What follows belongs to an exercise in optimizing a design on an open flow for small area, a short achievable clock period and few clock cycles; a production flow would make more cautious choices.
Where RTL was checked, it was by simulation tests only, not by an equivalence proof against the original.
The series may have gaps, and a smaller design here may also do less where the tests do not look.
Only the layout flow was run in runs 2 to 7; the RTL was not checked for function there.

`flow/design.v`:
```
module SequentialMultiplier(clock, reset, multiplicand, multiplier, product, ready, start);
    parameter N = 32;
    input clock;
    input reset;
    input [N-1:0] multiplicand, multiplier;
    output [2*N-1:0] product;
    output ready;
    input start;
    logic add_enable, load, shift, lsb, done, increment, counter_reset;
    DataPath #(N) datapath (clock, reset, start, add_enable, load, shift, increment, counter_reset, multiplicand, multiplier, product, lsb, done);
    FSM #(N) fsm (clock, reset, start, lsb, done, ready, add_enable, load, shift, increment, counter_reset);
endmodule
module DataPath (clock, reset, start, add_enable, load, shift, increment, counter_reset, multiplicand, multiplier, product, lsb, done);
    parameter N = 4;
    input logic clock;
    input logic reset;
    input logic start;
    input logic add_enable;
    input logic load;
    input logic shift;
    input logic increment;
    input logic counter_reset;
    input logic [N-1:0] multiplicand;
    input logic [N-1:0] multiplier;
    output logic [2*N-1:0] product;
    output logic lsb;
    output logic done;
    logic [N-1:0] m_register;
    logic [2*N-1:0] ph_pl_register;
    logic [$clog2(N)-1:0] counter_reg;
    logic adder_carry;
    logic [N-1:0] sum;
    assign done = (counter_reg == N-1);
    assign lsb = ph_pl_register[0];
    assign product = ph_pl_register;
    always_comb begin
        {adder_carry, sum} = add_enable ? (m_register + ph_pl_register[2*N-1:N]) : {1'b0, ph_pl_register[2*N-1:N]};
    end
    always_ff @(posedge clock or posedge reset) begin
        if (reset) begin
            m_register <= '0;
            ph_pl_register <= '0;
        end
        else if (load) begin
            m_register <= multiplicand;
            ph_pl_register <= {{N{1'b0}}, multiplier};
        end
        else if (shift) begin
            ph_pl_register <= {adder_carry, sum, ph_pl_register[N-1:0]} >> 1;
        end
    end
    always_ff @(posedge clock or posedge reset) begin
        if (reset)
            counter_reg <= '0;
        else if (increment)
            counter_reg <= counter_reg + 1'b1;
        else if (counter_reset)
            counter_reg <= '0;
    end
endmodule
module FSM(clock, reset, start, lsb, done, ready, add_enable, load, shift, increment, counter_reset);
    parameter N = 4;
    input logic clock;
    input logic reset;
    input logic start;
    input logic lsb;
    input logic done;
    output logic ready;
    output logic add_enable;
    output logic load;
    output logic shift;
    output logic increment;
    output logic counter_reset;
    typedef enum logic [1:0] {
        INIT = 2'b01,  
        EVAL = 2'b10   
    } state_t;
    state_t current_state, next_state;
    always_ff @(posedge clock or posedge reset) begin
        if (reset)
            current_state <= INIT;
        else
            current_state <= next_state;
    end
    always_comb begin
        next_state = current_state;  
        case (current_state)
            INIT: if (start) next_state = EVAL;
            EVAL: if (done) next_state = INIT;
        endcase
    end
    always_comb begin
        {ready, add_enable, load, shift, increment, counter_reset} = '0;
        case (current_state)
            INIT: { ready, load, counter_reset } = { ~reset, start, start };
            EVAL: { add_enable, shift, increment } = { lsb, '1, '1 };
        endcase
    end
endmodule
```
`flow/run.sh`:
```
#!/bin/bash
# synth_recipe.tcl (not shown) runs the flow's synth.tcl, then flattens the netlist and writes it again
# the make line also repeats each setting of config.mk as NAME=value (left out here)
make -C /OpenROAD-flow-scripts/flow DESIGN_CONFIG=/design/flow/config.mk WORK_HOME=/design/flow/orfs CLKGATE_MAP_FILE= SYNTH_SCRIPT=/design/flow/synth_recipe.tcl finish
```
`flow/config.mk`:
```
export PLATFORM = sky130hd
export DESIGN_NAME = SequentialMultiplier
export DESIGN_NICKNAME = SequentialMultiplier
export VERILOG_FILES = /design/flow/design.v
export SDC_FILE = /design/flow/constraint.sdc
export NUM_CORES = 4
export LEC_CHECK = 0
export CAP_MARGIN = 20
export CORE_MARGIN = 2
export CORE_UTILIZATION = 40
export SLEW_MARGIN = 20
```
`flow/constraint.sdc`:
```
create_clock -name core_clock -period 4.0 [get_ports {clock}]
set_input_delay 0.8000 -clock core_clock [delete_from_list [all_inputs] [get_ports {clock}]]
set_output_delay 0.8000 -clock core_clock [all_outputs]
set_load 0.01 [all_outputs]
```
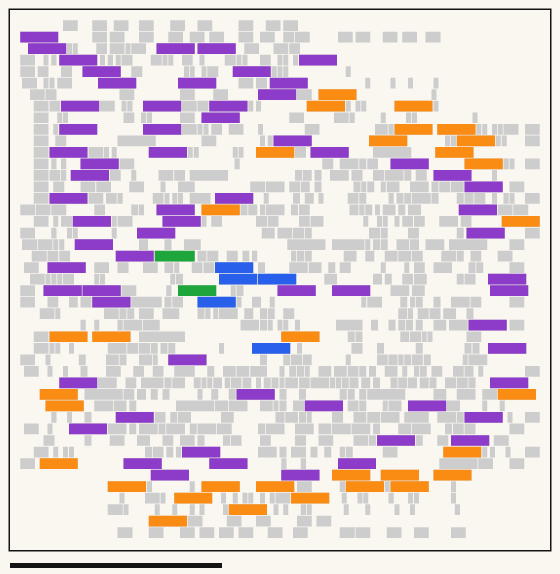
run_1/registers.png
Scale bar: 50 µm.
[orange] datapath.m_register | sequential cells: 32 | where: spread over the die
[purple] datapath.ph_pl_register | sequential cells: 64 | where: spread over the die
[blue] datapath.counter_reg | sequential cells: 5 | where: middle
[green] fsm.current_state | sequential cells: 2
sequential cell area share: 0.330
final core occ: 0.520
Reg area: 2580 µm²

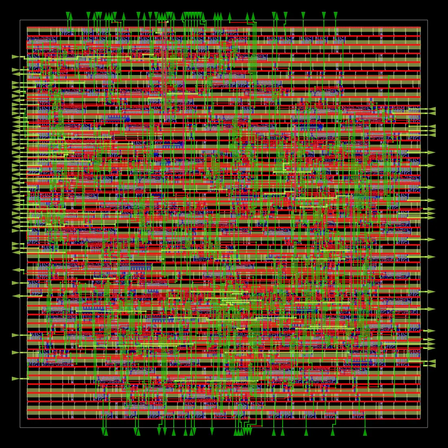
run_1/final_routing.png
final wirelength: 16500 µm
DR vias: 5447
post-DR wirelength/cell: 16.5 µm
Tot GR Track Use: 0.210

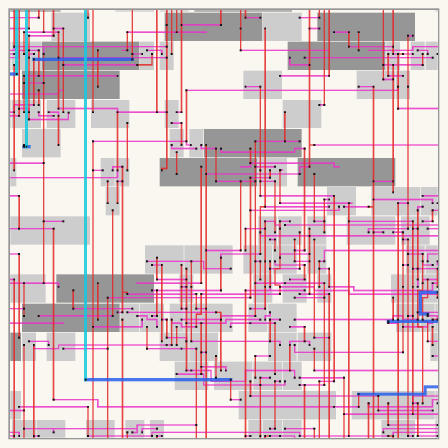
run_1/zoom.png
Region (44, 69) to (84, 109) µm. Cells in grey, sequential cells in the stronger grey; small squares are vias.
[blue] met3
[magenta] met1
[cyan] met4
[red] met2
sequential cells in the window: 10
cells with their middle in the window: 87
netlist names of flops here include: datapath.ph_pl_register (6), datapath.m_register (4)
most frequent: nand2_1 (18), dfrtp_1 (10), clkdlybuf4s50_1 (7)

==> flow_summary.ini, run 1 <==
[outcome]
status = finished clean

[place]
placed_cell_area_um2 = 7500
place_inst = 980
gp_congestion = 0.893
io_buffers = 131

[floorplan]
io_pins = 132
start_util = 0.405
dieArea_um2 = 16200
rows = 45

[global_routing]
grt-busiest-layer = met2
antenna_found_initial = 0
use_met1 = 0.279
met3_usage = 0.0616
overflow = 0
grt_pass1_wl_um = 27300
grt_max_degree = 82
grt_pass1_vias = 5458
met2_usage = 0.341

[finish]
n_fill_cell = 1387
numSequentialCells = 103
clock_cell_area_share = 0.0405
final_cells = 996
signal_buffers = 140
multi_input_area_share = 0.418
clock_buffers = 11
drive_gt1_frac = 0.0507
largest_class = multi-input combinational cells
diodes = 0
multi_input_area_um2 = 3270
multi_input_cells = 540
final_area_um2 = 7820
inv_count = 9
largest_reg_flops = 64

[worst_setup_path]
worst_path_max_delay_cell = fa_1
rr_worst_depth = 10
cp.required_ns = 4.22
crit_path_end_kind = flop
startpoint = datapath.ph_pl_register[32]$_DFFE_PP0P_
timing.critical_path.buf_inv = 0
startpoint_type = flop
r2r_slack_ns = 1.00
worstSetupPathType = reg2reg
cp_max_fo = 4

[clock_network]
cts-buffers-inserted = 9
post_cts_buffers = 0
clkSinkCount = 103
clock-root-buffer = clkbuf_16
clk_latency_ns = 0.36

[yosys]
synth-seq-cells = 103
synth_xor_area_frac = 0.0388
synthArstFlopShare = 1.00
muxShareOfSynthArea = 0.0232
synth_top_family_by_area = compound AO/OA/AOI/OAI gates
synth_cell_types = 62
synth-edff-count = 0
synthMostInstantiatedCell = nand2_1
syn-cell-area_um2 = 6090
synth_area_leader_cell = dfrtp_1
avgSynthCellArea_um2 = 8.81
yosysSeqAreaShare = 0.423
yosys-top-cells-area = dfrtp_1 (42%), nand2_1 (12%), ha_1 (7.0%), a22oi_1 (5.9%), o21ai_0 (3.4%)
synth_top_cell_area_share = 0.419
synth_compound_area_frac = 0.215

[timing]
finalCriticalPeriod_ns = 3.00
tns_ns = 0
rsz0062_at_grt = no
max_slew_margin = 0.476
setup_ws_ns = 1.00
min_period_over_period = 0.749
tightest_slew_ns = 0.784
drv_slew = 0

[min_path]
hold_depth = 2
hold_path_startpoint = datapath.m_register[0]$_DFFE_PP0P_
worstHoldEndpoint = datapath.m_register[0]$_DFFE_PP0P_

[route]
drt-met1-wl_um = 7580
drt-initial-drc-count = 387
highest-signal-layer = met4
met3_length_um = 1010
antenna_left = 0
via_per_inst = 5.47

[job]
maxCapViolations = 0
Testbench counts for the RTL of run 1, summed over its fixed seeds: cycles 158,408.
run_1/port_nets.png
Scale bar: 50 µm.
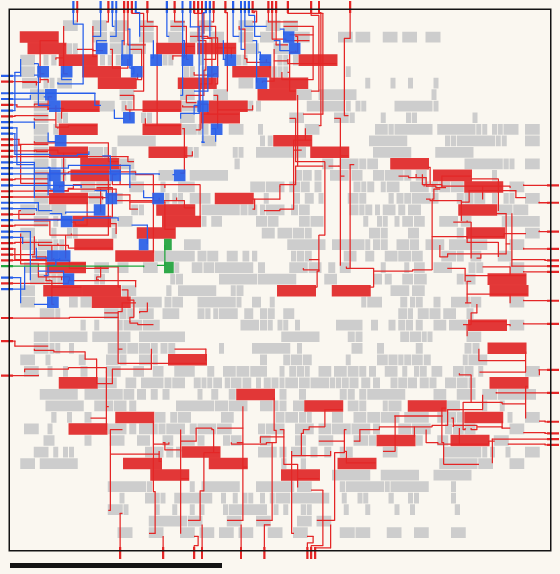

==> run 2: changes to the inputs <==
==> flow/design.v (replaced) <==
module SequentialMultiplier(clock, reset, multiplicand, multiplier, product, ready, start);
    parameter N = 32;
    localparam K = 8;
    localparam C = N / K;
    input clock;
    input reset;
    input [N-1:0] multiplicand, multiplier;
    output [2*N-1:0] product;
    output ready;
    input start;
    logic busy;
    logic [$clog2(C)-1:0] count;
    logic [N-1:0] m_register;
    logic [2*N-1:0] ph_pl_register;
    wire go = start & ~busy;
    assign ready = ~busy;
    assign product = ph_pl_register;
    wire [N-1:0]   op_a = busy ? m_register : multiplicand;
    wire [K-1:0]   op_b = busy ? ph_pl_register[K-1:0] : multiplier[K-1:0];
    wire [N-1:0]   acc  = busy ? ph_pl_register[2*N-1:N] : '0;
    wire [N-K-1:0] low  = busy ? ph_pl_register[N-1:K] : multiplier[N-1:K];
    wire [N+K-1:0] sum  = acc + op_a * op_b;
    always_ff @(posedge clock) begin
        if (go)
            m_register <= multiplicand;
        if (go | busy)
            ph_pl_register <= {sum, low};
    end
    always_ff @(posedge clock or posedge reset) begin
        if (reset) begin
            busy <= 1'b0;
            count <= '0;
        end else if (go) begin
            busy <= 1'b1;
            count <= '0;
        end else if (busy) begin
            count <= count + 1'b1;
            if (count == C - 2)
                busy <= 1'b0;
        end
    end
endmodule
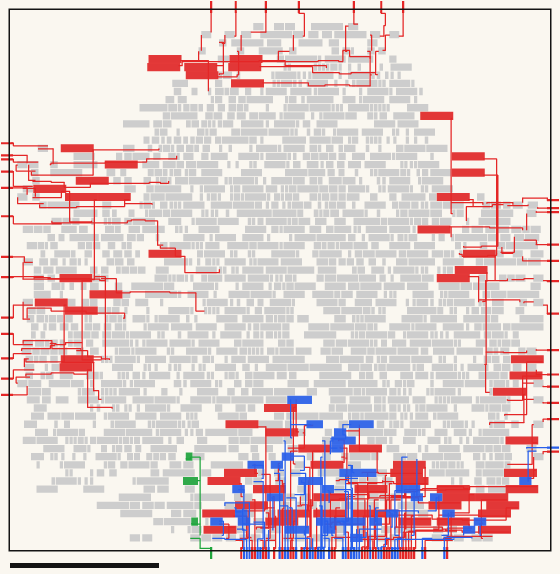
run_2/port_nets.png
Scale bar: 50 µm.
[green] start | bits: 1 | direction: input | end cells: 3 | buffers: 1 | wire: 46.3 µm
[blue] multiplier | bits: 32 | direction: input | end cells: 35 | buffers: 32 | wire: 853 µm
[red] product | bits: 64 | direction: output | end cells: 64 | buffers: 96 | wire: 3140 µm
I/O Buffers: 131
IO Pins: 132

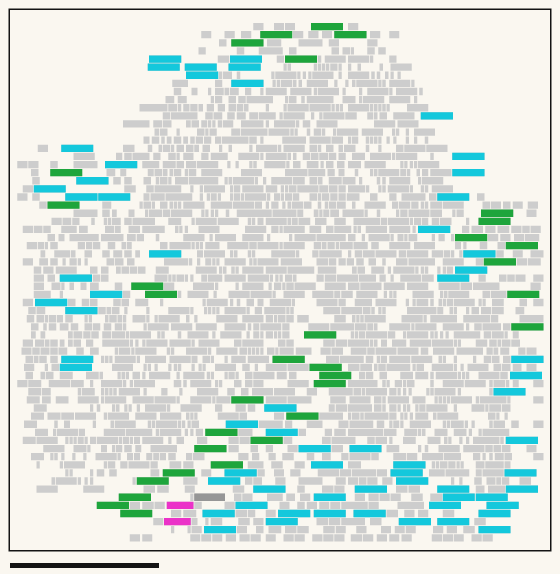
run_2/registers.png
Scale bar: 50 µm.
[cyan] ph_pl_register | sequential cells: 64 | where: spread over the die
[green] m_register | sequential cells: 32 | where: spread over the die
[magenta] count | sequential cells: 2
not coloured: 1
Reg area: 2960 µm²
final core occ: 0.600
sequential cell area share: 0.160

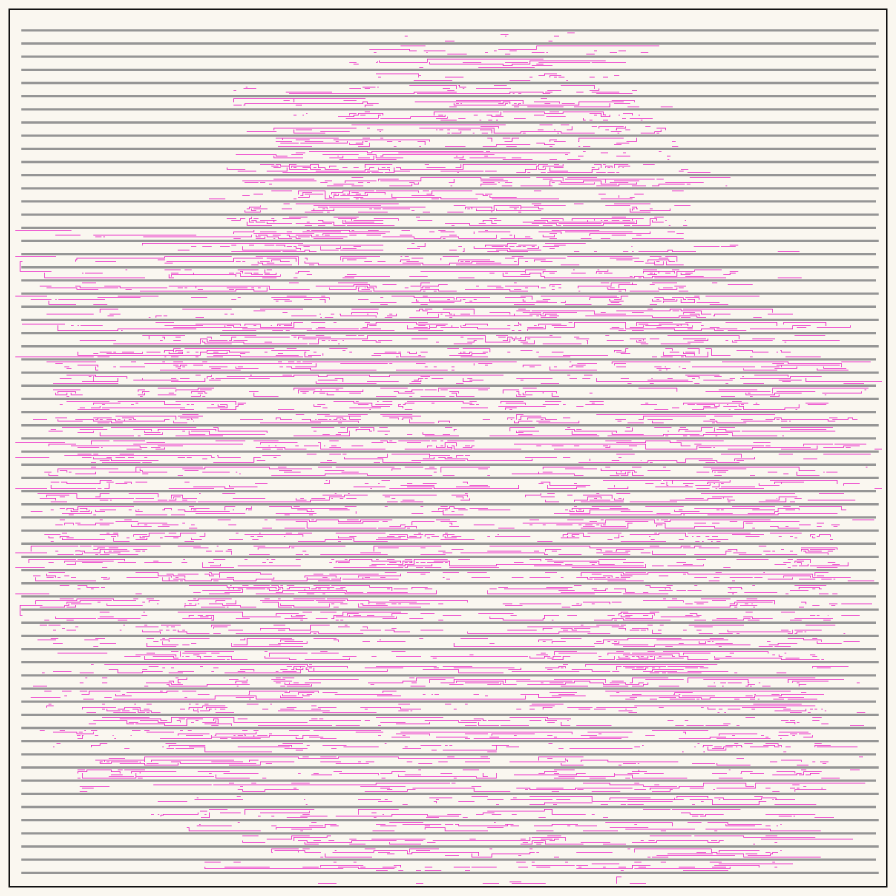
run_2/met1.png
Supply wires on this layer in grey.
share of all routed wire: 43%
longest straight run: 55.7 µm
wire length on this layer: 15600 µm
main direction: horizontal
nets with wire on the layer: 1858
M1 GR Usage: 0.307
DR vias: 10316
final wirelength: 36700 µm

==> flow_summary.ini, run 2 <==
[min_path]
hold_path_startpoint = count[0]$_DFFE_PP0P_
hold_depth = 1
worstHoldEndpoint = count[0]$_DFFE_PP0P_

[yosys]
synth_top_family_by_area = adder cells
synth_xor_area_frac = 0.0231
synth_area_leader_cell = fa_1
syn-cell-area_um2 = 12500
synth_cell_types = 51
synthArstFlopShare = 0.0303
synth-seq-cells = 99
synth_top_cell_area_share = 0.339
yosys-top-cells-area = fa_1 (34%), edfxtp_1 (23%), inv_1 (7.9%), ha_1 (6.1%), nor2_1 (5.5%)
avgSynthCellArea_um2 = 9.89
synthMostInstantiatedCell = inv_1

[timing]
min_period_over_period = 1.44
tns_ns = -48.17
setup_viol = 36
drv_slew = 0
max_slew_margin = 0.540
finalCriticalPeriod_ns = 5.78
setup_ws_ns = -1.78
tightest_slew_ns = 0.688

[finish]
diodes = 1
multi_input_area_um2 = 9480
numSequentialCells = 99
n_fill_cell = 2495
multi_input_cells = 857
largest_reg_flops = 64
final_cells = 2081
multi_input_area_share = 0.514
inv_count = 265
largest_class = multi-input combinational cells
clock_cell_area_share = 0.0153
clock_buffers = 9

[worst_setup_path]
cp_max_fo = 3
cp.required_ns = 4.14
rr_worst_depth = 20
r2r_slack_ns = -1.76
crit_path_end_kind = flop
worstSetupPathType = in2reg
startpoint_type = primary input

[clock_network]
clkSinkCount = 99
clock-root-buffer = clkbuf_16
cts-buffers-inserted = 9
clk_latency_ns = 0.39

[place]
gp_congestion = 0.884
place_inst = 2012

[route]
drt-met1-wl_um = 15600
met3_length_um = 1700
drt-initial-drc-count = 498
highest-signal-layer = met4
post_drt_wl_per_cell_um = 17.7
antenna_left = 0

[job]
maxCapViolations = 0

[outcome]
violations = negative setup slack
status = failed layout checks

[global_routing]
antenna_found_initial = 1
grt_pass1_vias = 11246
grt_pass1_wl_um = 59400
overflow = 0
grt_max_degree = 46
run_2/final_routing.png
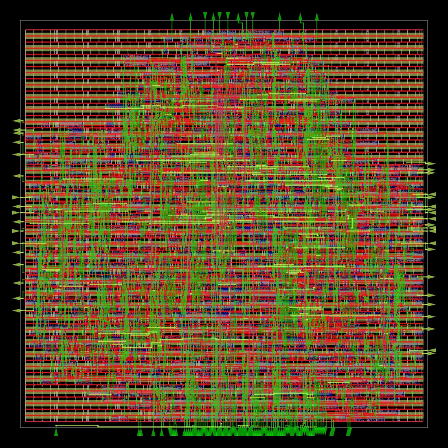

--- run 3 (changed files replaced; the others as in run 2) ---
==> flow/design.v <==
module SequentialMultiplier(clock, reset, multiplicand, multiplier, product, ready, start);
    parameter N = 32;
    input clock;
    input reset;
    input [N-1:0] multiplicand, multiplier;
    output [2*N-1:0] product;
    output ready;
    input start;
    logic busy;
    logic [1:0] count;
    logic [N-1:0] m_register;
    logic [33:0] acc_s, acc_c;       
    logic [1:0] acc_ci;                  
    logic [N-1:0] pl_register;           
    logic prev;                          
    wire go = start & ~busy;
    assign ready = ~busy;
    wire [8:0] bb = {pl_register[7:0], prev};
    wire [3:0] one, two, neg;
    genvar j;
    generate
        for (j = 0; j < 4; j = j + 1) begin : enc
            assign one[j] = bb[2*j+1] ^ bb[2*j];
            assign two[j] = (bb[2*j+2] & ~bb[2*j+1] & ~bb[2*j]) | (~bb[2*j+2] & bb[2*j+1] & bb[2*j]);
            assign neg[j] = bb[2*j+2] & ~(bb[2*j+1] & bb[2*j]);
        end
    endgenerate
    wire [N:0] m1 = {1'b0, m_register};
    wire [N:0] m2 = {m_register, 1'b0};
    wire [33:0] row0 = {~neg[0], ({33{one[0]}} & m1 | {33{two[0]}} & m2) ^ {33{neg[0]}}};
    wire [33:0] row1 = {~neg[1], ({33{one[1]}} & m1 | {33{two[1]}} & m2) ^ {33{neg[1]}}};
    wire [33:0] row2 = {~neg[2], ({33{one[2]}} & m1 | {33{two[2]}} & m2) ^ {33{neg[2]}}};
    wire [33:0] row3 = {~neg[3], ({33{one[3]}} & m1 | {33{two[3]}} & m2) ^ {33{neg[3]}}};
    wire hs0 = acc_c[1] ^ acc_ci[1];
    wire hc0 = acc_c[1] & acc_ci[1];
    wire hs1 = acc_c[3] ^ acc_s[3];
    wire hc1 = acc_c[3] & acc_s[3];
    wire hs2 = acc_c[4] ^ acc_s[4];
    wire hc2 = acc_c[4] & acc_s[4];
    wire fs0 = acc_c[5] ^ acc_s[5] ^ neg[2];
    wire fc0 = (acc_c[5] & acc_s[5]) | (acc_c[5] & neg[2]) | (acc_s[5] & neg[2]);
    wire hs3 = row0[4] ^ row1[2];
    wire hc3 = row0[4] & row1[2];
    wire fs1 = acc_c[6] ^ acc_s[6] ^ row0[5];
    wire fc1 = (acc_c[6] & acc_s[6]) | (acc_c[6] & row0[5]) | (acc_s[6] & row0[5]);
    wire hs4 = row1[3] ^ row2[1];
    wire hc4 = row1[3] & row2[1];
    wire fs2 = acc_c[7] ^ acc_s[7] ^ row0[6];
    wire fc2 = (acc_c[7] & acc_s[7]) | (acc_c[7] & row0[6]) | (acc_s[7] & row0[6]);
    wire fs3 = row1[4] ^ row2[2] ^ row3[0];
    wire fc3 = (row1[4] & row2[2]) | (row1[4] & row3[0]) | (row2[2] & row3[0]);
    wire fs4 = acc_c[8] ^ acc_s[8] ^ row0[7];
    wire fc4 = (acc_c[8] & acc_s[8]) | (acc_c[8] & row0[7]) | (acc_s[8] & row0[7]);
    wire fs5 = row1[5] ^ row2[3] ^ row3[1];
    wire fc5 = (row1[5] & row2[3]) | (row1[5] & row3[1]) | (row2[3] & row3[1]);
    wire fs6 = acc_c[9] ^ acc_s[9] ^ row0[8];
    wire fc6 = (acc_c[9] & acc_s[9]) | (acc_c[9] & row0[8]) | (acc_s[9] & row0[8]);
    wire fs7 = row1[6] ^ row2[4] ^ row3[2];
    wire fc7 = (row1[6] & row2[4]) | (row1[6] & row3[2]) | (row2[4] & row3[2]);
    wire fs8 = acc_c[10] ^ acc_s[10] ^ row0[9];
    wire fc8 = (acc_c[10] & acc_s[10]) | (acc_c[10] & row0[9]) | (acc_s[10] & row0[9]);
    wire fs9 = row1[7] ^ row2[5] ^ row3[3];
    wire fc9 = (row1[7] & row2[5]) | (row1[7] & row3[3]) | (row2[5] & row3[3]);
    wire fs10 = acc_c[11] ^ acc_s[11] ^ row0[10];
    wire fc10 = (acc_c[11] & acc_s[11]) | (acc_c[11] & row0[10]) | (acc_s[11] & row0[10]);
    wire fs11 = row1[8] ^ row2[6] ^ row3[4];
    wire fc11 = (row1[8] & row2[6]) | (row1[8] & row3[4]) | (row2[6] & row3[4]);
    wire fs12 = acc_c[12] ^ acc_s[12] ^ row0[11];
    wire fc12 = (acc_c[12] & acc_s[12]) | (acc_c[12] & row0[11]) | (acc_s[12] & row0[11]);
    wire fs13 = row1[9] ^ row2[7] ^ row3[5];
    wire fc13 = (row1[9] & row2[7]) | (row1[9] & row3[5]) | (row2[7] & row3[5]);
    wire fs14 = acc_c[13] ^ acc_s[13] ^ row0[12];
    wire fc14 = (acc_c[13] & acc_s[13]) | (acc_c[13] & row0[12]) | (acc_s[13] & row0[12]);
    wire fs15 = row1[10] ^ row2[8] ^ row3[6];
    wire fc15 = (row1[10] & row2[8]) | (row1[10] & row3[6]) | (row2[8] & row3[6]);
    wire fs16 = acc_c[14] ^ acc_s[14] ^ row0[13];
    wire fc16 = (acc_c[14] & acc_s[14]) | (acc_c[14] & row0[13]) | (acc_s[14] & row0[13]);
    wire fs17 = row1[11] ^ row2[9] ^ row3[7];
    wire fc17 = (row1[11] & row2[9]) | (row1[11] & row3[7]) | (row2[9] & row3[7]);
    wire fs18 = acc_c[15] ^ acc_s[15] ^ row0[14];
    wire fc18 = (acc_c[15] & acc_s[15]) | (acc_c[15] & row0[14]) | (acc_s[15] & row0[14]);
    wire fs19 = row1[12] ^ row2[10] ^ row3[8];
    wire fc19 = (row1[12] & row2[10]) | (row1[12] & row3[8]) | (row2[10] & row3[8]);
    wire fs20 = acc_c[16] ^ acc_s[16] ^ row0[15];
    wire fc20 = (acc_c[16] & acc_s[16]) | (acc_c[16] & row0[15]) | (acc_s[16] & row0[15]);
    wire fs21 = row1[13] ^ row2[11] ^ row3[9];
    wire fc21 = (row1[13] & row2[11]) | (row1[13] & row3[9]) | (row2[11] & row3[9]);
    wire fs22 = acc_c[17] ^ acc_s[17] ^ row0[16];
    wire fc22 = (acc_c[17] & acc_s[17]) | (acc_c[17] & row0[16]) | (acc_s[17] & row0[16]);
    wire fs23 = row1[14] ^ row2[12] ^ row3[10];
    wire fc23 = (row1[14] & row2[12]) | (row1[14] & row3[10]) | (row2[12] & row3[10]);
    wire fs24 = acc_c[18] ^ acc_s[18] ^ row0[17];
    wire fc24 = (acc_c[18] & acc_s[18]) | (acc_c[18] & row0[17]) | (acc_s[18] & row0[17]);
    wire fs25 = row1[15] ^ row2[13] ^ row3[11];
    wire fc25 = (row1[15] & row2[13]) | (row1[15] & row3[11]) | (row2[13] & row3[11]);
    wire fs26 = acc_c[19] ^ acc_s[19] ^ row0[18];
    wire fc26 = (acc_c[19] & acc_s[19]) | (acc_c[19] & row0[18]) | (acc_s[19] & row0[18]);
    wire fs27 = row1[16] ^ row2[14] ^ row3[12];
    wire fc27 = (row1[16] & row2[14]) | (row1[16] & row3[12]) | (row2[14] & row3[12]);
    wire fs28 = acc_c[20] ^ acc_s[20] ^ row0[19];
    wire fc28 = (acc_c[20] & acc_s[20]) | (acc_c[20] & row0[19]) | (acc_s[20] & row0[19]);
    wire fs29 = row1[17] ^ row2[15] ^ row3[13];
    wire fc29 = (row1[17] & row2[15]) | (row1[17] & row3[13]) | (row2[15] & row3[13]);
    wire fs30 = acc_c[21] ^ acc_s[21] ^ row0[20];
    wire fc30 = (acc_c[21] & acc_s[21]) | (acc_c[21] & row0[20]) | (acc_s[21] & row0[20]);
    wire fs31 = row1[18] ^ row2[16] ^ row3[14];
    wire fc31 = (row1[18] & row2[16]) | (row1[18] & row3[14]) | (row2[16] & row3[14]);
    wire fs32 = acc_c[22] ^ acc_s[22] ^ row0[21];
    wire fc32 = (acc_c[22] & acc_s[22]) | (acc_c[22] & row0[21]) | (acc_s[22] & row0[21]);
    wire fs33 = row1[19] ^ row2[17] ^ row3[15];
    wire fc33 = (row1[19] & row2[17]) | (row1[19] & row3[15]) | (row2[17] & row3[15]);
    wire fs34 = acc_c[23] ^ acc_s[23] ^ row0[22];
    wire fc34 = (acc_c[23] & acc_s[23]) | (acc_c[23] & row0[22]) | (acc_s[23] & row0[22]);
    wire fs35 = row1[20] ^ row2[18] ^ row3[16];
    wire fc35 = (row1[20] & row2[18]) | (row1[20] & row3[16]) | (row2[18] & row3[16]);
    wire fs36 = acc_c[24] ^ acc_s[24] ^ row0[23];
    wire fc36 = (acc_c[24] & acc_s[24]) | (acc_c[24] & row0[23]) | (acc_s[24] & row0[23]);
    wire fs37 = row1[21] ^ row2[19] ^ row3[17];
    wire fc37 = (row1[21] & row2[19]) | (row1[21] & row3[17]) | (row2[19] & row3[17]);
    wire fs38 = acc_c[25] ^ acc_s[25] ^ row0[24];
    wire fc38 = (acc_c[25] & acc_s[25]) | (acc_c[25] & row0[24]) | (acc_s[25] & row0[24]);
    wire fs39 = row1[22] ^ row2[20] ^ row3[18];
    wire fc39 = (row1[22] & row2[20]) | (row1[22] & row3[18]) | (row2[20] & row3[18]);
    wire fs40 = acc_c[26] ^ acc_s[26] ^ row0[25];
    wire fc40 = (acc_c[26] & acc_s[26]) | (acc_c[26] & row0[25]) | (acc_s[26] & row0[25]);
    wire fs41 = row1[23] ^ row2[21] ^ row3[19];
    wire fc41 = (row1[23] & row2[21]) | (row1[23] & row3[19]) | (row2[21] & row3[19]);
    wire fs42 = acc_c[27] ^ acc_s[27] ^ row0[26];
    wire fc42 = (acc_c[27] & acc_s[27]) | (acc_c[27] & row0[26]) | (acc_s[27] & row0[26]);
    wire fs43 = row1[24] ^ row2[22] ^ row3[20];
    wire fc43 = (row1[24] & row2[22]) | (row1[24] & row3[20]) | (row2[22] & row3[20]);
    wire fs44 = acc_c[28] ^ acc_s[28] ^ row0[27];
    wire fc44 = (acc_c[28] & acc_s[28]) | (acc_c[28] & row0[27]) | (acc_s[28] & row0[27]);
    wire fs45 = row1[25] ^ row2[23] ^ row3[21];
    wire fc45 = (row1[25] & row2[23]) | (row1[25] & row3[21]) | (row2[23] & row3[21]);
    wire fs46 = acc_c[29] ^ acc_s[29] ^ row0[28];
    wire fc46 = (acc_c[29] & acc_s[29]) | (acc_c[29] & row0[28]) | (acc_s[29] & row0[28]);
    wire fs47 = row1[26] ^ row2[24] ^ row3[22];
    wire fc47 = (row1[26] & row2[24]) | (row1[26] & row3[22]) | (row2[24] & row3[22]);
    wire fs48 = acc_c[30] ^ acc_s[30] ^ row0[29];
    wire fc48 = (acc_c[30] & acc_s[30]) | (acc_c[30] & row0[29]) | (acc_s[30] & row0[29]);
    wire fs49 = row1[27] ^ row2[25] ^ row3[23];
    wire fc49 = (row1[27] & row2[25]) | (row1[27] & row3[23]) | (row2[25] & row3[23]);
    wire fs50 = acc_c[31] ^ acc_s[31] ^ row0[30];
    wire fc50 = (acc_c[31] & acc_s[31]) | (acc_c[31] & row0[30]) | (acc_s[31] & row0[30]);
    wire fs51 = row1[28] ^ row2[26] ^ row3[24];
    wire fc51 = (row1[28] & row2[26]) | (row1[28] & row3[24]) | (row2[26] & row3[24]);
    wire fs52 = acc_c[32] ^ acc_s[32] ^ row0[31];
    wire fc52 = (acc_c[32] & acc_s[32]) | (acc_c[32] & row0[31]) | (acc_s[32] & row0[31]);
    wire fs53 = row1[29] ^ row2[27] ^ row3[25];
    wire fc53 = (row1[29] & row2[27]) | (row1[29] & row3[25]) | (row2[27] & row3[25]);
    wire fs54 = acc_c[33] ^ acc_s[33] ^ row0[32];
    wire fc54 = (acc_c[33] & acc_s[33]) | (acc_c[33] & row0[32]) | (acc_s[33] & row0[32]);
    wire fs55 = row1[30] ^ row2[28] ^ row3[26];
    wire fc55 = (row1[30] & row2[28]) | (row1[30] & row3[26]) | (row2[28] & row3[26]);
    wire fs56 = row0[33] ^ row1[31] ^ row2[29];
    wire fc56 = (row0[33] & row1[31]) | (row0[33] & row2[29]) | (row1[31] & row2[29]);
    wire hs5 = acc_s[1] ^ hs0;
    wire hc5 = acc_s[1] & hs0;
    wire fs57 = acc_c[2] ^ acc_s[2] ^ hc0;
    wire fc57 = (acc_c[2] & acc_s[2]) | (acc_c[2] & hc0) | (acc_s[2] & hc0);
    wire fs58 = hs1 ^ neg[1] ^ row0[2];
    wire fc58 = (hs1 & neg[1]) | (hs1 & row0[2]) | (neg[1] & row0[2]);
    wire fs59 = hc1 ^ hs2 ^ row0[3];
    wire fc59 = (hc1 & hs2) | (hc1 & row0[3]) | (hs2 & row0[3]);
    wire fs60 = hc2 ^ row2[0] ^ fs0;
    wire fc60 = (hc2 & row2[0]) | (hc2 & fs0) | (row2[0] & fs0);
    wire fs61 = fc0 ^ hc3 ^ hs4;
    wire fc61 = (fc0 & hc3) | (fc0 & hs4) | (hc3 & hs4);
    wire fs62 = hc4 ^ fc1 ^ fs2;
    wire fc62 = (hc4 & fc1) | (hc4 & fs2) | (fc1 & fs2);
    wire fs63 = fc2 ^ fc3 ^ fs4;
    wire fc63 = (fc2 & fc3) | (fc2 & fs4) | (fc3 & fs4);
    wire fs64 = fc4 ^ fc5 ^ fs6;
    wire fc64 = (fc4 & fc5) | (fc4 & fs6) | (fc5 & fs6);
    wire fs65 = fc6 ^ fc7 ^ fs8;
    wire fc65 = (fc6 & fc7) | (fc6 & fs8) | (fc7 & fs8);
    wire fs66 = fc8 ^ fc9 ^ fs10;
    wire fc66 = (fc8 & fc9) | (fc8 & fs10) | (fc9 & fs10);
    wire fs67 = fc10 ^ fc11 ^ fs12;
    wire fc67 = (fc10 & fc11) | (fc10 & fs12) | (fc11 & fs12);
    wire fs68 = fc12 ^ fc13 ^ fs14;
    wire fc68 = (fc12 & fc13) | (fc12 & fs14) | (fc13 & fs14);
    wire fs69 = fc14 ^ fc15 ^ fs16;
    wire fc69 = (fc14 & fc15) | (fc14 & fs16) | (fc15 & fs16);
    wire fs70 = fc16 ^ fc17 ^ fs18;
    wire fc70 = (fc16 & fc17) | (fc16 & fs18) | (fc17 & fs18);
    wire fs71 = fc18 ^ fc19 ^ fs20;
    wire fc71 = (fc18 & fc19) | (fc18 & fs20) | (fc19 & fs20);
    wire fs72 = fc20 ^ fc21 ^ fs22;
    wire fc72 = (fc20 & fc21) | (fc20 & fs22) | (fc21 & fs22);
    wire fs73 = fc22 ^ fc23 ^ fs24;
    wire fc73 = (fc22 & fc23) | (fc22 & fs24) | (fc23 & fs24);
    wire fs74 = fc24 ^ fc25 ^ fs26;
    wire fc74 = (fc24 & fc25) | (fc24 & fs26) | (fc25 & fs26);
    wire fs75 = fc26 ^ fc27 ^ fs28;
    wire fc75 = (fc26 & fc27) | (fc26 & fs28) | (fc27 & fs28);
    wire fs76 = fc28 ^ fc29 ^ fs30;
    wire fc76 = (fc28 & fc29) | (fc28 & fs30) | (fc29 & fs30);
    wire fs77 = fc30 ^ fc31 ^ fs32;
    wire fc77 = (fc30 & fc31) | (fc30 & fs32) | (fc31 & fs32);
    wire fs78 = fc32 ^ fc33 ^ fs34;
    wire fc78 = (fc32 & fc33) | (fc32 & fs34) | (fc33 & fs34);
    wire fs79 = fc34 ^ fc35 ^ fs36;
    wire fc79 = (fc34 & fc35) | (fc34 & fs36) | (fc35 & fs36);
    wire fs80 = fc36 ^ fc37 ^ fs38;
    wire fc80 = (fc36 & fc37) | (fc36 & fs38) | (fc37 & fs38);
    wire fs81 = fc38 ^ fc39 ^ fs40;
    wire fc81 = (fc38 & fc39) | (fc38 & fs40) | (fc39 & fs40);
    wire fs82 = fc40 ^ fc41 ^ fs42;
    wire fc82 = (fc40 & fc41) | (fc40 & fs42) | (fc41 & fs42);
    wire fs83 = fc42 ^ fc43 ^ fs44;
    wire fc83 = (fc42 & fc43) | (fc42 & fs44) | (fc43 & fs44);
    wire fs84 = fc44 ^ fc45 ^ fs46;
    wire fc84 = (fc44 & fc45) | (fc44 & fs46) | (fc45 & fs46);
    wire fs85 = fc46 ^ fc47 ^ fs48;
    wire fc85 = (fc46 & fc47) | (fc46 & fs48) | (fc47 & fs48);
    wire fs86 = fc48 ^ fc49 ^ fs50;
    wire fc86 = (fc48 & fc49) | (fc48 & fs50) | (fc49 & fs50);
    wire fs87 = fc50 ^ fc51 ^ fs52;
    wire fc87 = (fc50 & fc51) | (fc50 & fs52) | (fc51 & fs52);
    wire fs88 = fc52 ^ fc53 ^ fs54;
    wire fc88 = (fc52 & fc53) | (fc52 & fs54) | (fc53 & fs54);
    wire fs89 = row3[27] ^ fc54 ^ fc55;
    wire fc89 = (row3[27] & fc54) | (row3[27] & fc55) | (fc54 & fc55);
    wire fs90 = row1[32] ^ row2[30] ^ row3[28];
    wire fc90 = (row1[32] & row2[30]) | (row1[32] & row3[28]) | (row2[30] & row3[28]);
    wire hs6 = row1[33] ^ row2[31];
    wire hc6 = row1[33] & row2[31];
    wire hs7 = neg[0] ^ hs5;
    wire hc7 = neg[0] & hs5;
    wire fs91 = hc5 ^ row0[1] ^ fs57;
    wire fc91 = (hc5 & row0[1]) | (hc5 & fs57) | (row0[1] & fs57);
    wire fs92 = row1[0] ^ fc57 ^ fs58;
    wire fc92 = (row1[0] & fc57) | (row1[0] & fs58) | (fc57 & fs58);
    wire fs93 = row1[1] ^ fc58 ^ fs59;
    wire fc93 = (row1[1] & fc58) | (row1[1] & fs59) | (fc58 & fs59);
    wire fs94 = hs3 ^ fc59 ^ fs60;
    wire fc94 = (hs3 & fc59) | (hs3 & fs60) | (fc59 & fs60);
    wire fs95 = fs1 ^ fc60 ^ fs61;
    wire fc95 = (fs1 & fc60) | (fs1 & fs61) | (fc60 & fs61);
    wire fs96 = fs3 ^ fc61 ^ fs62;
    wire fc96 = (fs3 & fc61) | (fs3 & fs62) | (fc61 & fs62);
    wire fs97 = fs5 ^ fc62 ^ fs63;
    wire fc97 = (fs5 & fc62) | (fs5 & fs63) | (fc62 & fs63);
    wire fs98 = fs7 ^ fc63 ^ fs64;
    wire fc98 = (fs7 & fc63) | (fs7 & fs64) | (fc63 & fs64);
    wire fs99 = fs9 ^ fc64 ^ fs65;
    wire fc99 = (fs9 & fc64) | (fs9 & fs65) | (fc64 & fs65);
    wire fs100 = fs11 ^ fc65 ^ fs66;
    wire fc100 = (fs11 & fc65) | (fs11 & fs66) | (fc65 & fs66);
    wire fs101 = fs13 ^ fc66 ^ fs67;
    wire fc101 = (fs13 & fc66) | (fs13 & fs67) | (fc66 & fs67);
    wire fs102 = fs15 ^ fc67 ^ fs68;
    wire fc102 = (fs15 & fc67) | (fs15 & fs68) | (fc67 & fs68);
    wire fs103 = fs17 ^ fc68 ^ fs69;
    wire fc103 = (fs17 & fc68) | (fs17 & fs69) | (fc68 & fs69);
    wire fs104 = fs19 ^ fc69 ^ fs70;
    wire fc104 = (fs19 & fc69) | (fs19 & fs70) | (fc69 & fs70);
    wire fs105 = fs21 ^ fc70 ^ fs71;
    wire fc105 = (fs21 & fc70) | (fs21 & fs71) | (fc70 & fs71);
    wire fs106 = fs23 ^ fc71 ^ fs72;
    wire fc106 = (fs23 & fc71) | (fs23 & fs72) | (fc71 & fs72);
    wire fs107 = fs25 ^ fc72 ^ fs73;
    wire fc107 = (fs25 & fc72) | (fs25 & fs73) | (fc72 & fs73);
    wire fs108 = fs27 ^ fc73 ^ fs74;
    wire fc108 = (fs27 & fc73) | (fs27 & fs74) | (fc73 & fs74);
    wire fs109 = fs29 ^ fc74 ^ fs75;
    wire fc109 = (fs29 & fc74) | (fs29 & fs75) | (fc74 & fs75);
    wire fs110 = fs31 ^ fc75 ^ fs76;
    wire fc110 = (fs31 & fc75) | (fs31 & fs76) | (fc75 & fs76);
    wire fs111 = fs33 ^ fc76 ^ fs77;
    wire fc111 = (fs33 & fc76) | (fs33 & fs77) | (fc76 & fs77);
    wire fs112 = fs35 ^ fc77 ^ fs78;
    wire fc112 = (fs35 & fc77) | (fs35 & fs78) | (fc77 & fs78);
    wire fs113 = fs37 ^ fc78 ^ fs79;
    wire fc113 = (fs37 & fc78) | (fs37 & fs79) | (fc78 & fs79);
    wire fs114 = fs39 ^ fc79 ^ fs80;
    wire fc114 = (fs39 & fc79) | (fs39 & fs80) | (fc79 & fs80);
    wire fs115 = fs41 ^ fc80 ^ fs81;
    wire fc115 = (fs41 & fc80) | (fs41 & fs81) | (fc80 & fs81);
    wire fs116 = fs43 ^ fc81 ^ fs82;
    wire fc116 = (fs43 & fc81) | (fs43 & fs82) | (fc81 & fs82);
    wire fs117 = fs45 ^ fc82 ^ fs83;
    wire fc117 = (fs45 & fc82) | (fs45 & fs83) | (fc82 & fs83);
    wire fs118 = fs47 ^ fc83 ^ fs84;
    wire fc118 = (fs47 & fc83) | (fs47 & fs84) | (fc83 & fs84);
    wire fs119 = fs49 ^ fc84 ^ fs85;
    wire fc119 = (fs49 & fc84) | (fs49 & fs85) | (fc84 & fs85);
    wire fs120 = fs51 ^ fc85 ^ fs86;
    wire fc120 = (fs51 & fc85) | (fs51 & fs86) | (fc85 & fs86);
    wire fs121 = fs53 ^ fc86 ^ fs87;
    wire fc121 = (fs53 & fc86) | (fs53 & fs87) | (fc86 & fs87);
    wire fs122 = fs55 ^ fc87 ^ fs88;
    wire fc122 = (fs55 & fc87) | (fs55 & fs88) | (fc87 & fs88);
    wire fs123 = fs56 ^ fc88 ^ fs89;
    wire fc123 = (fs56 & fc88) | (fs56 & fs89) | (fc88 & fs89);
    wire fs124 = fc56 ^ fs90 ^ fc89;
    wire fc124 = (fc56 & fs90) | (fc56 & fc89) | (fs90 & fc89);
    wire fs125 = row3[29] ^ hs6 ^ fc90;
    wire fc125 = (row3[29] & hs6) | (row3[29] & fc90) | (hs6 & fc90);
    wire fs126 = row2[32] ^ row3[30] ^ hc6;
    wire fc126 = (row2[32] & row3[30]) | (row2[32] & hc6) | (row3[30] & hc6);
    wire hs8 = row2[33] ^ row3[31];
    wire hc8 = row2[33] & row3[31];
    wire [41:0] tx = {1'b0, row3[33], row3[32], hs8, fs126, fs125, fc123, fc122, fc121, fc120, fc119, fc118, fc117, fc116, fc115, fc114, fc113, fc112, fc111, fc110, fc109, fc108, fc107, fc106, fc105, fc104, fc103, fc102, fc101, fc100, fc99, fc98, fc97, fc96, fc95, fc94, fc93, fc92, fc91, hc7, row0[0], acc_c[0]};
    wire [41:0] ty = {1'b0, 1'b0, hc8, fc126, fc125, fc124, fs124, fs123, fs122, fs121, fs120, fs119, fs118, fs117, fs116, fs115, fs114, fs113, fs112, fs111, fs110, fs109, fs108, fs107, fs106, fs105, fs104, fs103, fs102, fs101, fs100, fs99, fs98, fs97, fs96, fs95, fs94, fs93, fs92, fs91, hs7, acc_s[0]};
    wire [9:0] low = tx[7:0] + ty[7:0] + {neg[3], 7'b0} + acc_ci[0];
    wire [N-1:0] hi = acc_s[N-1:0] + acc_c[N-1:0] + acc_ci + 32'hAAAAAAAC;
    assign product = {hi, pl_register};
    always_ff @(posedge clock) begin
        if (~busy)
            m_register <= multiplicand;
        if (go) begin
            acc_s <= {2'b0, multiplicand & {N{multiplier[0]}}};
            acc_c <= '0;
            acc_ci <= 2'b0;
            pl_register <= {1'b0, multiplier[N-1:1]};
            prev <= 1'b0;
        end else if (busy) begin
            acc_s <= tx[41:8];
            acc_c <= ty[41:8];
            acc_ci <= low[9:8];
            pl_register <= {low[7:0], pl_register[N-1:8]};
            prev <= pl_register[7];
        end
    end
    always_ff @(posedge clock or posedge reset) begin
        if (reset) begin
            busy <= 1'b0;
            count <= '0;
        end else if (go) begin
            busy <= 1'b1;
            count <= '0;
        end else if (busy) begin
            count <= count + 1'b1;
            if (count == 2'd3)
                busy <= 1'b0;
        end
    end
endmodule
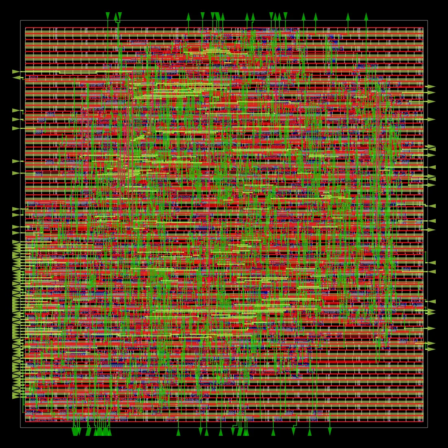
run_3/final_routing.png
routed wl met2: 16900 µm
post-DR wirelength/cell: 18.3 µm
DR vias: 10304
WL met3: 2250 µm

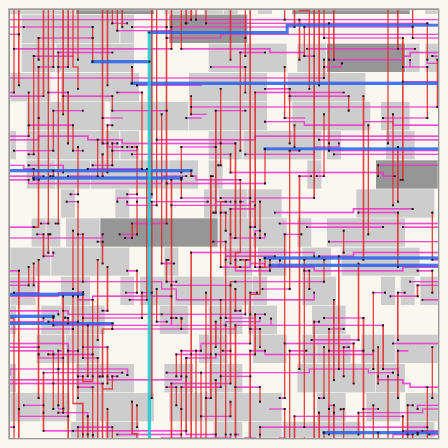
run_3/zoom.png
Region (73, 110) to (113, 150) µm. Cells in grey, sequential cells in the stronger grey; small squares are vias.
[blue] met3
[red] met2
[cyan] met4
[magenta] met1
netlist names of flops here include: acc_c (2)
cells with their middle in the window: 97
most frequent: fa_1 (24), a22oi_1 (21), xnor2_1 (17)
sequential cells in the window: 4

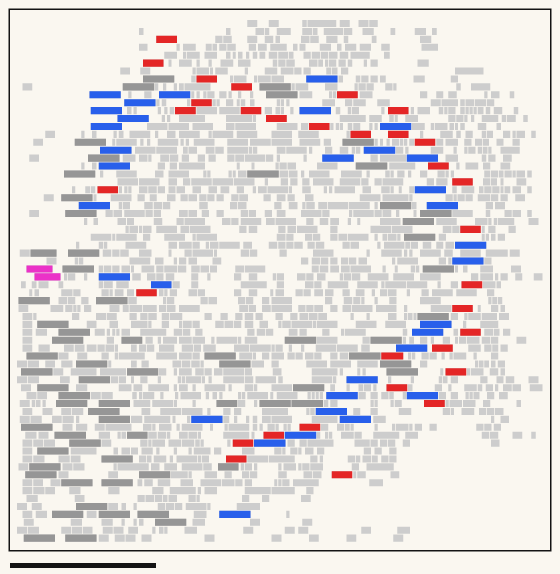
run_3/registers.png
Scale bar: 50 µm.
[blue] acc_s | sequential cells: 33
[red] acc_c | sequential cells: 32
[magenta] count | sequential cells: 2
not coloured: 68
sequential cell area share: 0.219
final core occ: 0.514
Reg area: 3670 µm²

==> flow_summary.ini, run 3 <==
[global_routing]
antenna_found_initial = 0
grt-busiest-layer = met2
grt_max_degree = 62
grt_pass1_wl_um = 58100
overflow = 0
track_usage = 0.220
grt_pass1_vias = 10603
met2_usage = 0.351

[timing]
tightest_slew_ns = 0.772
tns_ns = -3.42
drv_slew = 0
finalCriticalPeriod_ns = 4.41
min_period_over_period = 1.10
max_slew_margin = 0.485
setup_ws_ns = -0.405
setup_viol = 16

[route]
via_per_inst = 5.19
drt-initial-drc-count = 803
highest-signal-layer = met4

[clock_network]
cts-buffers-inserted = 17
clock-root-buffer = clkbuf_16
clkSinkCount = 135
clk_latency_ns = 0.44

[worst_setup_path]
r2r_slack_ns = -0.16
worst_path_max_delay_cell = fa_2
startpoint_type = flop
cp.required_ns = 3.20
worstSetupPathType = reg2out
crit_path_end_kind = primary output
rr_worst_depth = 13
cp_max_fo = 4
timing.critical_path.buf_inv = 4
startpoint = acc_s[1]$_DFFE_PP_

[finish]
clock_buffers = 18
multi_input_area_um2 = 8820
largest_class = multi-input combinational cells
multi_input_cells = 916
final_cells = 1986
diodes = 0
inv_count = 163
final_area_um2 = 16700
multi_input_area_share = 0.527
signal_buffers = 298

[yosys]
synth_xor_area_frac = 0.112
synth-edff-count = 95
muxShareOfSynthArea = 0.0214
synth_top_family_by_area = adder cells
syn-cell-area_um2 = 13200
synth_compound_area_frac = 0.160
synth_cell_types = 59
yosys-top-cells-area = edfxtp_1 (22%), fa_1 (19%), ha_1 (8.4%), xnor2_1 (8.4%), a22oi_1 (7.1%)
synth_top_cell_area_share = 0.216
synthArstFlopShare = 0.0222
synthMostInstantiatedCell = inv_1
avgSynthCellArea_um2 = 9.96

[min_path]
worstHoldEndpoint = acc_s[32]$_SDFFE_PP0P_
hold_path_startpoint = acc_s[32]$_SDFFE_PP0P_
hold_depth = 2

[outcome]
status = failed layout checks
violations = negative setup slack

[floorplan]
dieArea_um2 = 34400
rows = 66
start_util = 0.405
io_pins = 132

[place]
placed_cell_area_um2 = 15700
io_buffers = 131
place_inst = 1934

[job]
maxCapViolations = 0
run_3/port_nets.png
Scale bar: 50 µm.
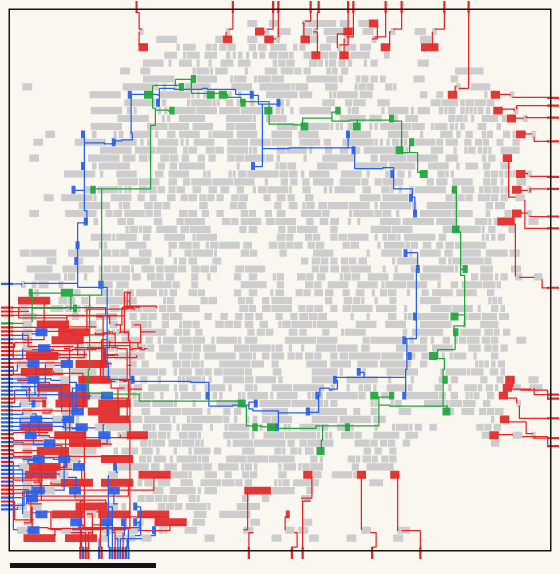

==> run 4: a larger rewrite; changed files in full <==
==> flow/design.v <==
module SequentialMultiplier(clock, reset, multiplicand, multiplier, product, ready, start);
    parameter N = 32;
    input clock;
    input reset;
    input [N-1:0] multiplicand, multiplier;
    output [2*N-1:0] product;
    output ready;
    input start;
    logic busy;
    logic [2:0] count;                   
    logic [N-1:0] m_register;
    logic [33:0] acc_s, acc_c;       
    logic [N-1:0] pl_register;           
    logic [3:0] one, two, neg;      
    logic [7:0] pend_s, pend_c;          
    logic pend_n;                        
    logic [1:0] pend_ci;                 
    wire go = start & ~busy;
    wire accumulate = busy & ~count[2];
    wire resolve = busy & count[2];
    assign ready = ~busy;
    wire [8:0] bb = go ? {multiplier[8:1], 1'b0} : pl_register[15:7];
    wire [3:0] one_d, two_d, neg_d;
    genvar j;
    generate
        for (j = 0; j < 4; j = j + 1) begin : enc
            assign one_d[j] = bb[2*j+1] ^ bb[2*j];
            assign two_d[j] = (bb[2*j+2] & ~bb[2*j+1] & ~bb[2*j]) | (~bb[2*j+2] & bb[2*j+1] & bb[2*j]);
            assign neg_d[j] = bb[2*j+2] & ~(bb[2*j+1] & bb[2*j]);
        end
    endgenerate
    wire [N:0] m1 = {1'b0, m_register};
    wire [N:0] m2 = {m_register, 1'b0};
    wire [33:0] row0 = {~neg[0], ({33{one[0]}} & m1 | {33{two[0]}} & m2) ^ {33{neg[0]}}};
    wire [33:0] row1 = {~neg[1], ({33{one[1]}} & m1 | {33{two[1]}} & m2) ^ {33{neg[1]}}};
    wire [33:0] row2 = {~neg[2], ({33{one[2]}} & m1 | {33{two[2]}} & m2) ^ {33{neg[2]}}};
    wire [33:0] row3 = {~neg[3], ({33{one[3]}} & m1 | {33{two[3]}} & m2) ^ {33{neg[3]}}};
    wire hs0 = acc_c[3] ^ acc_s[3];
    wire hc0 = acc_c[3] & acc_s[3];
    wire hs1 = acc_c[4] ^ acc_s[4];
    wire hc1 = acc_c[4] & acc_s[4];
    wire fs0 = acc_c[5] ^ acc_s[5] ^ neg[2];
    wire fc0 = (acc_c[5] & acc_s[5]) | (acc_c[5] & neg[2]) | (acc_s[5] & neg[2]);
    wire hs2 = row0[4] ^ row1[2];
    wire hc2 = row0[4] & row1[2];
    wire fs1 = acc_c[6] ^ acc_s[6] ^ row0[5];
    wire fc1 = (acc_c[6] & acc_s[6]) | (acc_c[6] & row0[5]) | (acc_s[6] & row0[5]);
    wire hs3 = row1[3] ^ row2[1];
    wire hc3 = row1[3] & row2[1];
    wire fs2 = acc_c[7] ^ acc_s[7] ^ row0[6];
    wire fc2 = (acc_c[7] & acc_s[7]) | (acc_c[7] & row0[6]) | (acc_s[7] & row0[6]);
    wire fs3 = row1[4] ^ row2[2] ^ row3[0];
    wire fc3 = (row1[4] & row2[2]) | (row1[4] & row3[0]) | (row2[2] & row3[0]);
    wire fs4 = acc_c[8] ^ acc_s[8] ^ row0[7];
    wire fc4 = (acc_c[8] & acc_s[8]) | (acc_c[8] & row0[7]) | (acc_s[8] & row0[7]);
    wire fs5 = row1[5] ^ row2[3] ^ row3[1];
    wire fc5 = (row1[5] & row2[3]) | (row1[5] & row3[1]) | (row2[3] & row3[1]);
    wire fs6 = acc_c[9] ^ acc_s[9] ^ row0[8];
    wire fc6 = (acc_c[9] & acc_s[9]) | (acc_c[9] & row0[8]) | (acc_s[9] & row0[8]);
    wire fs7 = row1[6] ^ row2[4] ^ row3[2];
    wire fc7 = (row1[6] & row2[4]) | (row1[6] & row3[2]) | (row2[4] & row3[2]);
    wire fs8 = acc_c[10] ^ acc_s[10] ^ row0[9];
    wire fc8 = (acc_c[10] & acc_s[10]) | (acc_c[10] & row0[9]) | (acc_s[10] & row0[9]);
    wire fs9 = row1[7] ^ row2[5] ^ row3[3];
    wire fc9 = (row1[7] & row2[5]) | (row1[7] & row3[3]) | (row2[5] & row3[3]);
    wire fs10 = acc_c[11] ^ acc_s[11] ^ row0[10];
    wire fc10 = (acc_c[11] & acc_s[11]) | (acc_c[11] & row0[10]) | (acc_s[11] & row0[10]);
    wire fs11 = row1[8] ^ row2[6] ^ row3[4];
    wire fc11 = (row1[8] & row2[6]) | (row1[8] & row3[4]) | (row2[6] & row3[4]);
    wire fs12 = acc_c[12] ^ acc_s[12] ^ row0[11];
    wire fc12 = (acc_c[12] & acc_s[12]) | (acc_c[12] & row0[11]) | (acc_s[12] & row0[11]);
    wire fs13 = row1[9] ^ row2[7] ^ row3[5];
    wire fc13 = (row1[9] & row2[7]) | (row1[9] & row3[5]) | (row2[7] & row3[5]);
    wire fs14 = acc_c[13] ^ acc_s[13] ^ row0[12];
    wire fc14 = (acc_c[13] & acc_s[13]) | (acc_c[13] & row0[12]) | (acc_s[13] & row0[12]);
    wire fs15 = row1[10] ^ row2[8] ^ row3[6];
    wire fc15 = (row1[10] & row2[8]) | (row1[10] & row3[6]) | (row2[8] & row3[6]);
    wire fs16 = acc_c[14] ^ acc_s[14] ^ row0[13];
    wire fc16 = (acc_c[14] & acc_s[14]) | (acc_c[14] & row0[13]) | (acc_s[14] & row0[13]);
    wire fs17 = row1[11] ^ row2[9] ^ row3[7];
    wire fc17 = (row1[11] & row2[9]) | (row1[11] & row3[7]) | (row2[9] & row3[7]);
    wire fs18 = acc_c[15] ^ acc_s[15] ^ row0[14];
    wire fc18 = (acc_c[15] & acc_s[15]) | (acc_c[15] & row0[14]) | (acc_s[15] & row0[14]);
    wire fs19 = row1[12] ^ row2[10] ^ row3[8];
    wire fc19 = (row1[12] & row2[10]) | (row1[12] & row3[8]) | (row2[10] & row3[8]);
    wire fs20 = acc_c[16] ^ acc_s[16] ^ row0[15];
    wire fc20 = (acc_c[16] & acc_s[16]) | (acc_c[16] & row0[15]) | (acc_s[16] & row0[15]);
    wire fs21 = row1[13] ^ row2[11] ^ row3[9];
    wire fc21 = (row1[13] & row2[11]) | (row1[13] & row3[9]) | (row2[11] & row3[9]);
    wire fs22 = acc_c[17] ^ acc_s[17] ^ row0[16];
    wire fc22 = (acc_c[17] & acc_s[17]) | (acc_c[17] & row0[16]) | (acc_s[17] & row0[16]);
    wire fs23 = row1[14] ^ row2[12] ^ row3[10];
    wire fc23 = (row1[14] & row2[12]) | (row1[14] & row3[10]) | (row2[12] & row3[10]);
    wire fs24 = acc_c[18] ^ acc_s[18] ^ row0[17];
    wire fc24 = (acc_c[18] & acc_s[18]) | (acc_c[18] & row0[17]) | (acc_s[18] & row0[17]);
    wire fs25 = row1[15] ^ row2[13] ^ row3[11];
    wire fc25 = (row1[15] & row2[13]) | (row1[15] & row3[11]) | (row2[13] & row3[11]);
    wire fs26 = acc_c[19] ^ acc_s[19] ^ row0[18];
    wire fc26 = (acc_c[19] & acc_s[19]) | (acc_c[19] & row0[18]) | (acc_s[19] & row0[18]);
    wire fs27 = row1[16] ^ row2[14] ^ row3[12];
    wire fc27 = (row1[16] & row2[14]) | (row1[16] & row3[12]) | (row2[14] & row3[12]);
    wire fs28 = acc_c[20] ^ acc_s[20] ^ row0[19];
    wire fc28 = (acc_c[20] & acc_s[20]) | (acc_c[20] & row0[19]) | (acc_s[20] & row0[19]);
    wire fs29 = row1[17] ^ row2[15] ^ row3[13];
    wire fc29 = (row1[17] & row2[15]) | (row1[17] & row3[13]) | (row2[15] & row3[13]);
    wire fs30 = acc_c[21] ^ acc_s[21] ^ row0[20];
    wire fc30 = (acc_c[21] & acc_s[21]) | (acc_c[21] & row0[20]) | (acc_s[21] & row0[20]);
    wire fs31 = row1[18] ^ row2[16] ^ row3[14];
    wire fc31 = (row1[18] & row2[16]) | (row1[18] & row3[14]) | (row2[16] & row3[14]);
    wire fs32 = acc_c[22] ^ acc_s[22] ^ row0[21];
    wire fc32 = (acc_c[22] & acc_s[22]) | (acc_c[22] & row0[21]) | (acc_s[22] & row0[21]);
    wire fs33 = row1[19] ^ row2[17] ^ row3[15];
    wire fc33 = (row1[19] & row2[17]) | (row1[19] & row3[15]) | (row2[17] & row3[15]);
    wire fs34 = acc_c[23] ^ acc_s[23] ^ row0[22];
    wire fc34 = (acc_c[23] & acc_s[23]) | (acc_c[23] & row0[22]) | (acc_s[23] & row0[22]);
    wire fs35 = row1[20] ^ row2[18] ^ row3[16];
    wire fc35 = (row1[20] & row2[18]) | (row1[20] & row3[16]) | (row2[18] & row3[16]);
    wire fs36 = acc_c[24] ^ acc_s[24] ^ row0[23];
    wire fc36 = (acc_c[24] & acc_s[24]) | (acc_c[24] & row0[23]) | (acc_s[24] & row0[23]);
    wire fs37 = row1[21] ^ row2[19] ^ row3[17];
    wire fc37 = (row1[21] & row2[19]) | (row1[21] & row3[17]) | (row2[19] & row3[17]);
    wire fs38 = acc_c[25] ^ acc_s[25] ^ row0[24];
    wire fc38 = (acc_c[25] & acc_s[25]) | (acc_c[25] & row0[24]) | (acc_s[25] & row0[24]);
    wire fs39 = row1[22] ^ row2[20] ^ row3[18];
    wire fc39 = (row1[22] & row2[20]) | (row1[22] & row3[18]) | (row2[20] & row3[18]);
    wire fs40 = acc_c[26] ^ acc_s[26] ^ row0[25];
    wire fc40 = (acc_c[26] & acc_s[26]) | (acc_c[26] & row0[25]) | (acc_s[26] & row0[25]);
    wire fs41 = row1[23] ^ row2[21] ^ row3[19];
    wire fc41 = (row1[23] & row2[21]) | (row1[23] & row3[19]) | (row2[21] & row3[19]);
    wire fs42 = acc_c[27] ^ acc_s[27] ^ row0[26];
    wire fc42 = (acc_c[27] & acc_s[27]) | (acc_c[27] & row0[26]) | (acc_s[27] & row0[26]);
    wire fs43 = row1[24] ^ row2[22] ^ row3[20];
    wire fc43 = (row1[24] & row2[22]) | (row1[24] & row3[20]) | (row2[22] & row3[20]);
    wire fs44 = acc_c[28] ^ acc_s[28] ^ row0[27];
    wire fc44 = (acc_c[28] & acc_s[28]) | (acc_c[28] & row0[27]) | (acc_s[28] & row0[27]);
    wire fs45 = row1[25] ^ row2[23] ^ row3[21];
    wire fc45 = (row1[25] & row2[23]) | (row1[25] & row3[21]) | (row2[23] & row3[21]);
    wire fs46 = acc_c[29] ^ acc_s[29] ^ row0[28];
    wire fc46 = (acc_c[29] & acc_s[29]) | (acc_c[29] & row0[28]) | (acc_s[29] & row0[28]);
    wire fs47 = row1[26] ^ row2[24] ^ row3[22];
    wire fc47 = (row1[26] & row2[24]) | (row1[26] & row3[22]) | (row2[24] & row3[22]);
    wire fs48 = acc_c[30] ^ acc_s[30] ^ row0[29];
    wire fc48 = (acc_c[30] & acc_s[30]) | (acc_c[30] & row0[29]) | (acc_s[30] & row0[29]);
    wire fs49 = row1[27] ^ row2[25] ^ row3[23];
    wire fc49 = (row1[27] & row2[25]) | (row1[27] & row3[23]) | (row2[25] & row3[23]);
    wire fs50 = acc_c[31] ^ acc_s[31] ^ row0[30];
    wire fc50 = (acc_c[31] & acc_s[31]) | (acc_c[31] & row0[30]) | (acc_s[31] & row0[30]);
    wire fs51 = row1[28] ^ row2[26] ^ row3[24];
    wire fc51 = (row1[28] & row2[26]) | (row1[28] & row3[24]) | (row2[26] & row3[24]);
    wire fs52 = acc_c[32] ^ acc_s[32] ^ row0[31];
    wire fc52 = (acc_c[32] & acc_s[32]) | (acc_c[32] & row0[31]) | (acc_s[32] & row0[31]);
    wire fs53 = row1[29] ^ row2[27] ^ row3[25];
    wire fc53 = (row1[29] & row2[27]) | (row1[29] & row3[25]) | (row2[27] & row3[25]);
    wire fs54 = acc_c[33] ^ acc_s[33] ^ row0[32];
    wire fc54 = (acc_c[33] & acc_s[33]) | (acc_c[33] & row0[32]) | (acc_s[33] & row0[32]);
    wire fs55 = row1[30] ^ row2[28] ^ row3[26];
    wire fc55 = (row1[30] & row2[28]) | (row1[30] & row3[26]) | (row2[28] & row3[26]);
    wire fs56 = row0[33] ^ row1[31] ^ row2[29];
    wire fc56 = (row0[33] & row1[31]) | (row0[33] & row2[29]) | (row1[31] & row2[29]);
    wire hs4 = acc_c[1] ^ acc_s[1];
    wire hc4 = acc_c[1] & acc_s[1];
    wire hs5 = acc_c[2] ^ acc_s[2];
    wire hc5 = acc_c[2] & acc_s[2];
    wire fs57 = hs0 ^ neg[1] ^ row0[2];
    wire fc57 = (hs0 & neg[1]) | (hs0 & row0[2]) | (neg[1] & row0[2]);
    wire fs58 = hc0 ^ hs1 ^ row0[3];
    wire fc58 = (hc0 & hs1) | (hc0 & row0[3]) | (hs1 & row0[3]);
    wire fs59 = hc1 ^ row2[0] ^ fs0;
    wire fc59 = (hc1 & row2[0]) | (hc1 & fs0) | (row2[0] & fs0);
    wire fs60 = fc0 ^ hc2 ^ hs3;
    wire fc60 = (fc0 & hc2) | (fc0 & hs3) | (hc2 & hs3);
    wire fs61 = hc3 ^ fc1 ^ fs2;
    wire fc61 = (hc3 & fc1) | (hc3 & fs2) | (fc1 & fs2);
    wire fs62 = fc2 ^ fc3 ^ fs4;
    wire fc62 = (fc2 & fc3) | (fc2 & fs4) | (fc3 & fs4);
    wire fs63 = fc4 ^ fc5 ^ fs6;
    wire fc63 = (fc4 & fc5) | (fc4 & fs6) | (fc5 & fs6);
    wire fs64 = fc6 ^ fc7 ^ fs8;
    wire fc64 = (fc6 & fc7) | (fc6 & fs8) | (fc7 & fs8);
    wire fs65 = fc8 ^ fc9 ^ fs10;
    wire fc65 = (fc8 & fc9) | (fc8 & fs10) | (fc9 & fs10);
    wire fs66 = fc10 ^ fc11 ^ fs12;
    wire fc66 = (fc10 & fc11) | (fc10 & fs12) | (fc11 & fs12);
    wire fs67 = fc12 ^ fc13 ^ fs14;
    wire fc67 = (fc12 & fc13) | (fc12 & fs14) | (fc13 & fs14);
    wire fs68 = fc14 ^ fc15 ^ fs16;
    wire fc68 = (fc14 & fc15) | (fc14 & fs16) | (fc15 & fs16);
    wire fs69 = fc16 ^ fc17 ^ fs18;
    wire fc69 = (fc16 & fc17) | (fc16 & fs18) | (fc17 & fs18);
    wire fs70 = fc18 ^ fc19 ^ fs20;
    wire fc70 = (fc18 & fc19) | (fc18 & fs20) | (fc19 & fs20);
    wire fs71 = fc20 ^ fc21 ^ fs22;
    wire fc71 = (fc20 & fc21) | (fc20 & fs22) | (fc21 & fs22);
    wire fs72 = fc22 ^ fc23 ^ fs24;
    wire fc72 = (fc22 & fc23) | (fc22 & fs24) | (fc23 & fs24);
    wire fs73 = fc24 ^ fc25 ^ fs26;
    wire fc73 = (fc24 & fc25) | (fc24 & fs26) | (fc25 & fs26);
    wire fs74 = fc26 ^ fc27 ^ fs28;
    wire fc74 = (fc26 & fc27) | (fc26 & fs28) | (fc27 & fs28);
    wire fs75 = fc28 ^ fc29 ^ fs30;
    wire fc75 = (fc28 & fc29) | (fc28 & fs30) | (fc29 & fs30);
    wire fs76 = fc30 ^ fc31 ^ fs32;
    wire fc76 = (fc30 & fc31) | (fc30 & fs32) | (fc31 & fs32);
    wire fs77 = fc32 ^ fc33 ^ fs34;
    wire fc77 = (fc32 & fc33) | (fc32 & fs34) | (fc33 & fs34);
    wire fs78 = fc34 ^ fc35 ^ fs36;
    wire fc78 = (fc34 & fc35) | (fc34 & fs36) | (fc35 & fs36);
    wire fs79 = fc36 ^ fc37 ^ fs38;
    wire fc79 = (fc36 & fc37) | (fc36 & fs38) | (fc37 & fs38);
    wire fs80 = fc38 ^ fc39 ^ fs40;
    wire fc80 = (fc38 & fc39) | (fc38 & fs40) | (fc39 & fs40);
    wire fs81 = fc40 ^ fc41 ^ fs42;
    wire fc81 = (fc40 & fc41) | (fc40 & fs42) | (fc41 & fs42);
    wire fs82 = fc42 ^ fc43 ^ fs44;
    wire fc82 = (fc42 & fc43) | (fc42 & fs44) | (fc43 & fs44);
    wire fs83 = fc44 ^ fc45 ^ fs46;
    wire fc83 = (fc44 & fc45) | (fc44 & fs46) | (fc45 & fs46);
    wire fs84 = fc46 ^ fc47 ^ fs48;
    wire fc84 = (fc46 & fc47) | (fc46 & fs48) | (fc47 & fs48);
    wire fs85 = fc48 ^ fc49 ^ fs50;
    wire fc85 = (fc48 & fc49) | (fc48 & fs50) | (fc49 & fs50);
    wire fs86 = fc50 ^ fc51 ^ fs52;
    wire fc86 = (fc50 & fc51) | (fc50 & fs52) | (fc51 & fs52);
    wire fs87 = fc52 ^ fc53 ^ fs54;
    wire fc87 = (fc52 & fc53) | (fc52 & fs54) | (fc53 & fs54);
    wire fs88 = row3[27] ^ fc54 ^ fc55;
    wire fc88 = (row3[27] & fc54) | (row3[27] & fc55) | (fc54 & fc55);
    wire fs89 = row1[32] ^ row2[30] ^ row3[28];
    wire fc89 = (row1[32] & row2[30]) | (row1[32] & row3[28]) | (row2[30] & row3[28]);
    wire hs6 = row1[33] ^ row2[31];
    wire hc6 = row1[33] & row2[31];
    wire hs7 = hs4 ^ neg[0];
    wire hc7 = hs4 & neg[0];
    wire fs90 = hc4 ^ hs5 ^ row0[1];
    wire fc90 = (hc4 & hs5) | (hc4 & row0[1]) | (hs5 & row0[1]);
    wire fs91 = hc5 ^ row1[0] ^ fs57;
    wire fc91 = (hc5 & row1[0]) | (hc5 & fs57) | (row1[0] & fs57);
    wire fs92 = row1[1] ^ fc57 ^ fs58;
    wire fc92 = (row1[1] & fc57) | (row1[1] & fs58) | (fc57 & fs58);
    wire fs93 = hs2 ^ fc58 ^ fs59;
    wire fc93 = (hs2 & fc58) | (hs2 & fs59) | (fc58 & fs59);
    wire fs94 = fs1 ^ fc59 ^ fs60;
    wire fc94 = (fs1 & fc59) | (fs1 & fs60) | (fc59 & fs60);
    wire fs95 = fs3 ^ fc60 ^ fs61;
    wire fc95 = (fs3 & fc60) | (fs3 & fs61) | (fc60 & fs61);
    wire fs96 = fs5 ^ fc61 ^ fs62;
    wire fc96 = (fs5 & fc61) | (fs5 & fs62) | (fc61 & fs62);
    wire fs97 = fs7 ^ fc62 ^ fs63;
    wire fc97 = (fs7 & fc62) | (fs7 & fs63) | (fc62 & fs63);
    wire fs98 = fs9 ^ fc63 ^ fs64;
    wire fc98 = (fs9 & fc63) | (fs9 & fs64) | (fc63 & fs64);
    wire fs99 = fs11 ^ fc64 ^ fs65;
    wire fc99 = (fs11 & fc64) | (fs11 & fs65) | (fc64 & fs65);
    wire fs100 = fs13 ^ fc65 ^ fs66;
    wire fc100 = (fs13 & fc65) | (fs13 & fs66) | (fc65 & fs66);
    wire fs101 = fs15 ^ fc66 ^ fs67;
    wire fc101 = (fs15 & fc66) | (fs15 & fs67) | (fc66 & fs67);
    wire fs102 = fs17 ^ fc67 ^ fs68;
    wire fc102 = (fs17 & fc67) | (fs17 & fs68) | (fc67 & fs68);
    wire fs103 = fs19 ^ fc68 ^ fs69;
    wire fc103 = (fs19 & fc68) | (fs19 & fs69) | (fc68 & fs69);
    wire fs104 = fs21 ^ fc69 ^ fs70;
    wire fc104 = (fs21 & fc69) | (fs21 & fs70) | (fc69 & fs70);
    wire fs105 = fs23 ^ fc70 ^ fs71;
    wire fc105 = (fs23 & fc70) | (fs23 & fs71) | (fc70 & fs71);
    wire fs106 = fs25 ^ fc71 ^ fs72;
    wire fc106 = (fs25 & fc71) | (fs25 & fs72) | (fc71 & fs72);
    wire fs107 = fs27 ^ fc72 ^ fs73;
    wire fc107 = (fs27 & fc72) | (fs27 & fs73) | (fc72 & fs73);
    wire fs108 = fs29 ^ fc73 ^ fs74;
    wire fc108 = (fs29 & fc73) | (fs29 & fs74) | (fc73 & fs74);
    wire fs109 = fs31 ^ fc74 ^ fs75;
    wire fc109 = (fs31 & fc74) | (fs31 & fs75) | (fc74 & fs75);
    wire fs110 = fs33 ^ fc75 ^ fs76;
    wire fc110 = (fs33 & fc75) | (fs33 & fs76) | (fc75 & fs76);
    wire fs111 = fs35 ^ fc76 ^ fs77;
    wire fc111 = (fs35 & fc76) | (fs35 & fs77) | (fc76 & fs77);
    wire fs112 = fs37 ^ fc77 ^ fs78;
    wire fc112 = (fs37 & fc77) | (fs37 & fs78) | (fc77 & fs78);
    wire fs113 = fs39 ^ fc78 ^ fs79;
    wire fc113 = (fs39 & fc78) | (fs39 & fs79) | (fc78 & fs79);
    wire fs114 = fs41 ^ fc79 ^ fs80;
    wire fc114 = (fs41 & fc79) | (fs41 & fs80) | (fc79 & fs80);
    wire fs115 = fs43 ^ fc80 ^ fs81;
    wire fc115 = (fs43 & fc80) | (fs43 & fs81) | (fc80 & fs81);
    wire fs116 = fs45 ^ fc81 ^ fs82;
    wire fc116 = (fs45 & fc81) | (fs45 & fs82) | (fc81 & fs82);
    wire fs117 = fs47 ^ fc82 ^ fs83;
    wire fc117 = (fs47 & fc82) | (fs47 & fs83) | (fc82 & fs83);
    wire fs118 = fs49 ^ fc83 ^ fs84;
    wire fc118 = (fs49 & fc83) | (fs49 & fs84) | (fc83 & fs84);
    wire fs119 = fs51 ^ fc84 ^ fs85;
    wire fc119 = (fs51 & fc84) | (fs51 & fs85) | (fc84 & fs85);
    wire fs120 = fs53 ^ fc85 ^ fs86;
    wire fc120 = (fs53 & fc85) | (fs53 & fs86) | (fc85 & fs86);
    wire fs121 = fs55 ^ fc86 ^ fs87;
    wire fc121 = (fs55 & fc86) | (fs55 & fs87) | (fc86 & fs87);
    wire fs122 = fs56 ^ fc87 ^ fs88;
    wire fc122 = (fs56 & fc87) | (fs56 & fs88) | (fc87 & fs88);
    wire fs123 = fc56 ^ fs89 ^ fc88;
    wire fc123 = (fc56 & fs89) | (fc56 & fc88) | (fs89 & fc88);
    wire fs124 = row3[29] ^ hs6 ^ fc89;
    wire fc124 = (row3[29] & hs6) | (row3[29] & fc89) | (hs6 & fc89);
    wire fs125 = row2[32] ^ row3[30] ^ hc6;
    wire fc125 = (row2[32] & row3[30]) | (row2[32] & hc6) | (row3[30] & hc6);
    wire hs8 = row2[33] ^ row3[31];
    wire hc8 = row2[33] & row3[31];
    wire [41:0] tx = {1'b0, row3[33], row3[32], hs8, fs125, fs124, fc122, fc121, fc120, fc119, fc118, fc117, fc116, fc115, fc114, fc113, fc112, fc111, fc110, fc109, fc108, fc107, fc106, fc105, fc104, fc103, fc102, fc101, fc100, fc99, fc98, fc97, fc96, fc95, fc94, fc93, fc92, fc91, fc90, hc7, hs7, acc_c[0]};
    wire [41:0] ty = {1'b0, 1'b0, hc8, fc125, fc124, fc123, fs123, fs122, fs121, fs120, fs119, fs118, fs117, fs116, fs115, fs114, fs113, fs112, fs111, fs110, fs109, fs108, fs107, fs106, fs105, fs104, fs103, fs102, fs101, fs100, fs99, fs98, fs97, fs96, fs95, fs94, fs93, fs92, fs91, fs90, row0[0], acc_s[0]};
    wire [9:0] low = pend_s + pend_c + {pend_n, 7'b0} + pend_ci;
    wire [N-1:0] hi = acc_s[N-1:0] + acc_c[N-1:0] + low[9:8] + 32'hAAAAAAAC;
    assign product = {acc_s[N-1:0], pl_register};
    always_ff @(posedge clock) begin
        if (~busy)
            m_register <= multiplicand;
        one <= one_d;
        two <= two_d;
        neg <= neg_d;
        if (go) begin
            pend_s <= '0;
            pend_c <= '0;
            pend_n <= 1'b0;
            pend_ci <= '0;
        end else begin
            pend_s <= tx[7:0];
            pend_c <= ty[7:0];
            pend_n <= neg[3];
            pend_ci <= low[9:8];
        end
        if (go) begin
            acc_s <= {2'b0, multiplicand & {N{multiplier[0]}}};
            acc_c <= '0;
        end else if (accumulate) begin
            acc_s <= tx[41:8];
            acc_c <= ty[41:8];
        end else if (resolve) begin
            acc_s[N-1:0] <= hi;
        end
        if (go)
            pl_register <= {1'b0, multiplier[N-1:1]};
        else if (busy)
            pl_register <= {low[7:0], pl_register[N-1:8]};
    end
    always_ff @(posedge clock or posedge reset) begin
        if (reset) begin
            busy <= 1'b0;
            count <= '0;
        end else if (go) begin
            busy <= 1'b1;
            count <= '0;
        end else if (busy) begin
            count <= count + 1'b1;
            if (count == 3'd4)
                busy <= 1'b0;
        end
    end
endmodule
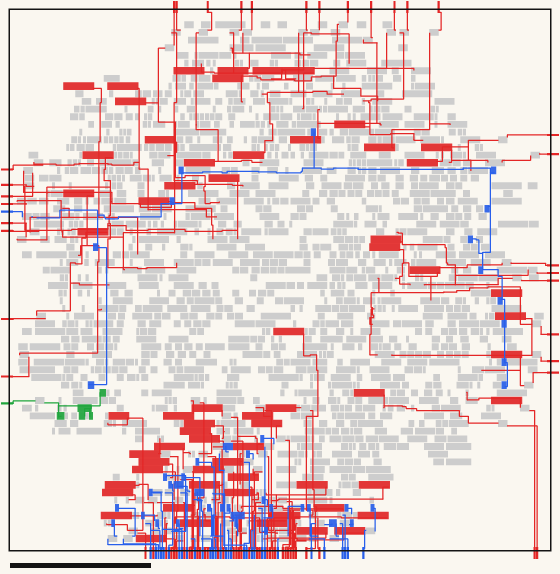
run_4/port_nets.png
Scale bar: 50 µm.

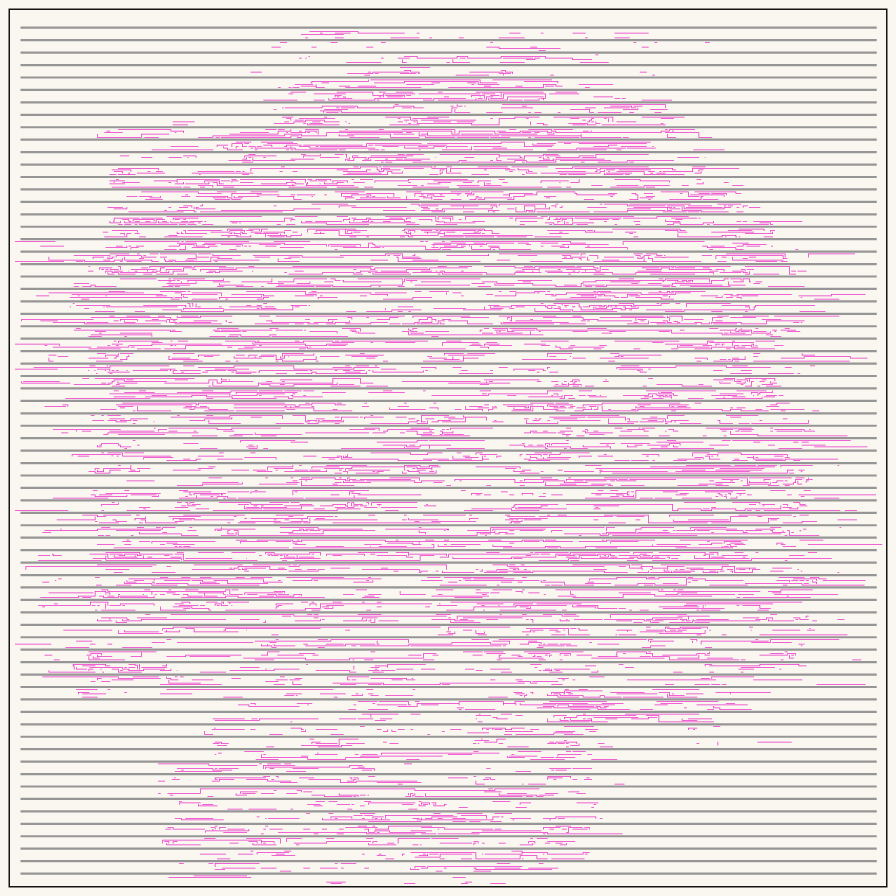
run_4/met1.png
Supply wires on this layer in grey.
longest straight run: 76.8 µm
wire length on this layer: 18200 µm
M1 GR Usage: 0.321
final wirelength: 42700 µm

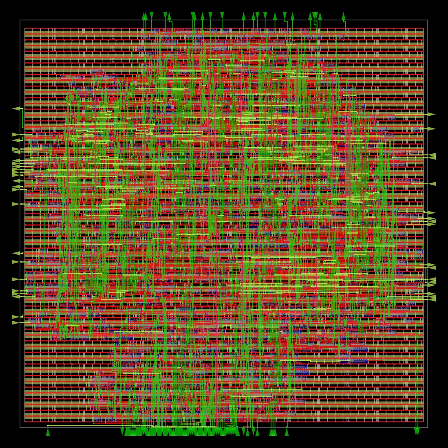
run_4/final_routing.png
DR vias: 10991
post-DR wirelength/cell: 21.7 µm
routed wl met2: 20700 µm

==> flow_summary.ini, run 4 <==
[route]
met3_length_um = 2730
via_per_inst = 5.58
drt-initial-drc-count = 1104
antenna_left = 0
drt-met1-wl_um = 18200

[yosys]
synth_warnings = 1
synth_xor_area_frac = 0.0996
synth-edff-count = 95
synth_area_leader_cell = edfxtp_1
avgSynthCellArea_um2 = 9.88
muxShareOfSynthArea = 0.00436
synth_compound_area_frac = 0.166
synthMostInstantiatedCell = nand2_1
synth_top_family_by_area = adder cells
yosys-top-cells-area = edfxtp_1 (20%), fa_1 (18%), dfxtp_1 (9.2%), xnor2_1 (9.1%), ha_1 (7.8%)
syn-cell-area_um2 = 14100
synth_top_cell_area_share = 0.203

[worst_setup_path]
worst_path_max_delay_cell = fa_1
rr_worst_depth = 23
r2r_slack_ns = -0.67
crit_path_end_kind = flop
startpoint = pend_s[1]$_SDFF_PP0_
startpoint_type = flop

[clock_network]
clkSinkCount = 164
post_cts_buffers = 13
clock-root-buffer = clkbuf_16
clk_latency_ns = 0.45
cts-buffers-inserted = 17

[place]
gp_congestion = 0.902
placed_cell_area_um2 = 15700
place_inst = 1921
io_buffers = 131

[floorplan]
io_pins = 132
start_util = 0.406
dieArea_um2 = 36700

[min_path]
hold_path_startpoint = acc_c[4]$_SDFFE_PP0P_
worstHoldEndpoint = acc_c[4]$_SDFFE_PP0P_

[finish]
diodes = 0
inv_count = 101
utilization = 0.482
multi_input_area_share = 0.541
regArea_um2 = 4260
clock_cell_area_share = 0.0350
drive_gt1_frac = 0.110
clock_buffers = 20
seq_area_frac = 0.255
n_fill_cell = 3226
final_cells = 1968
final_area_um2 = 16700
numSequentialCells = 164
multi_input_cells = 1016
largest_class = multi-input combinational cells

[global_routing]
antenna_found_initial = 0
grt-busiest-layer = met2
grt_max_degree = 56
met2_usage = 0.392
grt_pass1_wl_um = 65800
track_usage = 0.239
grt_pass1_vias = 11132
met3_usage = 0.0397

[outcome]
violations = negative setup slack
status = failed layout checks

[job]
maxCapViolations = 0

[timing]
setup_viol = 29
rsz0062_at_grt = yes
setup_ws_ns = -0.673
drv_slew = 0
min_period_over_period = 1.17
max_slew_margin = 0.263
tightest_slew_ns = 1.11
run_4/zoom.png
Region (76, 114) to (116, 154) µm. Cells in grey, sequential cells in the stronger grey; small squares are vias.
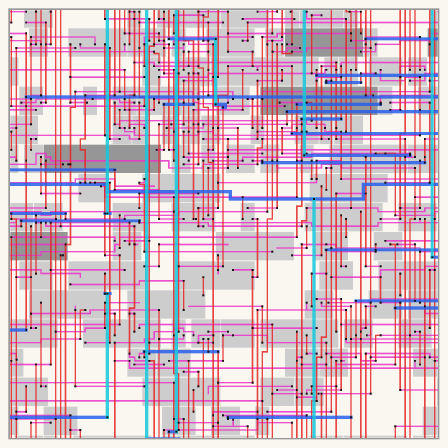

==> run 5: changes to the inputs <==
--- a/flow/design.v
+++ b/flow/design.v
@@ -307,8 +307,17 @@
     wire hc8 = row2[33] & row3[31];
     wire [41:0] tx = {1'b0, row3[33], row3[32], hs8, fs125, fs124, fc122, fc121, fc120, fc119, fc118, fc117, fc116, fc115, fc114, fc113, fc112, fc111, fc110, fc109, fc108, fc107, fc106, fc105, fc104, fc103, fc102, fc101, fc100, fc99, fc98, fc97, fc96, fc95, fc94, fc93, fc92, fc91, fc90, hc7, hs7, acc_c[0]};
     wire [41:0] ty = {1'b0, 1'b0, hc8, fc125, fc124, fc123, fs123, fs122, fs121, fs120, fs119, fs118, fs117, fs116, fs115, fs114, fs113, fs112, fs111, fs110, fs109, fs108, fs107, fs106, fs105, fs104, fs103, fs102, fs101, fs100, fs99, fs98, fs97, fs96, fs95, fs94, fs93, fs92, fs91, fs90, row0[0], acc_s[0]};
-    wire [9:0] low = pend_s + pend_c + {pend_n, 7'b0} + pend_ci;
-    wire [N-1:0] hi = acc_s[N-1:0] + acc_c[N-1:0] + low[9:8] + 32'hAAAAAAAC;
+    wire [39:0] fx = {acc_s[N-1:0], pend_s};
+    wire [39:0] fy = {acc_c[N-1:0], pend_c};
+    wire [39:0] fk = {32'hAAAAAAAC, 8'b0};
+    wire [39:0] fz = {32'b0, pend_n, 5'b0, pend_ci};    
+    wire [39:0] fu = fx ^ fy ^ (fk | fz);
+    wire [40:0] fv = {(fx & fy) | ((fx | fy) & (fk | fz)), 1'b0};
+    wire [39:0] fsum = fu + fv[39:0];
+    wire [7:0] low = fsum[7:0];
+    wire c8 = fsum[8] ^ fu[8] ^ fv[8];                  
+    wire [1:0] low_ci = {1'b0, c8} + {1'b0, fv[8]};   
+    wire [N-1:0] hi = fsum[39:8];
     assign product = {acc_s[N-1:0], pl_register};
     always_ff @(posedge clock) begin
         if (~busy)
@@ -325,7 +334,7 @@
             pend_s <= tx[7:0];
             pend_c <= ty[7:0];
             pend_n <= neg[3];
-            pend_ci <= low[9:8];
+            pend_ci <= low_ci;
         end
         if (go) begin
             acc_s <= {2'b0, multiplicand & {N{multiplier[0]}}};
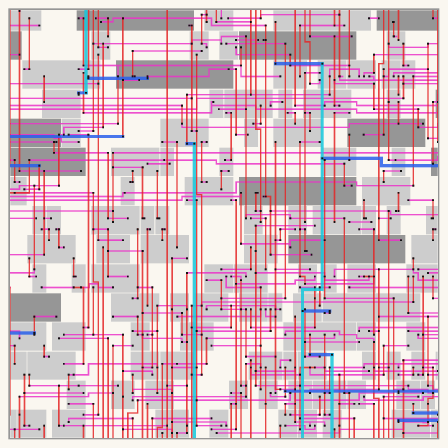
run_5/zoom.png
Region (78, 117) to (118, 157) µm. Cells in grey, sequential cells in the stronger grey; small squares are vias.
[blue] met3
[red] met2
[magenta] met1
[cyan] met4
most frequent: inv_1 (16), ha_1 (16), a21oi_1 (10)
sequential cells in the window: 8
netlist names of flops here include: product (6), acc_c (2)
cells with their middle in the window: 105

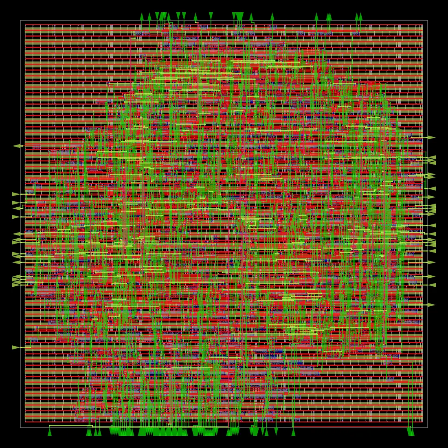
run_5/final_routing.png
WL met3: 2560 µm
post-DR wirelength/cell: 21.7 µm

==> flow_summary.ini, run 5 <==
[timing]
drv_slew = 0
tns_ns = 0
setup_viol = 0
hold_viol_final = 0
max_slew_margin = 0.503
setup_ws_ns = 0.290
fmax_mhz = 270
min_period_over_period = 0.927
finalCriticalPeriod_ns = 3.71
tightest_slew_ns = 0.743
rsz0062_at_grt = no

[global_routing]
met3_usage = 0.0392
grt_pass1_wl_um = 69300
met2_usage = 0.392
track_usage = 0.237
grt-busiest-layer = met2
overflow = 0
grt_max_degree = 44
use_met1 = 0.319
grt_pass1_vias = 11837
antenna_found_initial = 0

[worst_setup_path]
rr_worst_depth = 11
worst_path_max_delay_cell = fa_1
startpoint = pend_s[1]$_SDFF_PP0_
worstSetupPathType = reg2reg
slowest_delay_ns = 0.50
cp.required_ns = 4.18
startpoint_type = flop
timing.critical_path.buf_inv = 0
crit_family = compound AO/OA/AOI/OAI gates
cp_max_fo = 4
crit_path_end_kind = flop
r2r_slack_ns = 0.29

[yosys]
synth_area_leader_cell = edfxtp_1
synth_top_cell_area_share = 0.195
yosys-top-cells-area = edfxtp_1 (20%), fa_1 (17%), dfxtp_1 (8.9%), ha_1 (7.7%), xnor2_1 (7.5%)
synth-edff-count = 95
synthMostInstantiatedCell = nand2_1
yosysSeqAreaShare = 0.291
synthArstFlopShare = 0.0244
synth_xor_area_frac = 0.0988
synth_warnings = 1
synth-seq-cells = 164
synth_top_family_by_area = adder cells
syn-cell-area_um2 = 14600
synth_compound_area_frac = 0.174
synth_cell_types = 71
muxShareOfSynthArea = 0.00556
avgSynthCellArea_um2 = 9.60

[clock_network]
post_cts_buffers = 0
clk_latency_ns = 0.45
cts_tree = yes
cts-buffers-inserted = 17
clkSinkCount = 164
clock-root-buffer = clkbuf_16

[finish]
n_fill_cell = 3463
clock_cell_area_share = 0.0370
largest_class = multi-input combinational cells
utilization = 0.461
multi_input_area_share = 0.546
diodes = 0
clock_buffers = 20
final_area_um2 = 16700
final_cells = 2032
layout_commonest_cell = nand2_1
multi_input_cells = 1066
drive_gt1_frac = 0.0575
signal_buffers = 162
inv_count = 140
bufAreaShareNonClock = 0.0955
numSequentialCells = 164
multi_input_area_um2 = 9120

[route]
firstDrtPassIters = 5
antenna_left = 0
drt-initial-drc-count = 855
drt_wl_total_um = 44000
via_per_inst = 5.60
highest-signal-layer = met4
dr_wl_met2_um = 21100
num_vias = 11375
drt-met1-wl_um = 19300

[floorplan]
rows = 70
dieArea_um2 = 38100
start_util = 0.403
io_pins = 132

[min_path]
worstHoldEndpoint = count[0]$_DFFE_PP0P_
hold_path_startpoint = count[0]$_DFFE_PP0P_
hold_depth = 1

[outcome]
status = finished clean

[place]
place_inst = 2000
placed_cell_area_um2 = 16100
io_buffers = 131
gp_congestion = 0.881

[job]
maxCapViolations = 0
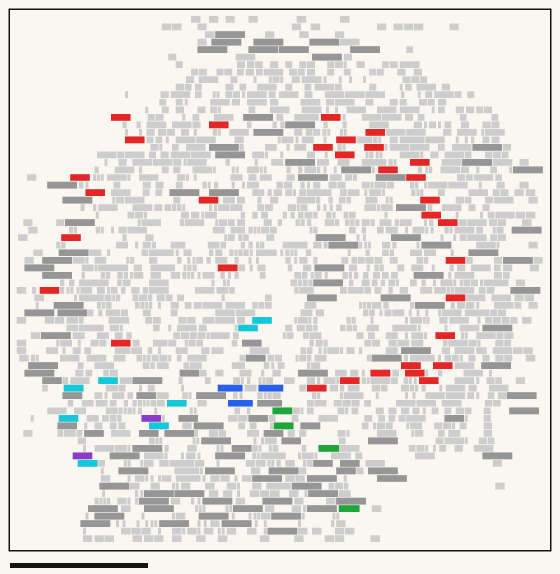
run_5/registers.png
Scale bar: 50 µm.
[purple] pend_ci | sequential cells: 2
[blue] count | sequential cells: 3
[green] neg | sequential cells: 4 | where: bottom middle
[cyan] pend_c | sequential cells: 8
[red] acc_c | sequential cells: 32
sequential cell area share: 0.255
Reg area: 4260 µm²

run_5/port_nets.png
Scale bar: 50 µm.
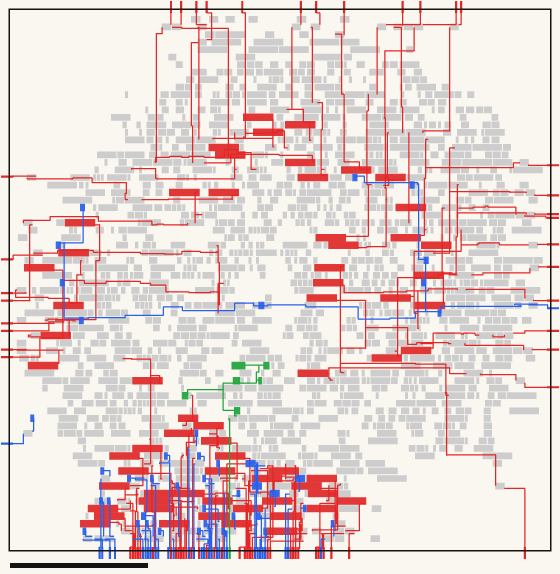

## Run 6: files that changed since run 5, shown whole
==> flow/design.v <==
module SequentialMultiplier(clock, reset, multiplicand, multiplier, product, ready, start);
    parameter N = 32;
    input clock;
    input reset;
    input [N-1:0] multiplicand, multiplier;
    output [2*N-1:0] product;
    output ready;
    input start;
    logic busy;
    logic [1:0] count;
    logic [N-1:0] m_register;
    logic [33:0] acc_s, acc_c;       
    logic [1:0] acc_ci;                  
    logic [N-1:0] pl_register;           
    logic prev;                          
    wire go = start & ~busy;
    assign ready = ~busy;
    wire [8:0] bb = {pl_register[7:0], prev};
    wire [3:0] one, two, neg;
    genvar j;
    generate
        for (j = 0; j < 4; j = j + 1) begin : enc
            assign one[j] = bb[2*j+1] ^ bb[2*j];
            assign two[j] = (bb[2*j+2] & ~bb[2*j+1] & ~bb[2*j]) | (~bb[2*j+2] & bb[2*j+1] & bb[2*j]);
            assign neg[j] = bb[2*j+2] & ~(bb[2*j+1] & bb[2*j]);
        end
    endgenerate
    wire [N:0] m1 = {1'b0, m_register};
    wire [N:0] m2 = {m_register, 1'b0};
    wire [33:0] row0 = {~neg[0], ({33{one[0]}} & m1 | {33{two[0]}} & m2) ^ {33{neg[0]}}};
    wire [33:0] row1 = {~neg[1], ({33{one[1]}} & m1 | {33{two[1]}} & m2) ^ {33{neg[1]}}};
    wire [33:0] row2 = {~neg[2], ({33{one[2]}} & m1 | {33{two[2]}} & m2) ^ {33{neg[2]}}};
    wire [33:0] row3 = {~neg[3], ({33{one[3]}} & m1 | {33{two[3]}} & m2) ^ {33{neg[3]}}};
    wire hs0, hc0;
    HalfAdder ha0 (acc_c[1], acc_ci[1], hs0, hc0);
    wire hs1, hc1;
    HalfAdder ha1 (acc_c[3], acc_s[3], hs1, hc1);
    wire hs2, hc2;
    HalfAdder ha2 (acc_c[4], acc_s[4], hs2, hc2);
    wire fs0, fc0;
    FullAdder fa0 (acc_c[5], acc_s[5], neg[2], fs0, fc0);
    wire hs3, hc3;
    HalfAdder ha3 (row0[4], row1[2], hs3, hc3);
    wire fs1, fc1;
    FullAdder fa1 (acc_c[6], acc_s[6], row0[5], fs1, fc1);
    wire hs4, hc4;
    HalfAdder ha4 (row1[3], row2[1], hs4, hc4);
    wire fs2, fc2;
    FullAdder fa2 (acc_c[7], acc_s[7], row0[6], fs2, fc2);
    wire fs3, fc3;
    FullAdder fa3 (row1[4], row2[2], row3[0], fs3, fc3);
    wire fs4, fc4;
    FullAdder fa4 (acc_c[8], acc_s[8], row0[7], fs4, fc4);
    wire fs5, fc5;
    FullAdder fa5 (row1[5], row2[3], row3[1], fs5, fc5);
    wire fs6, fc6;
    FullAdder fa6 (acc_c[9], acc_s[9], row0[8], fs6, fc6);
    wire fs7, fc7;
    FullAdder fa7 (row1[6], row2[4], row3[2], fs7, fc7);
    wire fs8, fc8;
    FullAdder fa8 (acc_c[10], acc_s[10], row0[9], fs8, fc8);
    wire fs9, fc9;
    FullAdder fa9 (row1[7], row2[5], row3[3], fs9, fc9);
    wire fs10, fc10;
    FullAdder fa10 (acc_c[11], acc_s[11], row0[10], fs10, fc10);
    wire fs11, fc11;
    FullAdder fa11 (row1[8], row2[6], row3[4], fs11, fc11);
    wire fs12, fc12;
    FullAdder fa12 (acc_c[12], acc_s[12], row0[11], fs12, fc12);
    wire fs13, fc13;
    FullAdder fa13 (row1[9], row2[7], row3[5], fs13, fc13);
    wire fs14, fc14;
    FullAdder fa14 (acc_c[13], acc_s[13], row0[12], fs14, fc14);
    wire fs15, fc15;
    FullAdder fa15 (row1[10], row2[8], row3[6], fs15, fc15);
    wire fs16, fc16;
    FullAdder fa16 (acc_c[14], acc_s[14], row0[13], fs16, fc16);
    wire fs17, fc17;
    FullAdder fa17 (row1[11], row2[9], row3[7], fs17, fc17);
    wire fs18, fc18;
    FullAdder fa18 (acc_c[15], acc_s[15], row0[14], fs18, fc18);
    wire fs19, fc19;
    FullAdder fa19 (row1[12], row2[10], row3[8], fs19, fc19);
    wire fs20, fc20;
    FullAdder fa20 (acc_c[16], acc_s[16], row0[15], fs20, fc20);
    wire fs21, fc21;
    FullAdder fa21 (row1[13], row2[11], row3[9], fs21, fc21);
    wire fs22, fc22;
    FullAdder fa22 (acc_c[17], acc_s[17], row0[16], fs22, fc22);
    wire fs23, fc23;
    FullAdder fa23 (row1[14], row2[12], row3[10], fs23, fc23);
    wire fs24, fc24;
    FullAdder fa24 (acc_c[18], acc_s[18], row0[17], fs24, fc24);
    wire fs25, fc25;
    FullAdder fa25 (row1[15], row2[13], row3[11], fs25, fc25);
    wire fs26, fc26;
    FullAdder fa26 (acc_c[19], acc_s[19], row0[18], fs26, fc26);
    wire fs27, fc27;
    FullAdder fa27 (row1[16], row2[14], row3[12], fs27, fc27);
    wire fs28, fc28;
    FullAdder fa28 (acc_c[20], acc_s[20], row0[19], fs28, fc28);
    wire fs29, fc29;
    FullAdder fa29 (row1[17], row2[15], row3[13], fs29, fc29);
    wire fs30, fc30;
    FullAdder fa30 (acc_c[21], acc_s[21], row0[20], fs30, fc30);
    wire fs31, fc31;
    FullAdder fa31 (row1[18], row2[16], row3[14], fs31, fc31);
    wire fs32, fc32;
    FullAdder fa32 (acc_c[22], acc_s[22], row0[21], fs32, fc32);
    wire fs33, fc33;
    FullAdder fa33 (row1[19], row2[17], row3[15], fs33, fc33);
    wire fs34, fc34;
    FullAdder fa34 (acc_c[23], acc_s[23], row0[22], fs34, fc34);
    wire fs35, fc35;
    FullAdder fa35 (row1[20], row2[18], row3[16], fs35, fc35);
    wire fs36, fc36;
    FullAdder fa36 (acc_c[24], acc_s[24], row0[23], fs36, fc36);
    wire fs37, fc37;
    FullAdder fa37 (row1[21], row2[19], row3[17], fs37, fc37);
    wire fs38, fc38;
    FullAdder fa38 (acc_c[25], acc_s[25], row0[24], fs38, fc38);
    wire fs39, fc39;
    FullAdder fa39 (row1[22], row2[20], row3[18], fs39, fc39);
    wire fs40, fc40;
    FullAdder fa40 (acc_c[26], acc_s[26], row0[25], fs40, fc40);
    wire fs41, fc41;
    FullAdder fa41 (row1[23], row2[21], row3[19], fs41, fc41);
    wire fs42, fc42;
    FullAdder fa42 (acc_c[27], acc_s[27], row0[26], fs42, fc42);
    wire fs43, fc43;
    FullAdder fa43 (row1[24], row2[22], row3[20], fs43, fc43);
    wire fs44, fc44;
    FullAdder fa44 (acc_c[28], acc_s[28], row0[27], fs44, fc44);
    wire fs45, fc45;
    FullAdder fa45 (row1[25], row2[23], row3[21], fs45, fc45);
    wire fs46, fc46;
    FullAdder fa46 (acc_c[29], acc_s[29], row0[28], fs46, fc46);
    wire fs47, fc47;
    FullAdder fa47 (row1[26], row2[24], row3[22], fs47, fc47);
    wire fs48, fc48;
    FullAdder fa48 (acc_c[30], acc_s[30], row0[29], fs48, fc48);
    wire fs49, fc49;
    FullAdder fa49 (row1[27], row2[25], row3[23], fs49, fc49);
    wire fs50, fc50;
    FullAdder fa50 (acc_c[31], acc_s[31], row0[30], fs50, fc50);
    wire fs51, fc51;
    FullAdder fa51 (row1[28], row2[26], row3[24], fs51, fc51);
    wire fs52, fc52;
    FullAdder fa52 (acc_c[32], acc_s[32], row0[31], fs52, fc52);
    wire fs53, fc53;
    FullAdder fa53 (row1[29], row2[27], row3[25], fs53, fc53);
    wire fs54, fc54;
    FullAdder fa54 (acc_c[33], acc_s[33], row0[32], fs54, fc54);
    wire fs55, fc55;
    FullAdder fa55 (row1[30], row2[28], row3[26], fs55, fc55);
    wire fs56, fc56;
    FullAdder fa56 (row0[33], row1[31], row2[29], fs56, fc56);
    wire hs5, hc5;
    HalfAdder ha5 (acc_s[1], hs0, hs5, hc5);
    wire fs57, fc57;
    FullAdder fa57 (acc_c[2], acc_s[2], hc0, fs57, fc57);
    wire fs58, fc58;
    FullAdder fa58 (hs1, neg[1], row0[2], fs58, fc58);
    wire fs59, fc59;
    FullAdder fa59 (hc1, hs2, row0[3], fs59, fc59);
    wire fs60, fc60;
    FullAdder fa60 (hc2, row2[0], fs0, fs60, fc60);
    wire fs61, fc61;
    FullAdder fa61 (fc0, hc3, hs4, fs61, fc61);
    wire fs62, fc62;
    FullAdder fa62 (hc4, fc1, fs2, fs62, fc62);
    wire fs63, fc63;
    FullAdder fa63 (fc2, fc3, fs4, fs63, fc63);
    wire fs64, fc64;
    FullAdder fa64 (fc4, fc5, fs6, fs64, fc64);
    wire fs65, fc65;
    FullAdder fa65 (fc6, fc7, fs8, fs65, fc65);
    wire fs66, fc66;
    FullAdder fa66 (fc8, fc9, fs10, fs66, fc66);
    wire fs67, fc67;
    FullAdder fa67 (fc10, fc11, fs12, fs67, fc67);
    wire fs68, fc68;
    FullAdder fa68 (fc12, fc13, fs14, fs68, fc68);
    wire fs69, fc69;
    FullAdder fa69 (fc14, fc15, fs16, fs69, fc69);
    wire fs70, fc70;
    FullAdder fa70 (fc16, fc17, fs18, fs70, fc70);
    wire fs71, fc71;
    FullAdder fa71 (fc18, fc19, fs20, fs71, fc71);
    wire fs72, fc72;
    FullAdder fa72 (fc20, fc21, fs22, fs72, fc72);
    wire fs73, fc73;
    FullAdder fa73 (fc22, fc23, fs24, fs73, fc73);
    wire fs74, fc74;
    FullAdder fa74 (fc24, fc25, fs26, fs74, fc74);
    wire fs75, fc75;
    FullAdder fa75 (fc26, fc27, fs28, fs75, fc75);
    wire fs76, fc76;
    FullAdder fa76 (fc28, fc29, fs30, fs76, fc76);
    wire fs77, fc77;
    FullAdder fa77 (fc30, fc31, fs32, fs77, fc77);
    wire fs78, fc78;
    FullAdder fa78 (fc32, fc33, fs34, fs78, fc78);
    wire fs79, fc79;
    FullAdder fa79 (fc34, fc35, fs36, fs79, fc79);
    wire fs80, fc80;
    FullAdder fa80 (fc36, fc37, fs38, fs80, fc80);
    wire fs81, fc81;
    FullAdder fa81 (fc38, fc39, fs40, fs81, fc81);
    wire fs82, fc82;
    FullAdder fa82 (fc40, fc41, fs42, fs82, fc82);
    wire fs83, fc83;
    FullAdder fa83 (fc42, fc43, fs44, fs83, fc83);
    wire fs84, fc84;
    FullAdder fa84 (fc44, fc45, fs46, fs84, fc84);
    wire fs85, fc85;
    FullAdder fa85 (fc46, fc47, fs48, fs85, fc85);
    wire fs86, fc86;
    FullAdder fa86 (fc48, fc49, fs50, fs86, fc86);
    wire fs87, fc87;
    FullAdder fa87 (fc50, fc51, fs52, fs87, fc87);
    wire fs88, fc88;
    FullAdder fa88 (fc52, fc53, fs54, fs88, fc88);
    wire fs89, fc89;
    FullAdder fa89 (row3[27], fc54, fc55, fs89, fc89);
    wire fs90, fc90;
    FullAdder fa90 (row1[32], row2[30], row3[28], fs90, fc90);
    wire hs6, hc6;
    HalfAdder ha6 (row1[33], row2[31], hs6, hc6);
    wire hs7, hc7;
    HalfAdder ha7 (neg[0], hs5, hs7, hc7);
    wire fs91, fc91;
    FullAdder fa91 (hc5, row0[1], fs57, fs91, fc91);
    wire fs92, fc92;
    FullAdder fa92 (row1[0], fc57, fs58, fs92, fc92);
    wire fs93, fc93;
    FullAdder fa93 (row1[1], fc58, fs59, fs93, fc93);
    wire fs94, fc94;
    FullAdder fa94 (hs3, fc59, fs60, fs94, fc94);
    wire fs95, fc95;
    FullAdder fa95 (fs1, fc60, fs61, fs95, fc95);
    wire fs96, fc96;
    FullAdder fa96 (fs3, fc61, fs62, fs96, fc96);
    wire fs97, fc97;
    FullAdder fa97 (fs5, fc62, fs63, fs97, fc97);
    wire fs98, fc98;
    FullAdder fa98 (fs7, fc63, fs64, fs98, fc98);
    wire fs99, fc99;
    FullAdder fa99 (fs9, fc64, fs65, fs99, fc99);
    wire fs100, fc100;
    FullAdder fa100 (fs11, fc65, fs66, fs100, fc100);
    wire fs101, fc101;
    FullAdder fa101 (fs13, fc66, fs67, fs101, fc101);
    wire fs102, fc102;
    FullAdder fa102 (fs15, fc67, fs68, fs102, fc102);
    wire fs103, fc103;
    FullAdder fa103 (fs17, fc68, fs69, fs103, fc103);
    wire fs104, fc104;
    FullAdder fa104 (fs19, fc69, fs70, fs104, fc104);
    wire fs105, fc105;
    FullAdder fa105 (fs21, fc70, fs71, fs105, fc105);
    wire fs106, fc106;
    FullAdder fa106 (fs23, fc71, fs72, fs106, fc106);
    wire fs107, fc107;
    FullAdder fa107 (fs25, fc72, fs73, fs107, fc107);
    wire fs108, fc108;
    FullAdder fa108 (fs27, fc73, fs74, fs108, fc108);
    wire fs109, fc109;
    FullAdder fa109 (fs29, fc74, fs75, fs109, fc109);
    wire fs110, fc110;
    FullAdder fa110 (fs31, fc75, fs76, fs110, fc110);
    wire fs111, fc111;
    FullAdder fa111 (fs33, fc76, fs77, fs111, fc111);
    wire fs112, fc112;
    FullAdder fa112 (fs35, fc77, fs78, fs112, fc112);
    wire fs113, fc113;
    FullAdder fa113 (fs37, fc78, fs79, fs113, fc113);
    wire fs114, fc114;
    FullAdder fa114 (fs39, fc79, fs80, fs114, fc114);
    wire fs115, fc115;
    FullAdder fa115 (fs41, fc80, fs81, fs115, fc115);
    wire fs116, fc116;
    FullAdder fa116 (fs43, fc81, fs82, fs116, fc116);
    wire fs117, fc117;
    FullAdder fa117 (fs45, fc82, fs83, fs117, fc117);
    wire fs118, fc118;
    FullAdder fa118 (fs47, fc83, fs84, fs118, fc118);
    wire fs119, fc119;
    FullAdder fa119 (fs49, fc84, fs85, fs119, fc119);
    wire fs120, fc120;
    FullAdder fa120 (fs51, fc85, fs86, fs120, fc120);
    wire fs121, fc121;
    FullAdder fa121 (fs53, fc86, fs87, fs121, fc121);
    wire fs122, fc122;
    FullAdder fa122 (fs55, fc87, fs88, fs122, fc122);
    wire fs123, fc123;
    FullAdder fa123 (fs56, fc88, fs89, fs123, fc123);
    wire fs124, fc124;
    FullAdder fa124 (fc56, fs90, fc89, fs124, fc124);
    wire fs125, fc125;
    FullAdder fa125 (row3[29], hs6, fc90, fs125, fc125);
    wire fs126, fc126;
    FullAdder fa126 (row2[32], row3[30], hc6, fs126, fc126);
    wire hs8, hc8;
    HalfAdder ha8 (row2[33], row3[31], hs8, hc8);
    wire [41:0] tx = {1'b0, row3[33], row3[32], hs8, fs126, fs125, fc123, fc122, fc121, fc120, fc119, fc118, fc117, fc116, fc115, fc114, fc113, fc112, fc111, fc110, fc109, fc108, fc107, fc106, fc105, fc104, fc103, fc102, fc101, fc100, fc99, fc98, fc97, fc96, fc95, fc94, fc93, fc92, fc91, hc7, row0[0], acc_c[0]};
    wire [41:0] ty = {1'b0, 1'b0, hc8, fc126, fc125, fc124, fs124, fs123, fs122, fs121, fs120, fs119, fs118, fs117, fs116, fs115, fs114, fs113, fs112, fs111, fs110, fs109, fs108, fs107, fs106, fs105, fs104, fs103, fs102, fs101, fs100, fs99, fs98, fs97, fs96, fs95, fs94, fs93, fs92, fs91, hs7, acc_s[0]};
    wire [9:0] low = tx[7:0] + ty[7:0] + {neg[3], 7'b0} + acc_ci[0];
    wire [N-1:0] hi = acc_s[N-1:0] + acc_c[N-1:0] + acc_ci + 32'hAAAAAAAC;
    assign product = {hi, pl_register};
    always_ff @(posedge clock) begin
        if (~busy)
            m_register <= multiplicand;
        if (go) begin
            acc_s <= {2'b0, multiplicand & {N{multiplier[0]}}};
            acc_c <= '0;
            acc_ci <= 2'b0;
            pl_register <= {1'b0, multiplier[N-1:1]};
            prev <= 1'b0;
        end else if (busy) begin
            acc_s <= tx[41:8];
            acc_c <= ty[41:8];
            acc_ci <= low[9:8];
            pl_register <= {low[7:0], pl_register[N-1:8]};
            prev <= pl_register[7];
        end
    end
    always_ff @(posedge clock or posedge reset) begin
        if (reset) begin
            busy <= 1'b0;
            count <= '0;
        end else if (go) begin
            busy <= 1'b1;
            count <= '0;
        end else if (busy) begin
            count <= count + 1'b1;
            if (count == 2'd3)
                busy <= 1'b0;
        end
    end
endmodule
module FullAdder(input a, input b, input c, output s, output co);
    assign s = a ^ b ^ c;
    assign co = (a & b) | (a & c) | (b & c);
endmodule
module HalfAdder(input a, input b, output s, output co);
    assign s = a ^ b;
    assign co = a & b;
endmodule
==> flow/config.mk <==
export PLATFORM = sky130hd
export DESIGN_NAME = SequentialMultiplier
export DESIGN_NICKNAME = SequentialMultiplier
export VERILOG_FILES = /design/flow/design.v
export SDC_FILE = /design/flow/constraint.sdc
export NUM_CORES = 4
export LEC_CHECK = 0
export CAP_MARGIN = 20
export CORE_MARGIN = 2
export CORE_UTILIZATION = 40
export SLEW_MARGIN = 20
export SYNTH_HIERARCHICAL = 1
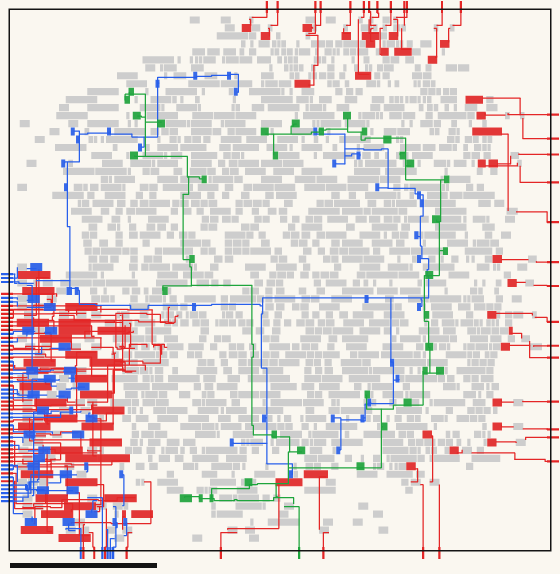
run_6/port_nets.png
Scale bar: 50 µm.

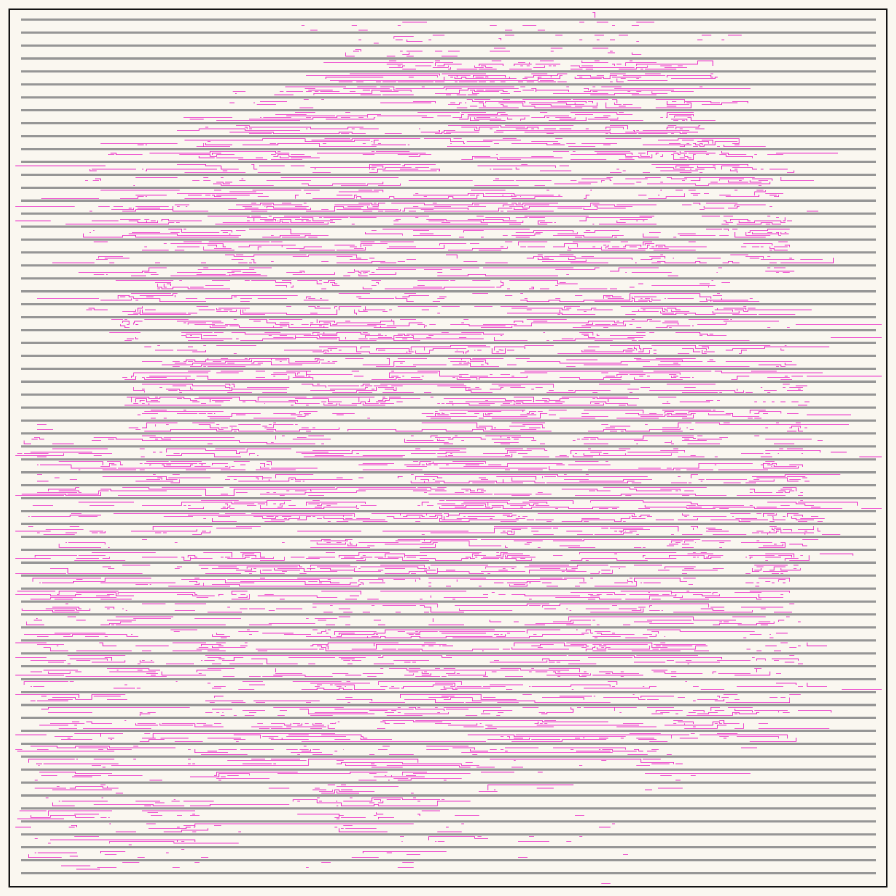
run_6/met1.png
Supply wires on this layer in grey.
share of all routed wire: 45%
main direction: horizontal
nets with wire on the layer: 1572
M1 GR Usage: 0.323
final wirelength: 37300 µm
DR vias: 10255

==> flow_summary.ini, run 6 <==
[timing]
setup_viol = 15
finalCriticalPeriod_ns = 4.32
fmax_mhz = 231
hold_viol_final = 0
setup_ws_ns = -0.323
tns_ns = -1.83
max_slew_margin = 0.444
rsz0062_at_grt = yes
min_period_over_period = 1.08

[floorplan]
dieArea_um2 = 34000
start_util = 0.403
io_pins = 132

[yosys]
synth_xor_area_frac = 0.110
synth_area_leader_cell = edfxtp_1
muxShareOfSynthArea = 0.0224
synth_top_family_by_area = adder cells
synth_compound_area_frac = 0.167
synth_top_cell_area_share = 0.219
syn-cell-area_um2 = 13000
yosysSeqAreaShare = 0.282

[worst_setup_path]
startpoint_type = flop
r2r_slack_ns = -0.01
crit_path_end_kind = primary output
slowest_delay_ns = 0.58
worst_path_max_delay_cell = fa_2
rr_worst_depth = 13
cp_max_fo = 4
cp.required_ns = 3.20
startpoint = acc_s[1]$_DFFE_PP_
worstSetupPathType = reg2out
crit_family = compound AO/OA/AOI/OAI gates

[route]
dr_wl_met2_um = 17600
met3_length_um = 2410
post_drt_wl_per_cell_um = 19.5
via_per_inst = 5.37
firstDrtPassIters = 5

[global_routing]
grt_max_degree = 54
grt_pass1_vias = 10804
track_usage = 0.231
grt_pass1_wl_um = 60700
antenna_found_initial = 1
overflow = 0

[finish]
drive_gt1_frac = 0.185
layout_commonest_cell = nand2_1
n_fill_cell = 2981
final_area_um2 = 16300
clock_cell_area_share = 0.0372
multi_input_cells = 954
clock_buffers = 17
multi_input_area_share = 0.547

[min_path]
worstHoldEndpoint = pl_register[31]$_SDFFE_PP0P_
hold_depth = 2

[place]
io_buffers = 131
place_inst = 1859

[outcome]
violations = negative setup slack
status = failed layout checks

[clock_network]
post_cts_buffers = 10
clock-root-buffer = clkbuf_16
cts-buffers-inserted = 17
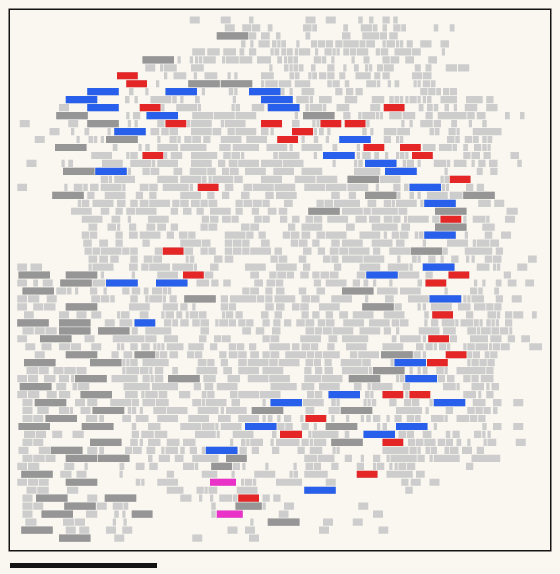
run_6/registers.png
Scale bar: 50 µm.
sequential cell area share: 0.225
Reg area: 3670 µm²

run_6/zoom.png
Region (72, 109) to (112, 149) µm. Cells in grey, sequential cells in the stronger grey; small squares are vias.
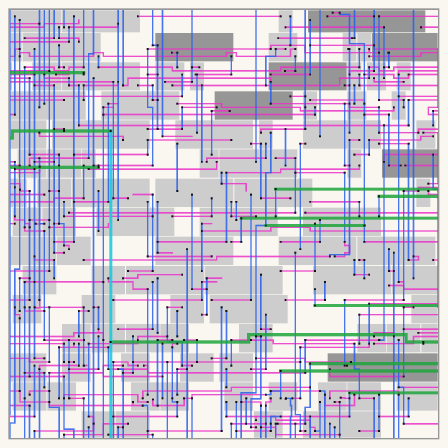

## Run 7: large edit since run 6, in outline
flow/design.v: 349 -> 365 lines; modules unchanged: 2
  SequentialMultiplier: edited, 341 -> 357 lines
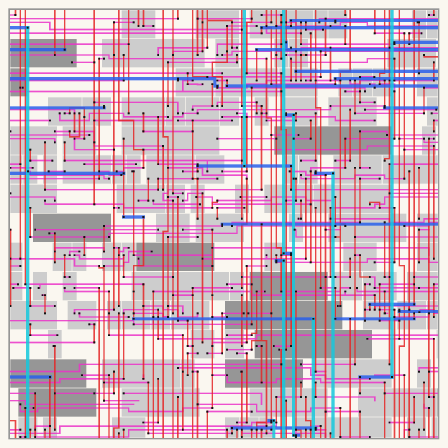
run_7/zoom.png
Region (77, 115) to (117, 155) µm. Cells in grey, sequential cells in the stronger grey; small squares are vias.
[blue] met3
[magenta] met1
[cyan] met4
[red] met2
cells with their middle in the window: 105
netlist names of flops here include: acc_c (5), product (3), m_register (2)
most frequent: inv_1 (14), nand2_1 (14), a21oi_1 (13)
sequential cells in the window: 10

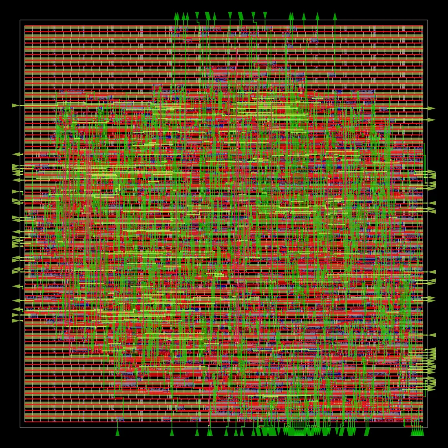
run_7/final_routing.png
final wirelength: 43900 µm
Tot GR Track Use: 0.245
post-DR wirelength/cell: 21.9 µm
WL met3: 2760 µm

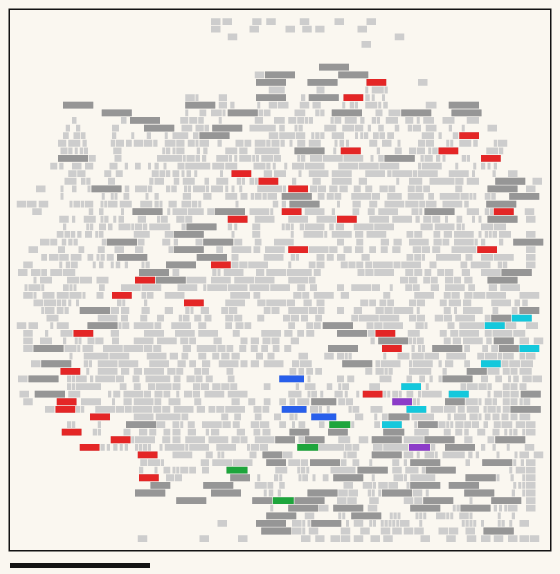
run_7/registers.png
Scale bar: 50 µm.
final core occ: 0.477
sequential cell area share: 0.252
Reg area: 4260 µm²

==> flow_summary.ini, run 7 <==
[global_routing]
antenna_found_initial = 0
grt_pass1_vias = 11568
grt_max_degree = 66
use_met1 = 0.326
grt-busiest-layer = met2
grt_pass1_wl_um = 68400
overflow = 0

[finish]
drive_gt1_frac = 0.114
numSequentialCells = 164
clock_cell_area_share = 0.0339
multi_input_area_share = 0.543
signal_buffers = 206
final_cells = 2009
n_fill_cell = 3324
multi_input_area_um2 = 9180
inv_count = 97
largest_class = multi-input combinational cells
bufAreaShareNonClock = 0.115
diodes = 0
multi_input_cells = 1049
final_area_um2 = 16900
clock_buffers = 18

[outcome]
status = failed layout checks
violations = negative setup slack

[place]
gp_congestion = 0.941
placed_cell_area_um2 = 15900
io_buffers = 131
place_inst = 1947

[timing]
finalCriticalPeriod_ns = 4.57
fmax_mhz = 219
drv_slew = 0
hold_viol_final = 0
tns_ns = -11.26
rsz0062_at_grt = yes
setup_viol = 29
setup_ws_ns = -0.565
tightest_slew_ns = 0.797
max_slew_margin = 0.468
min_period_over_period = 1.14

[clock_network]
clk_latency_ns = 0.46
post_cts_buffers = 29
cts_tree = yes
clock-root-buffer = clkbuf_16

[worst_setup_path]
worst_path_max_delay_cell = fa_1
crit_family = adder cells
rr_worst_depth = 22
startpoint_type = flop
r2r_slack_ns = -0.57
cp_max_fo = 5
startpoint = pend_ci[1]$_SDFF_PP0_
timing.critical_path.buf_inv = 3
crit_path_end_kind = flop
slowest_delay_ns = 0.53

[yosys]
syn-cell-area_um2 = 14300
muxShareOfSynthArea = 0.00568
synth-edff-count = 95
synth-seq-cells = 164
synth_xor_area_frac = 0.0967
synth_cell_types = 73
yosys-top-cells-area = edfxtp_1 (20%), fa_1 (19%), xnor2_1 (9.2%), dfxtp_1 (9.1%), ha_1 (7.5%)
avgSynthCellArea_um2 = 9.84
synth_area_leader_cell = edfxtp_1
synth_top_family_by_area = adder cells
synth_compound_area_frac = 0.168
synth_warnings = 7
synthMostInstantiatedCell = nand2_1

[floorplan]
dieArea_um2 = 37300
start_util = 0.404
io_pins = 132

[route]
dr_wl_met2_um = 20700
antenna_left = 0
firstDrtPassIters = 6
via_per_inst = 5.60
drt-initial-drc-count = 993

[min_path]
hold_path_startpoint = acc_c[3]$_SDFFE_PP0P_
worstHoldEndpoint = acc_c[3]$_SDFFE_PP0P_

[job]
maxCapViolations = 0

==> screenshots <==
Metal 1.
Supply wires on this layer in grey.
shot_01.png
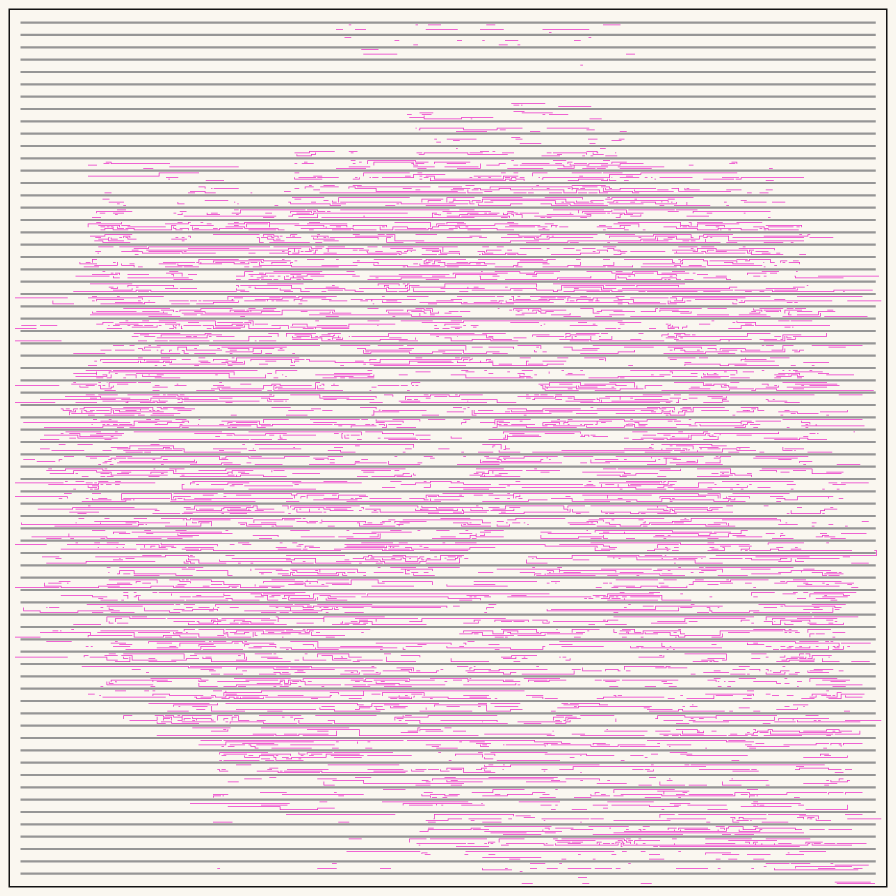
shot_02.png
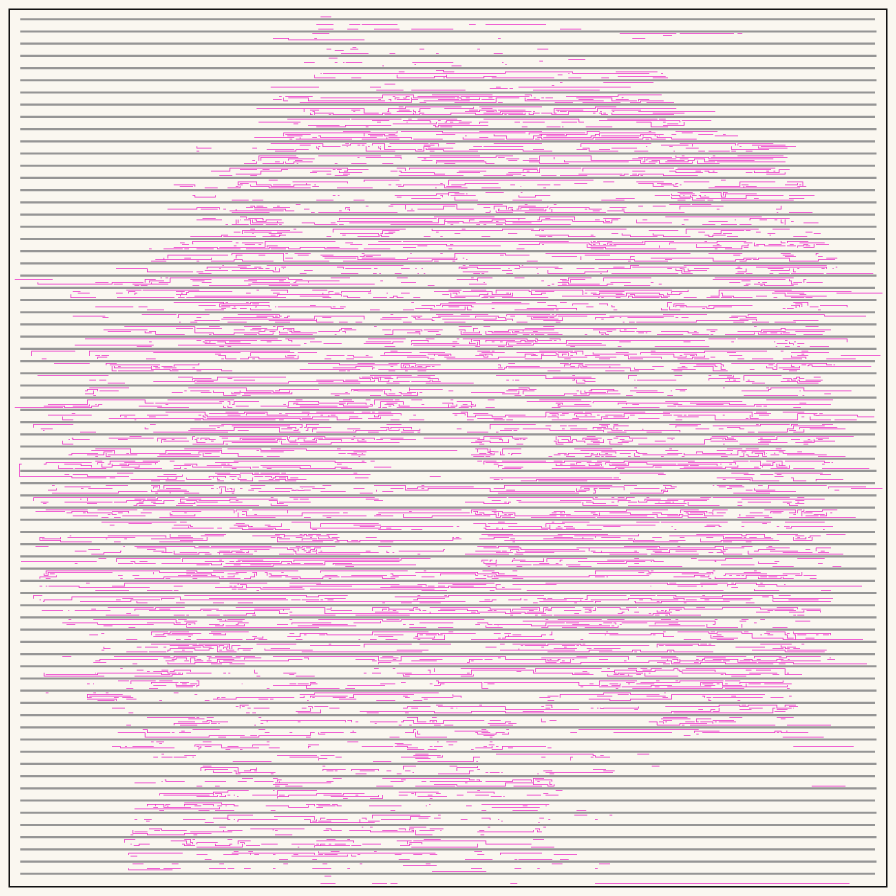
shot_03.png
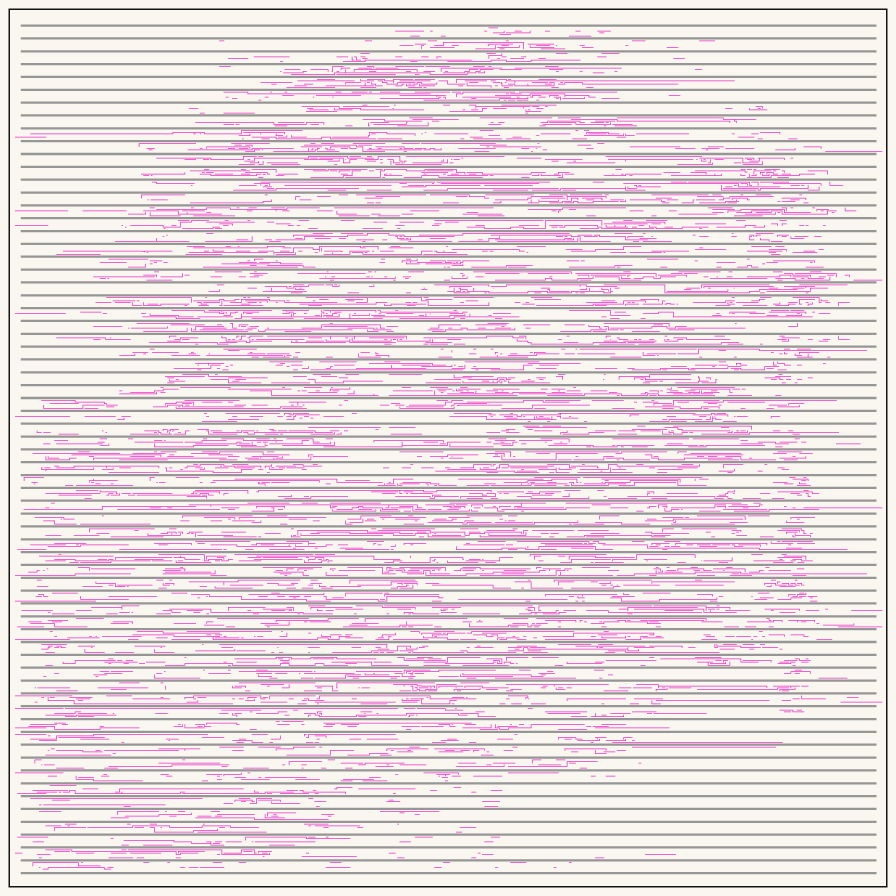
shot_04.png
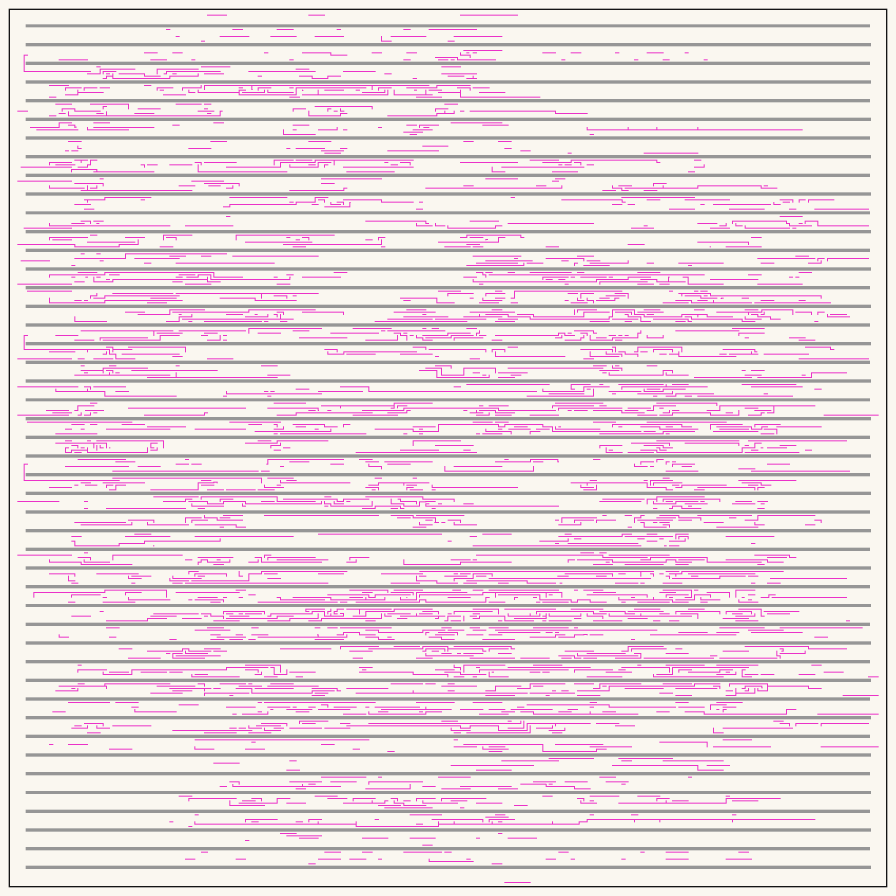
shot_04.png is run 1.
shot_01.png is run 7.
shot_02.png is run 5.
shot_03.png is run 3.

Key to shot_04.png:
nets with wire on the layer: 814
longest straight run: 34.0 µm
main direction: horizontal
wire length on this layer: 7580 µm
share of all routed wire: 46%

port drivers added, routing unchanged:
The results above use ideal ports. As a check the final layouts listed here were re-extracted and re-timed, cells and wires unchanged.
Step 1 sets driving cells, clkbuf_16 on the clock port and buf_2 on the other inputs (assumed; they add their load-dependent delay and slew).
Step 2, shift: input delay + t, output delay - t, t = (earliest + latest rising clock arrival at the registers) / 2. This alone moves slack from input paths to output paths.
Three values: ideal, step 1, step 2; two values: the first two.
run	t (ns)	slack for setup (ns)	latest minus earliest clock arrival (ns)	worst data-port slew with drivers (ns)
run 1	0.394	1.003 / 1.003 / 1.003	0.012 / 0.012	0.05
run 2	0.427	-1.775 / -1.794 / -2.222	0.019 / 0.019	0.07
run 3	0.478	-0.405 / -0.454 / -0.159	0.014 / 0.013	0.05
run 4	0.494	-0.673 / -0.673 / -0.673	0.014 / 0.014	0.06
run 5	0.496	0.290 / 0.290 / 0.290	0.015 / 0.015	0.06
run 6	0.475	-0.323 / -0.372 / -0.008	0.015 / 0.015	0.06
run 7	0.498	-0.565 / -0.565 / -0.565	0.014 / 0.015	0.07
For run 2, which loses most, drivers alone change the setup slack by -0.019 ns; drivers and shift together by -0.447 ns.
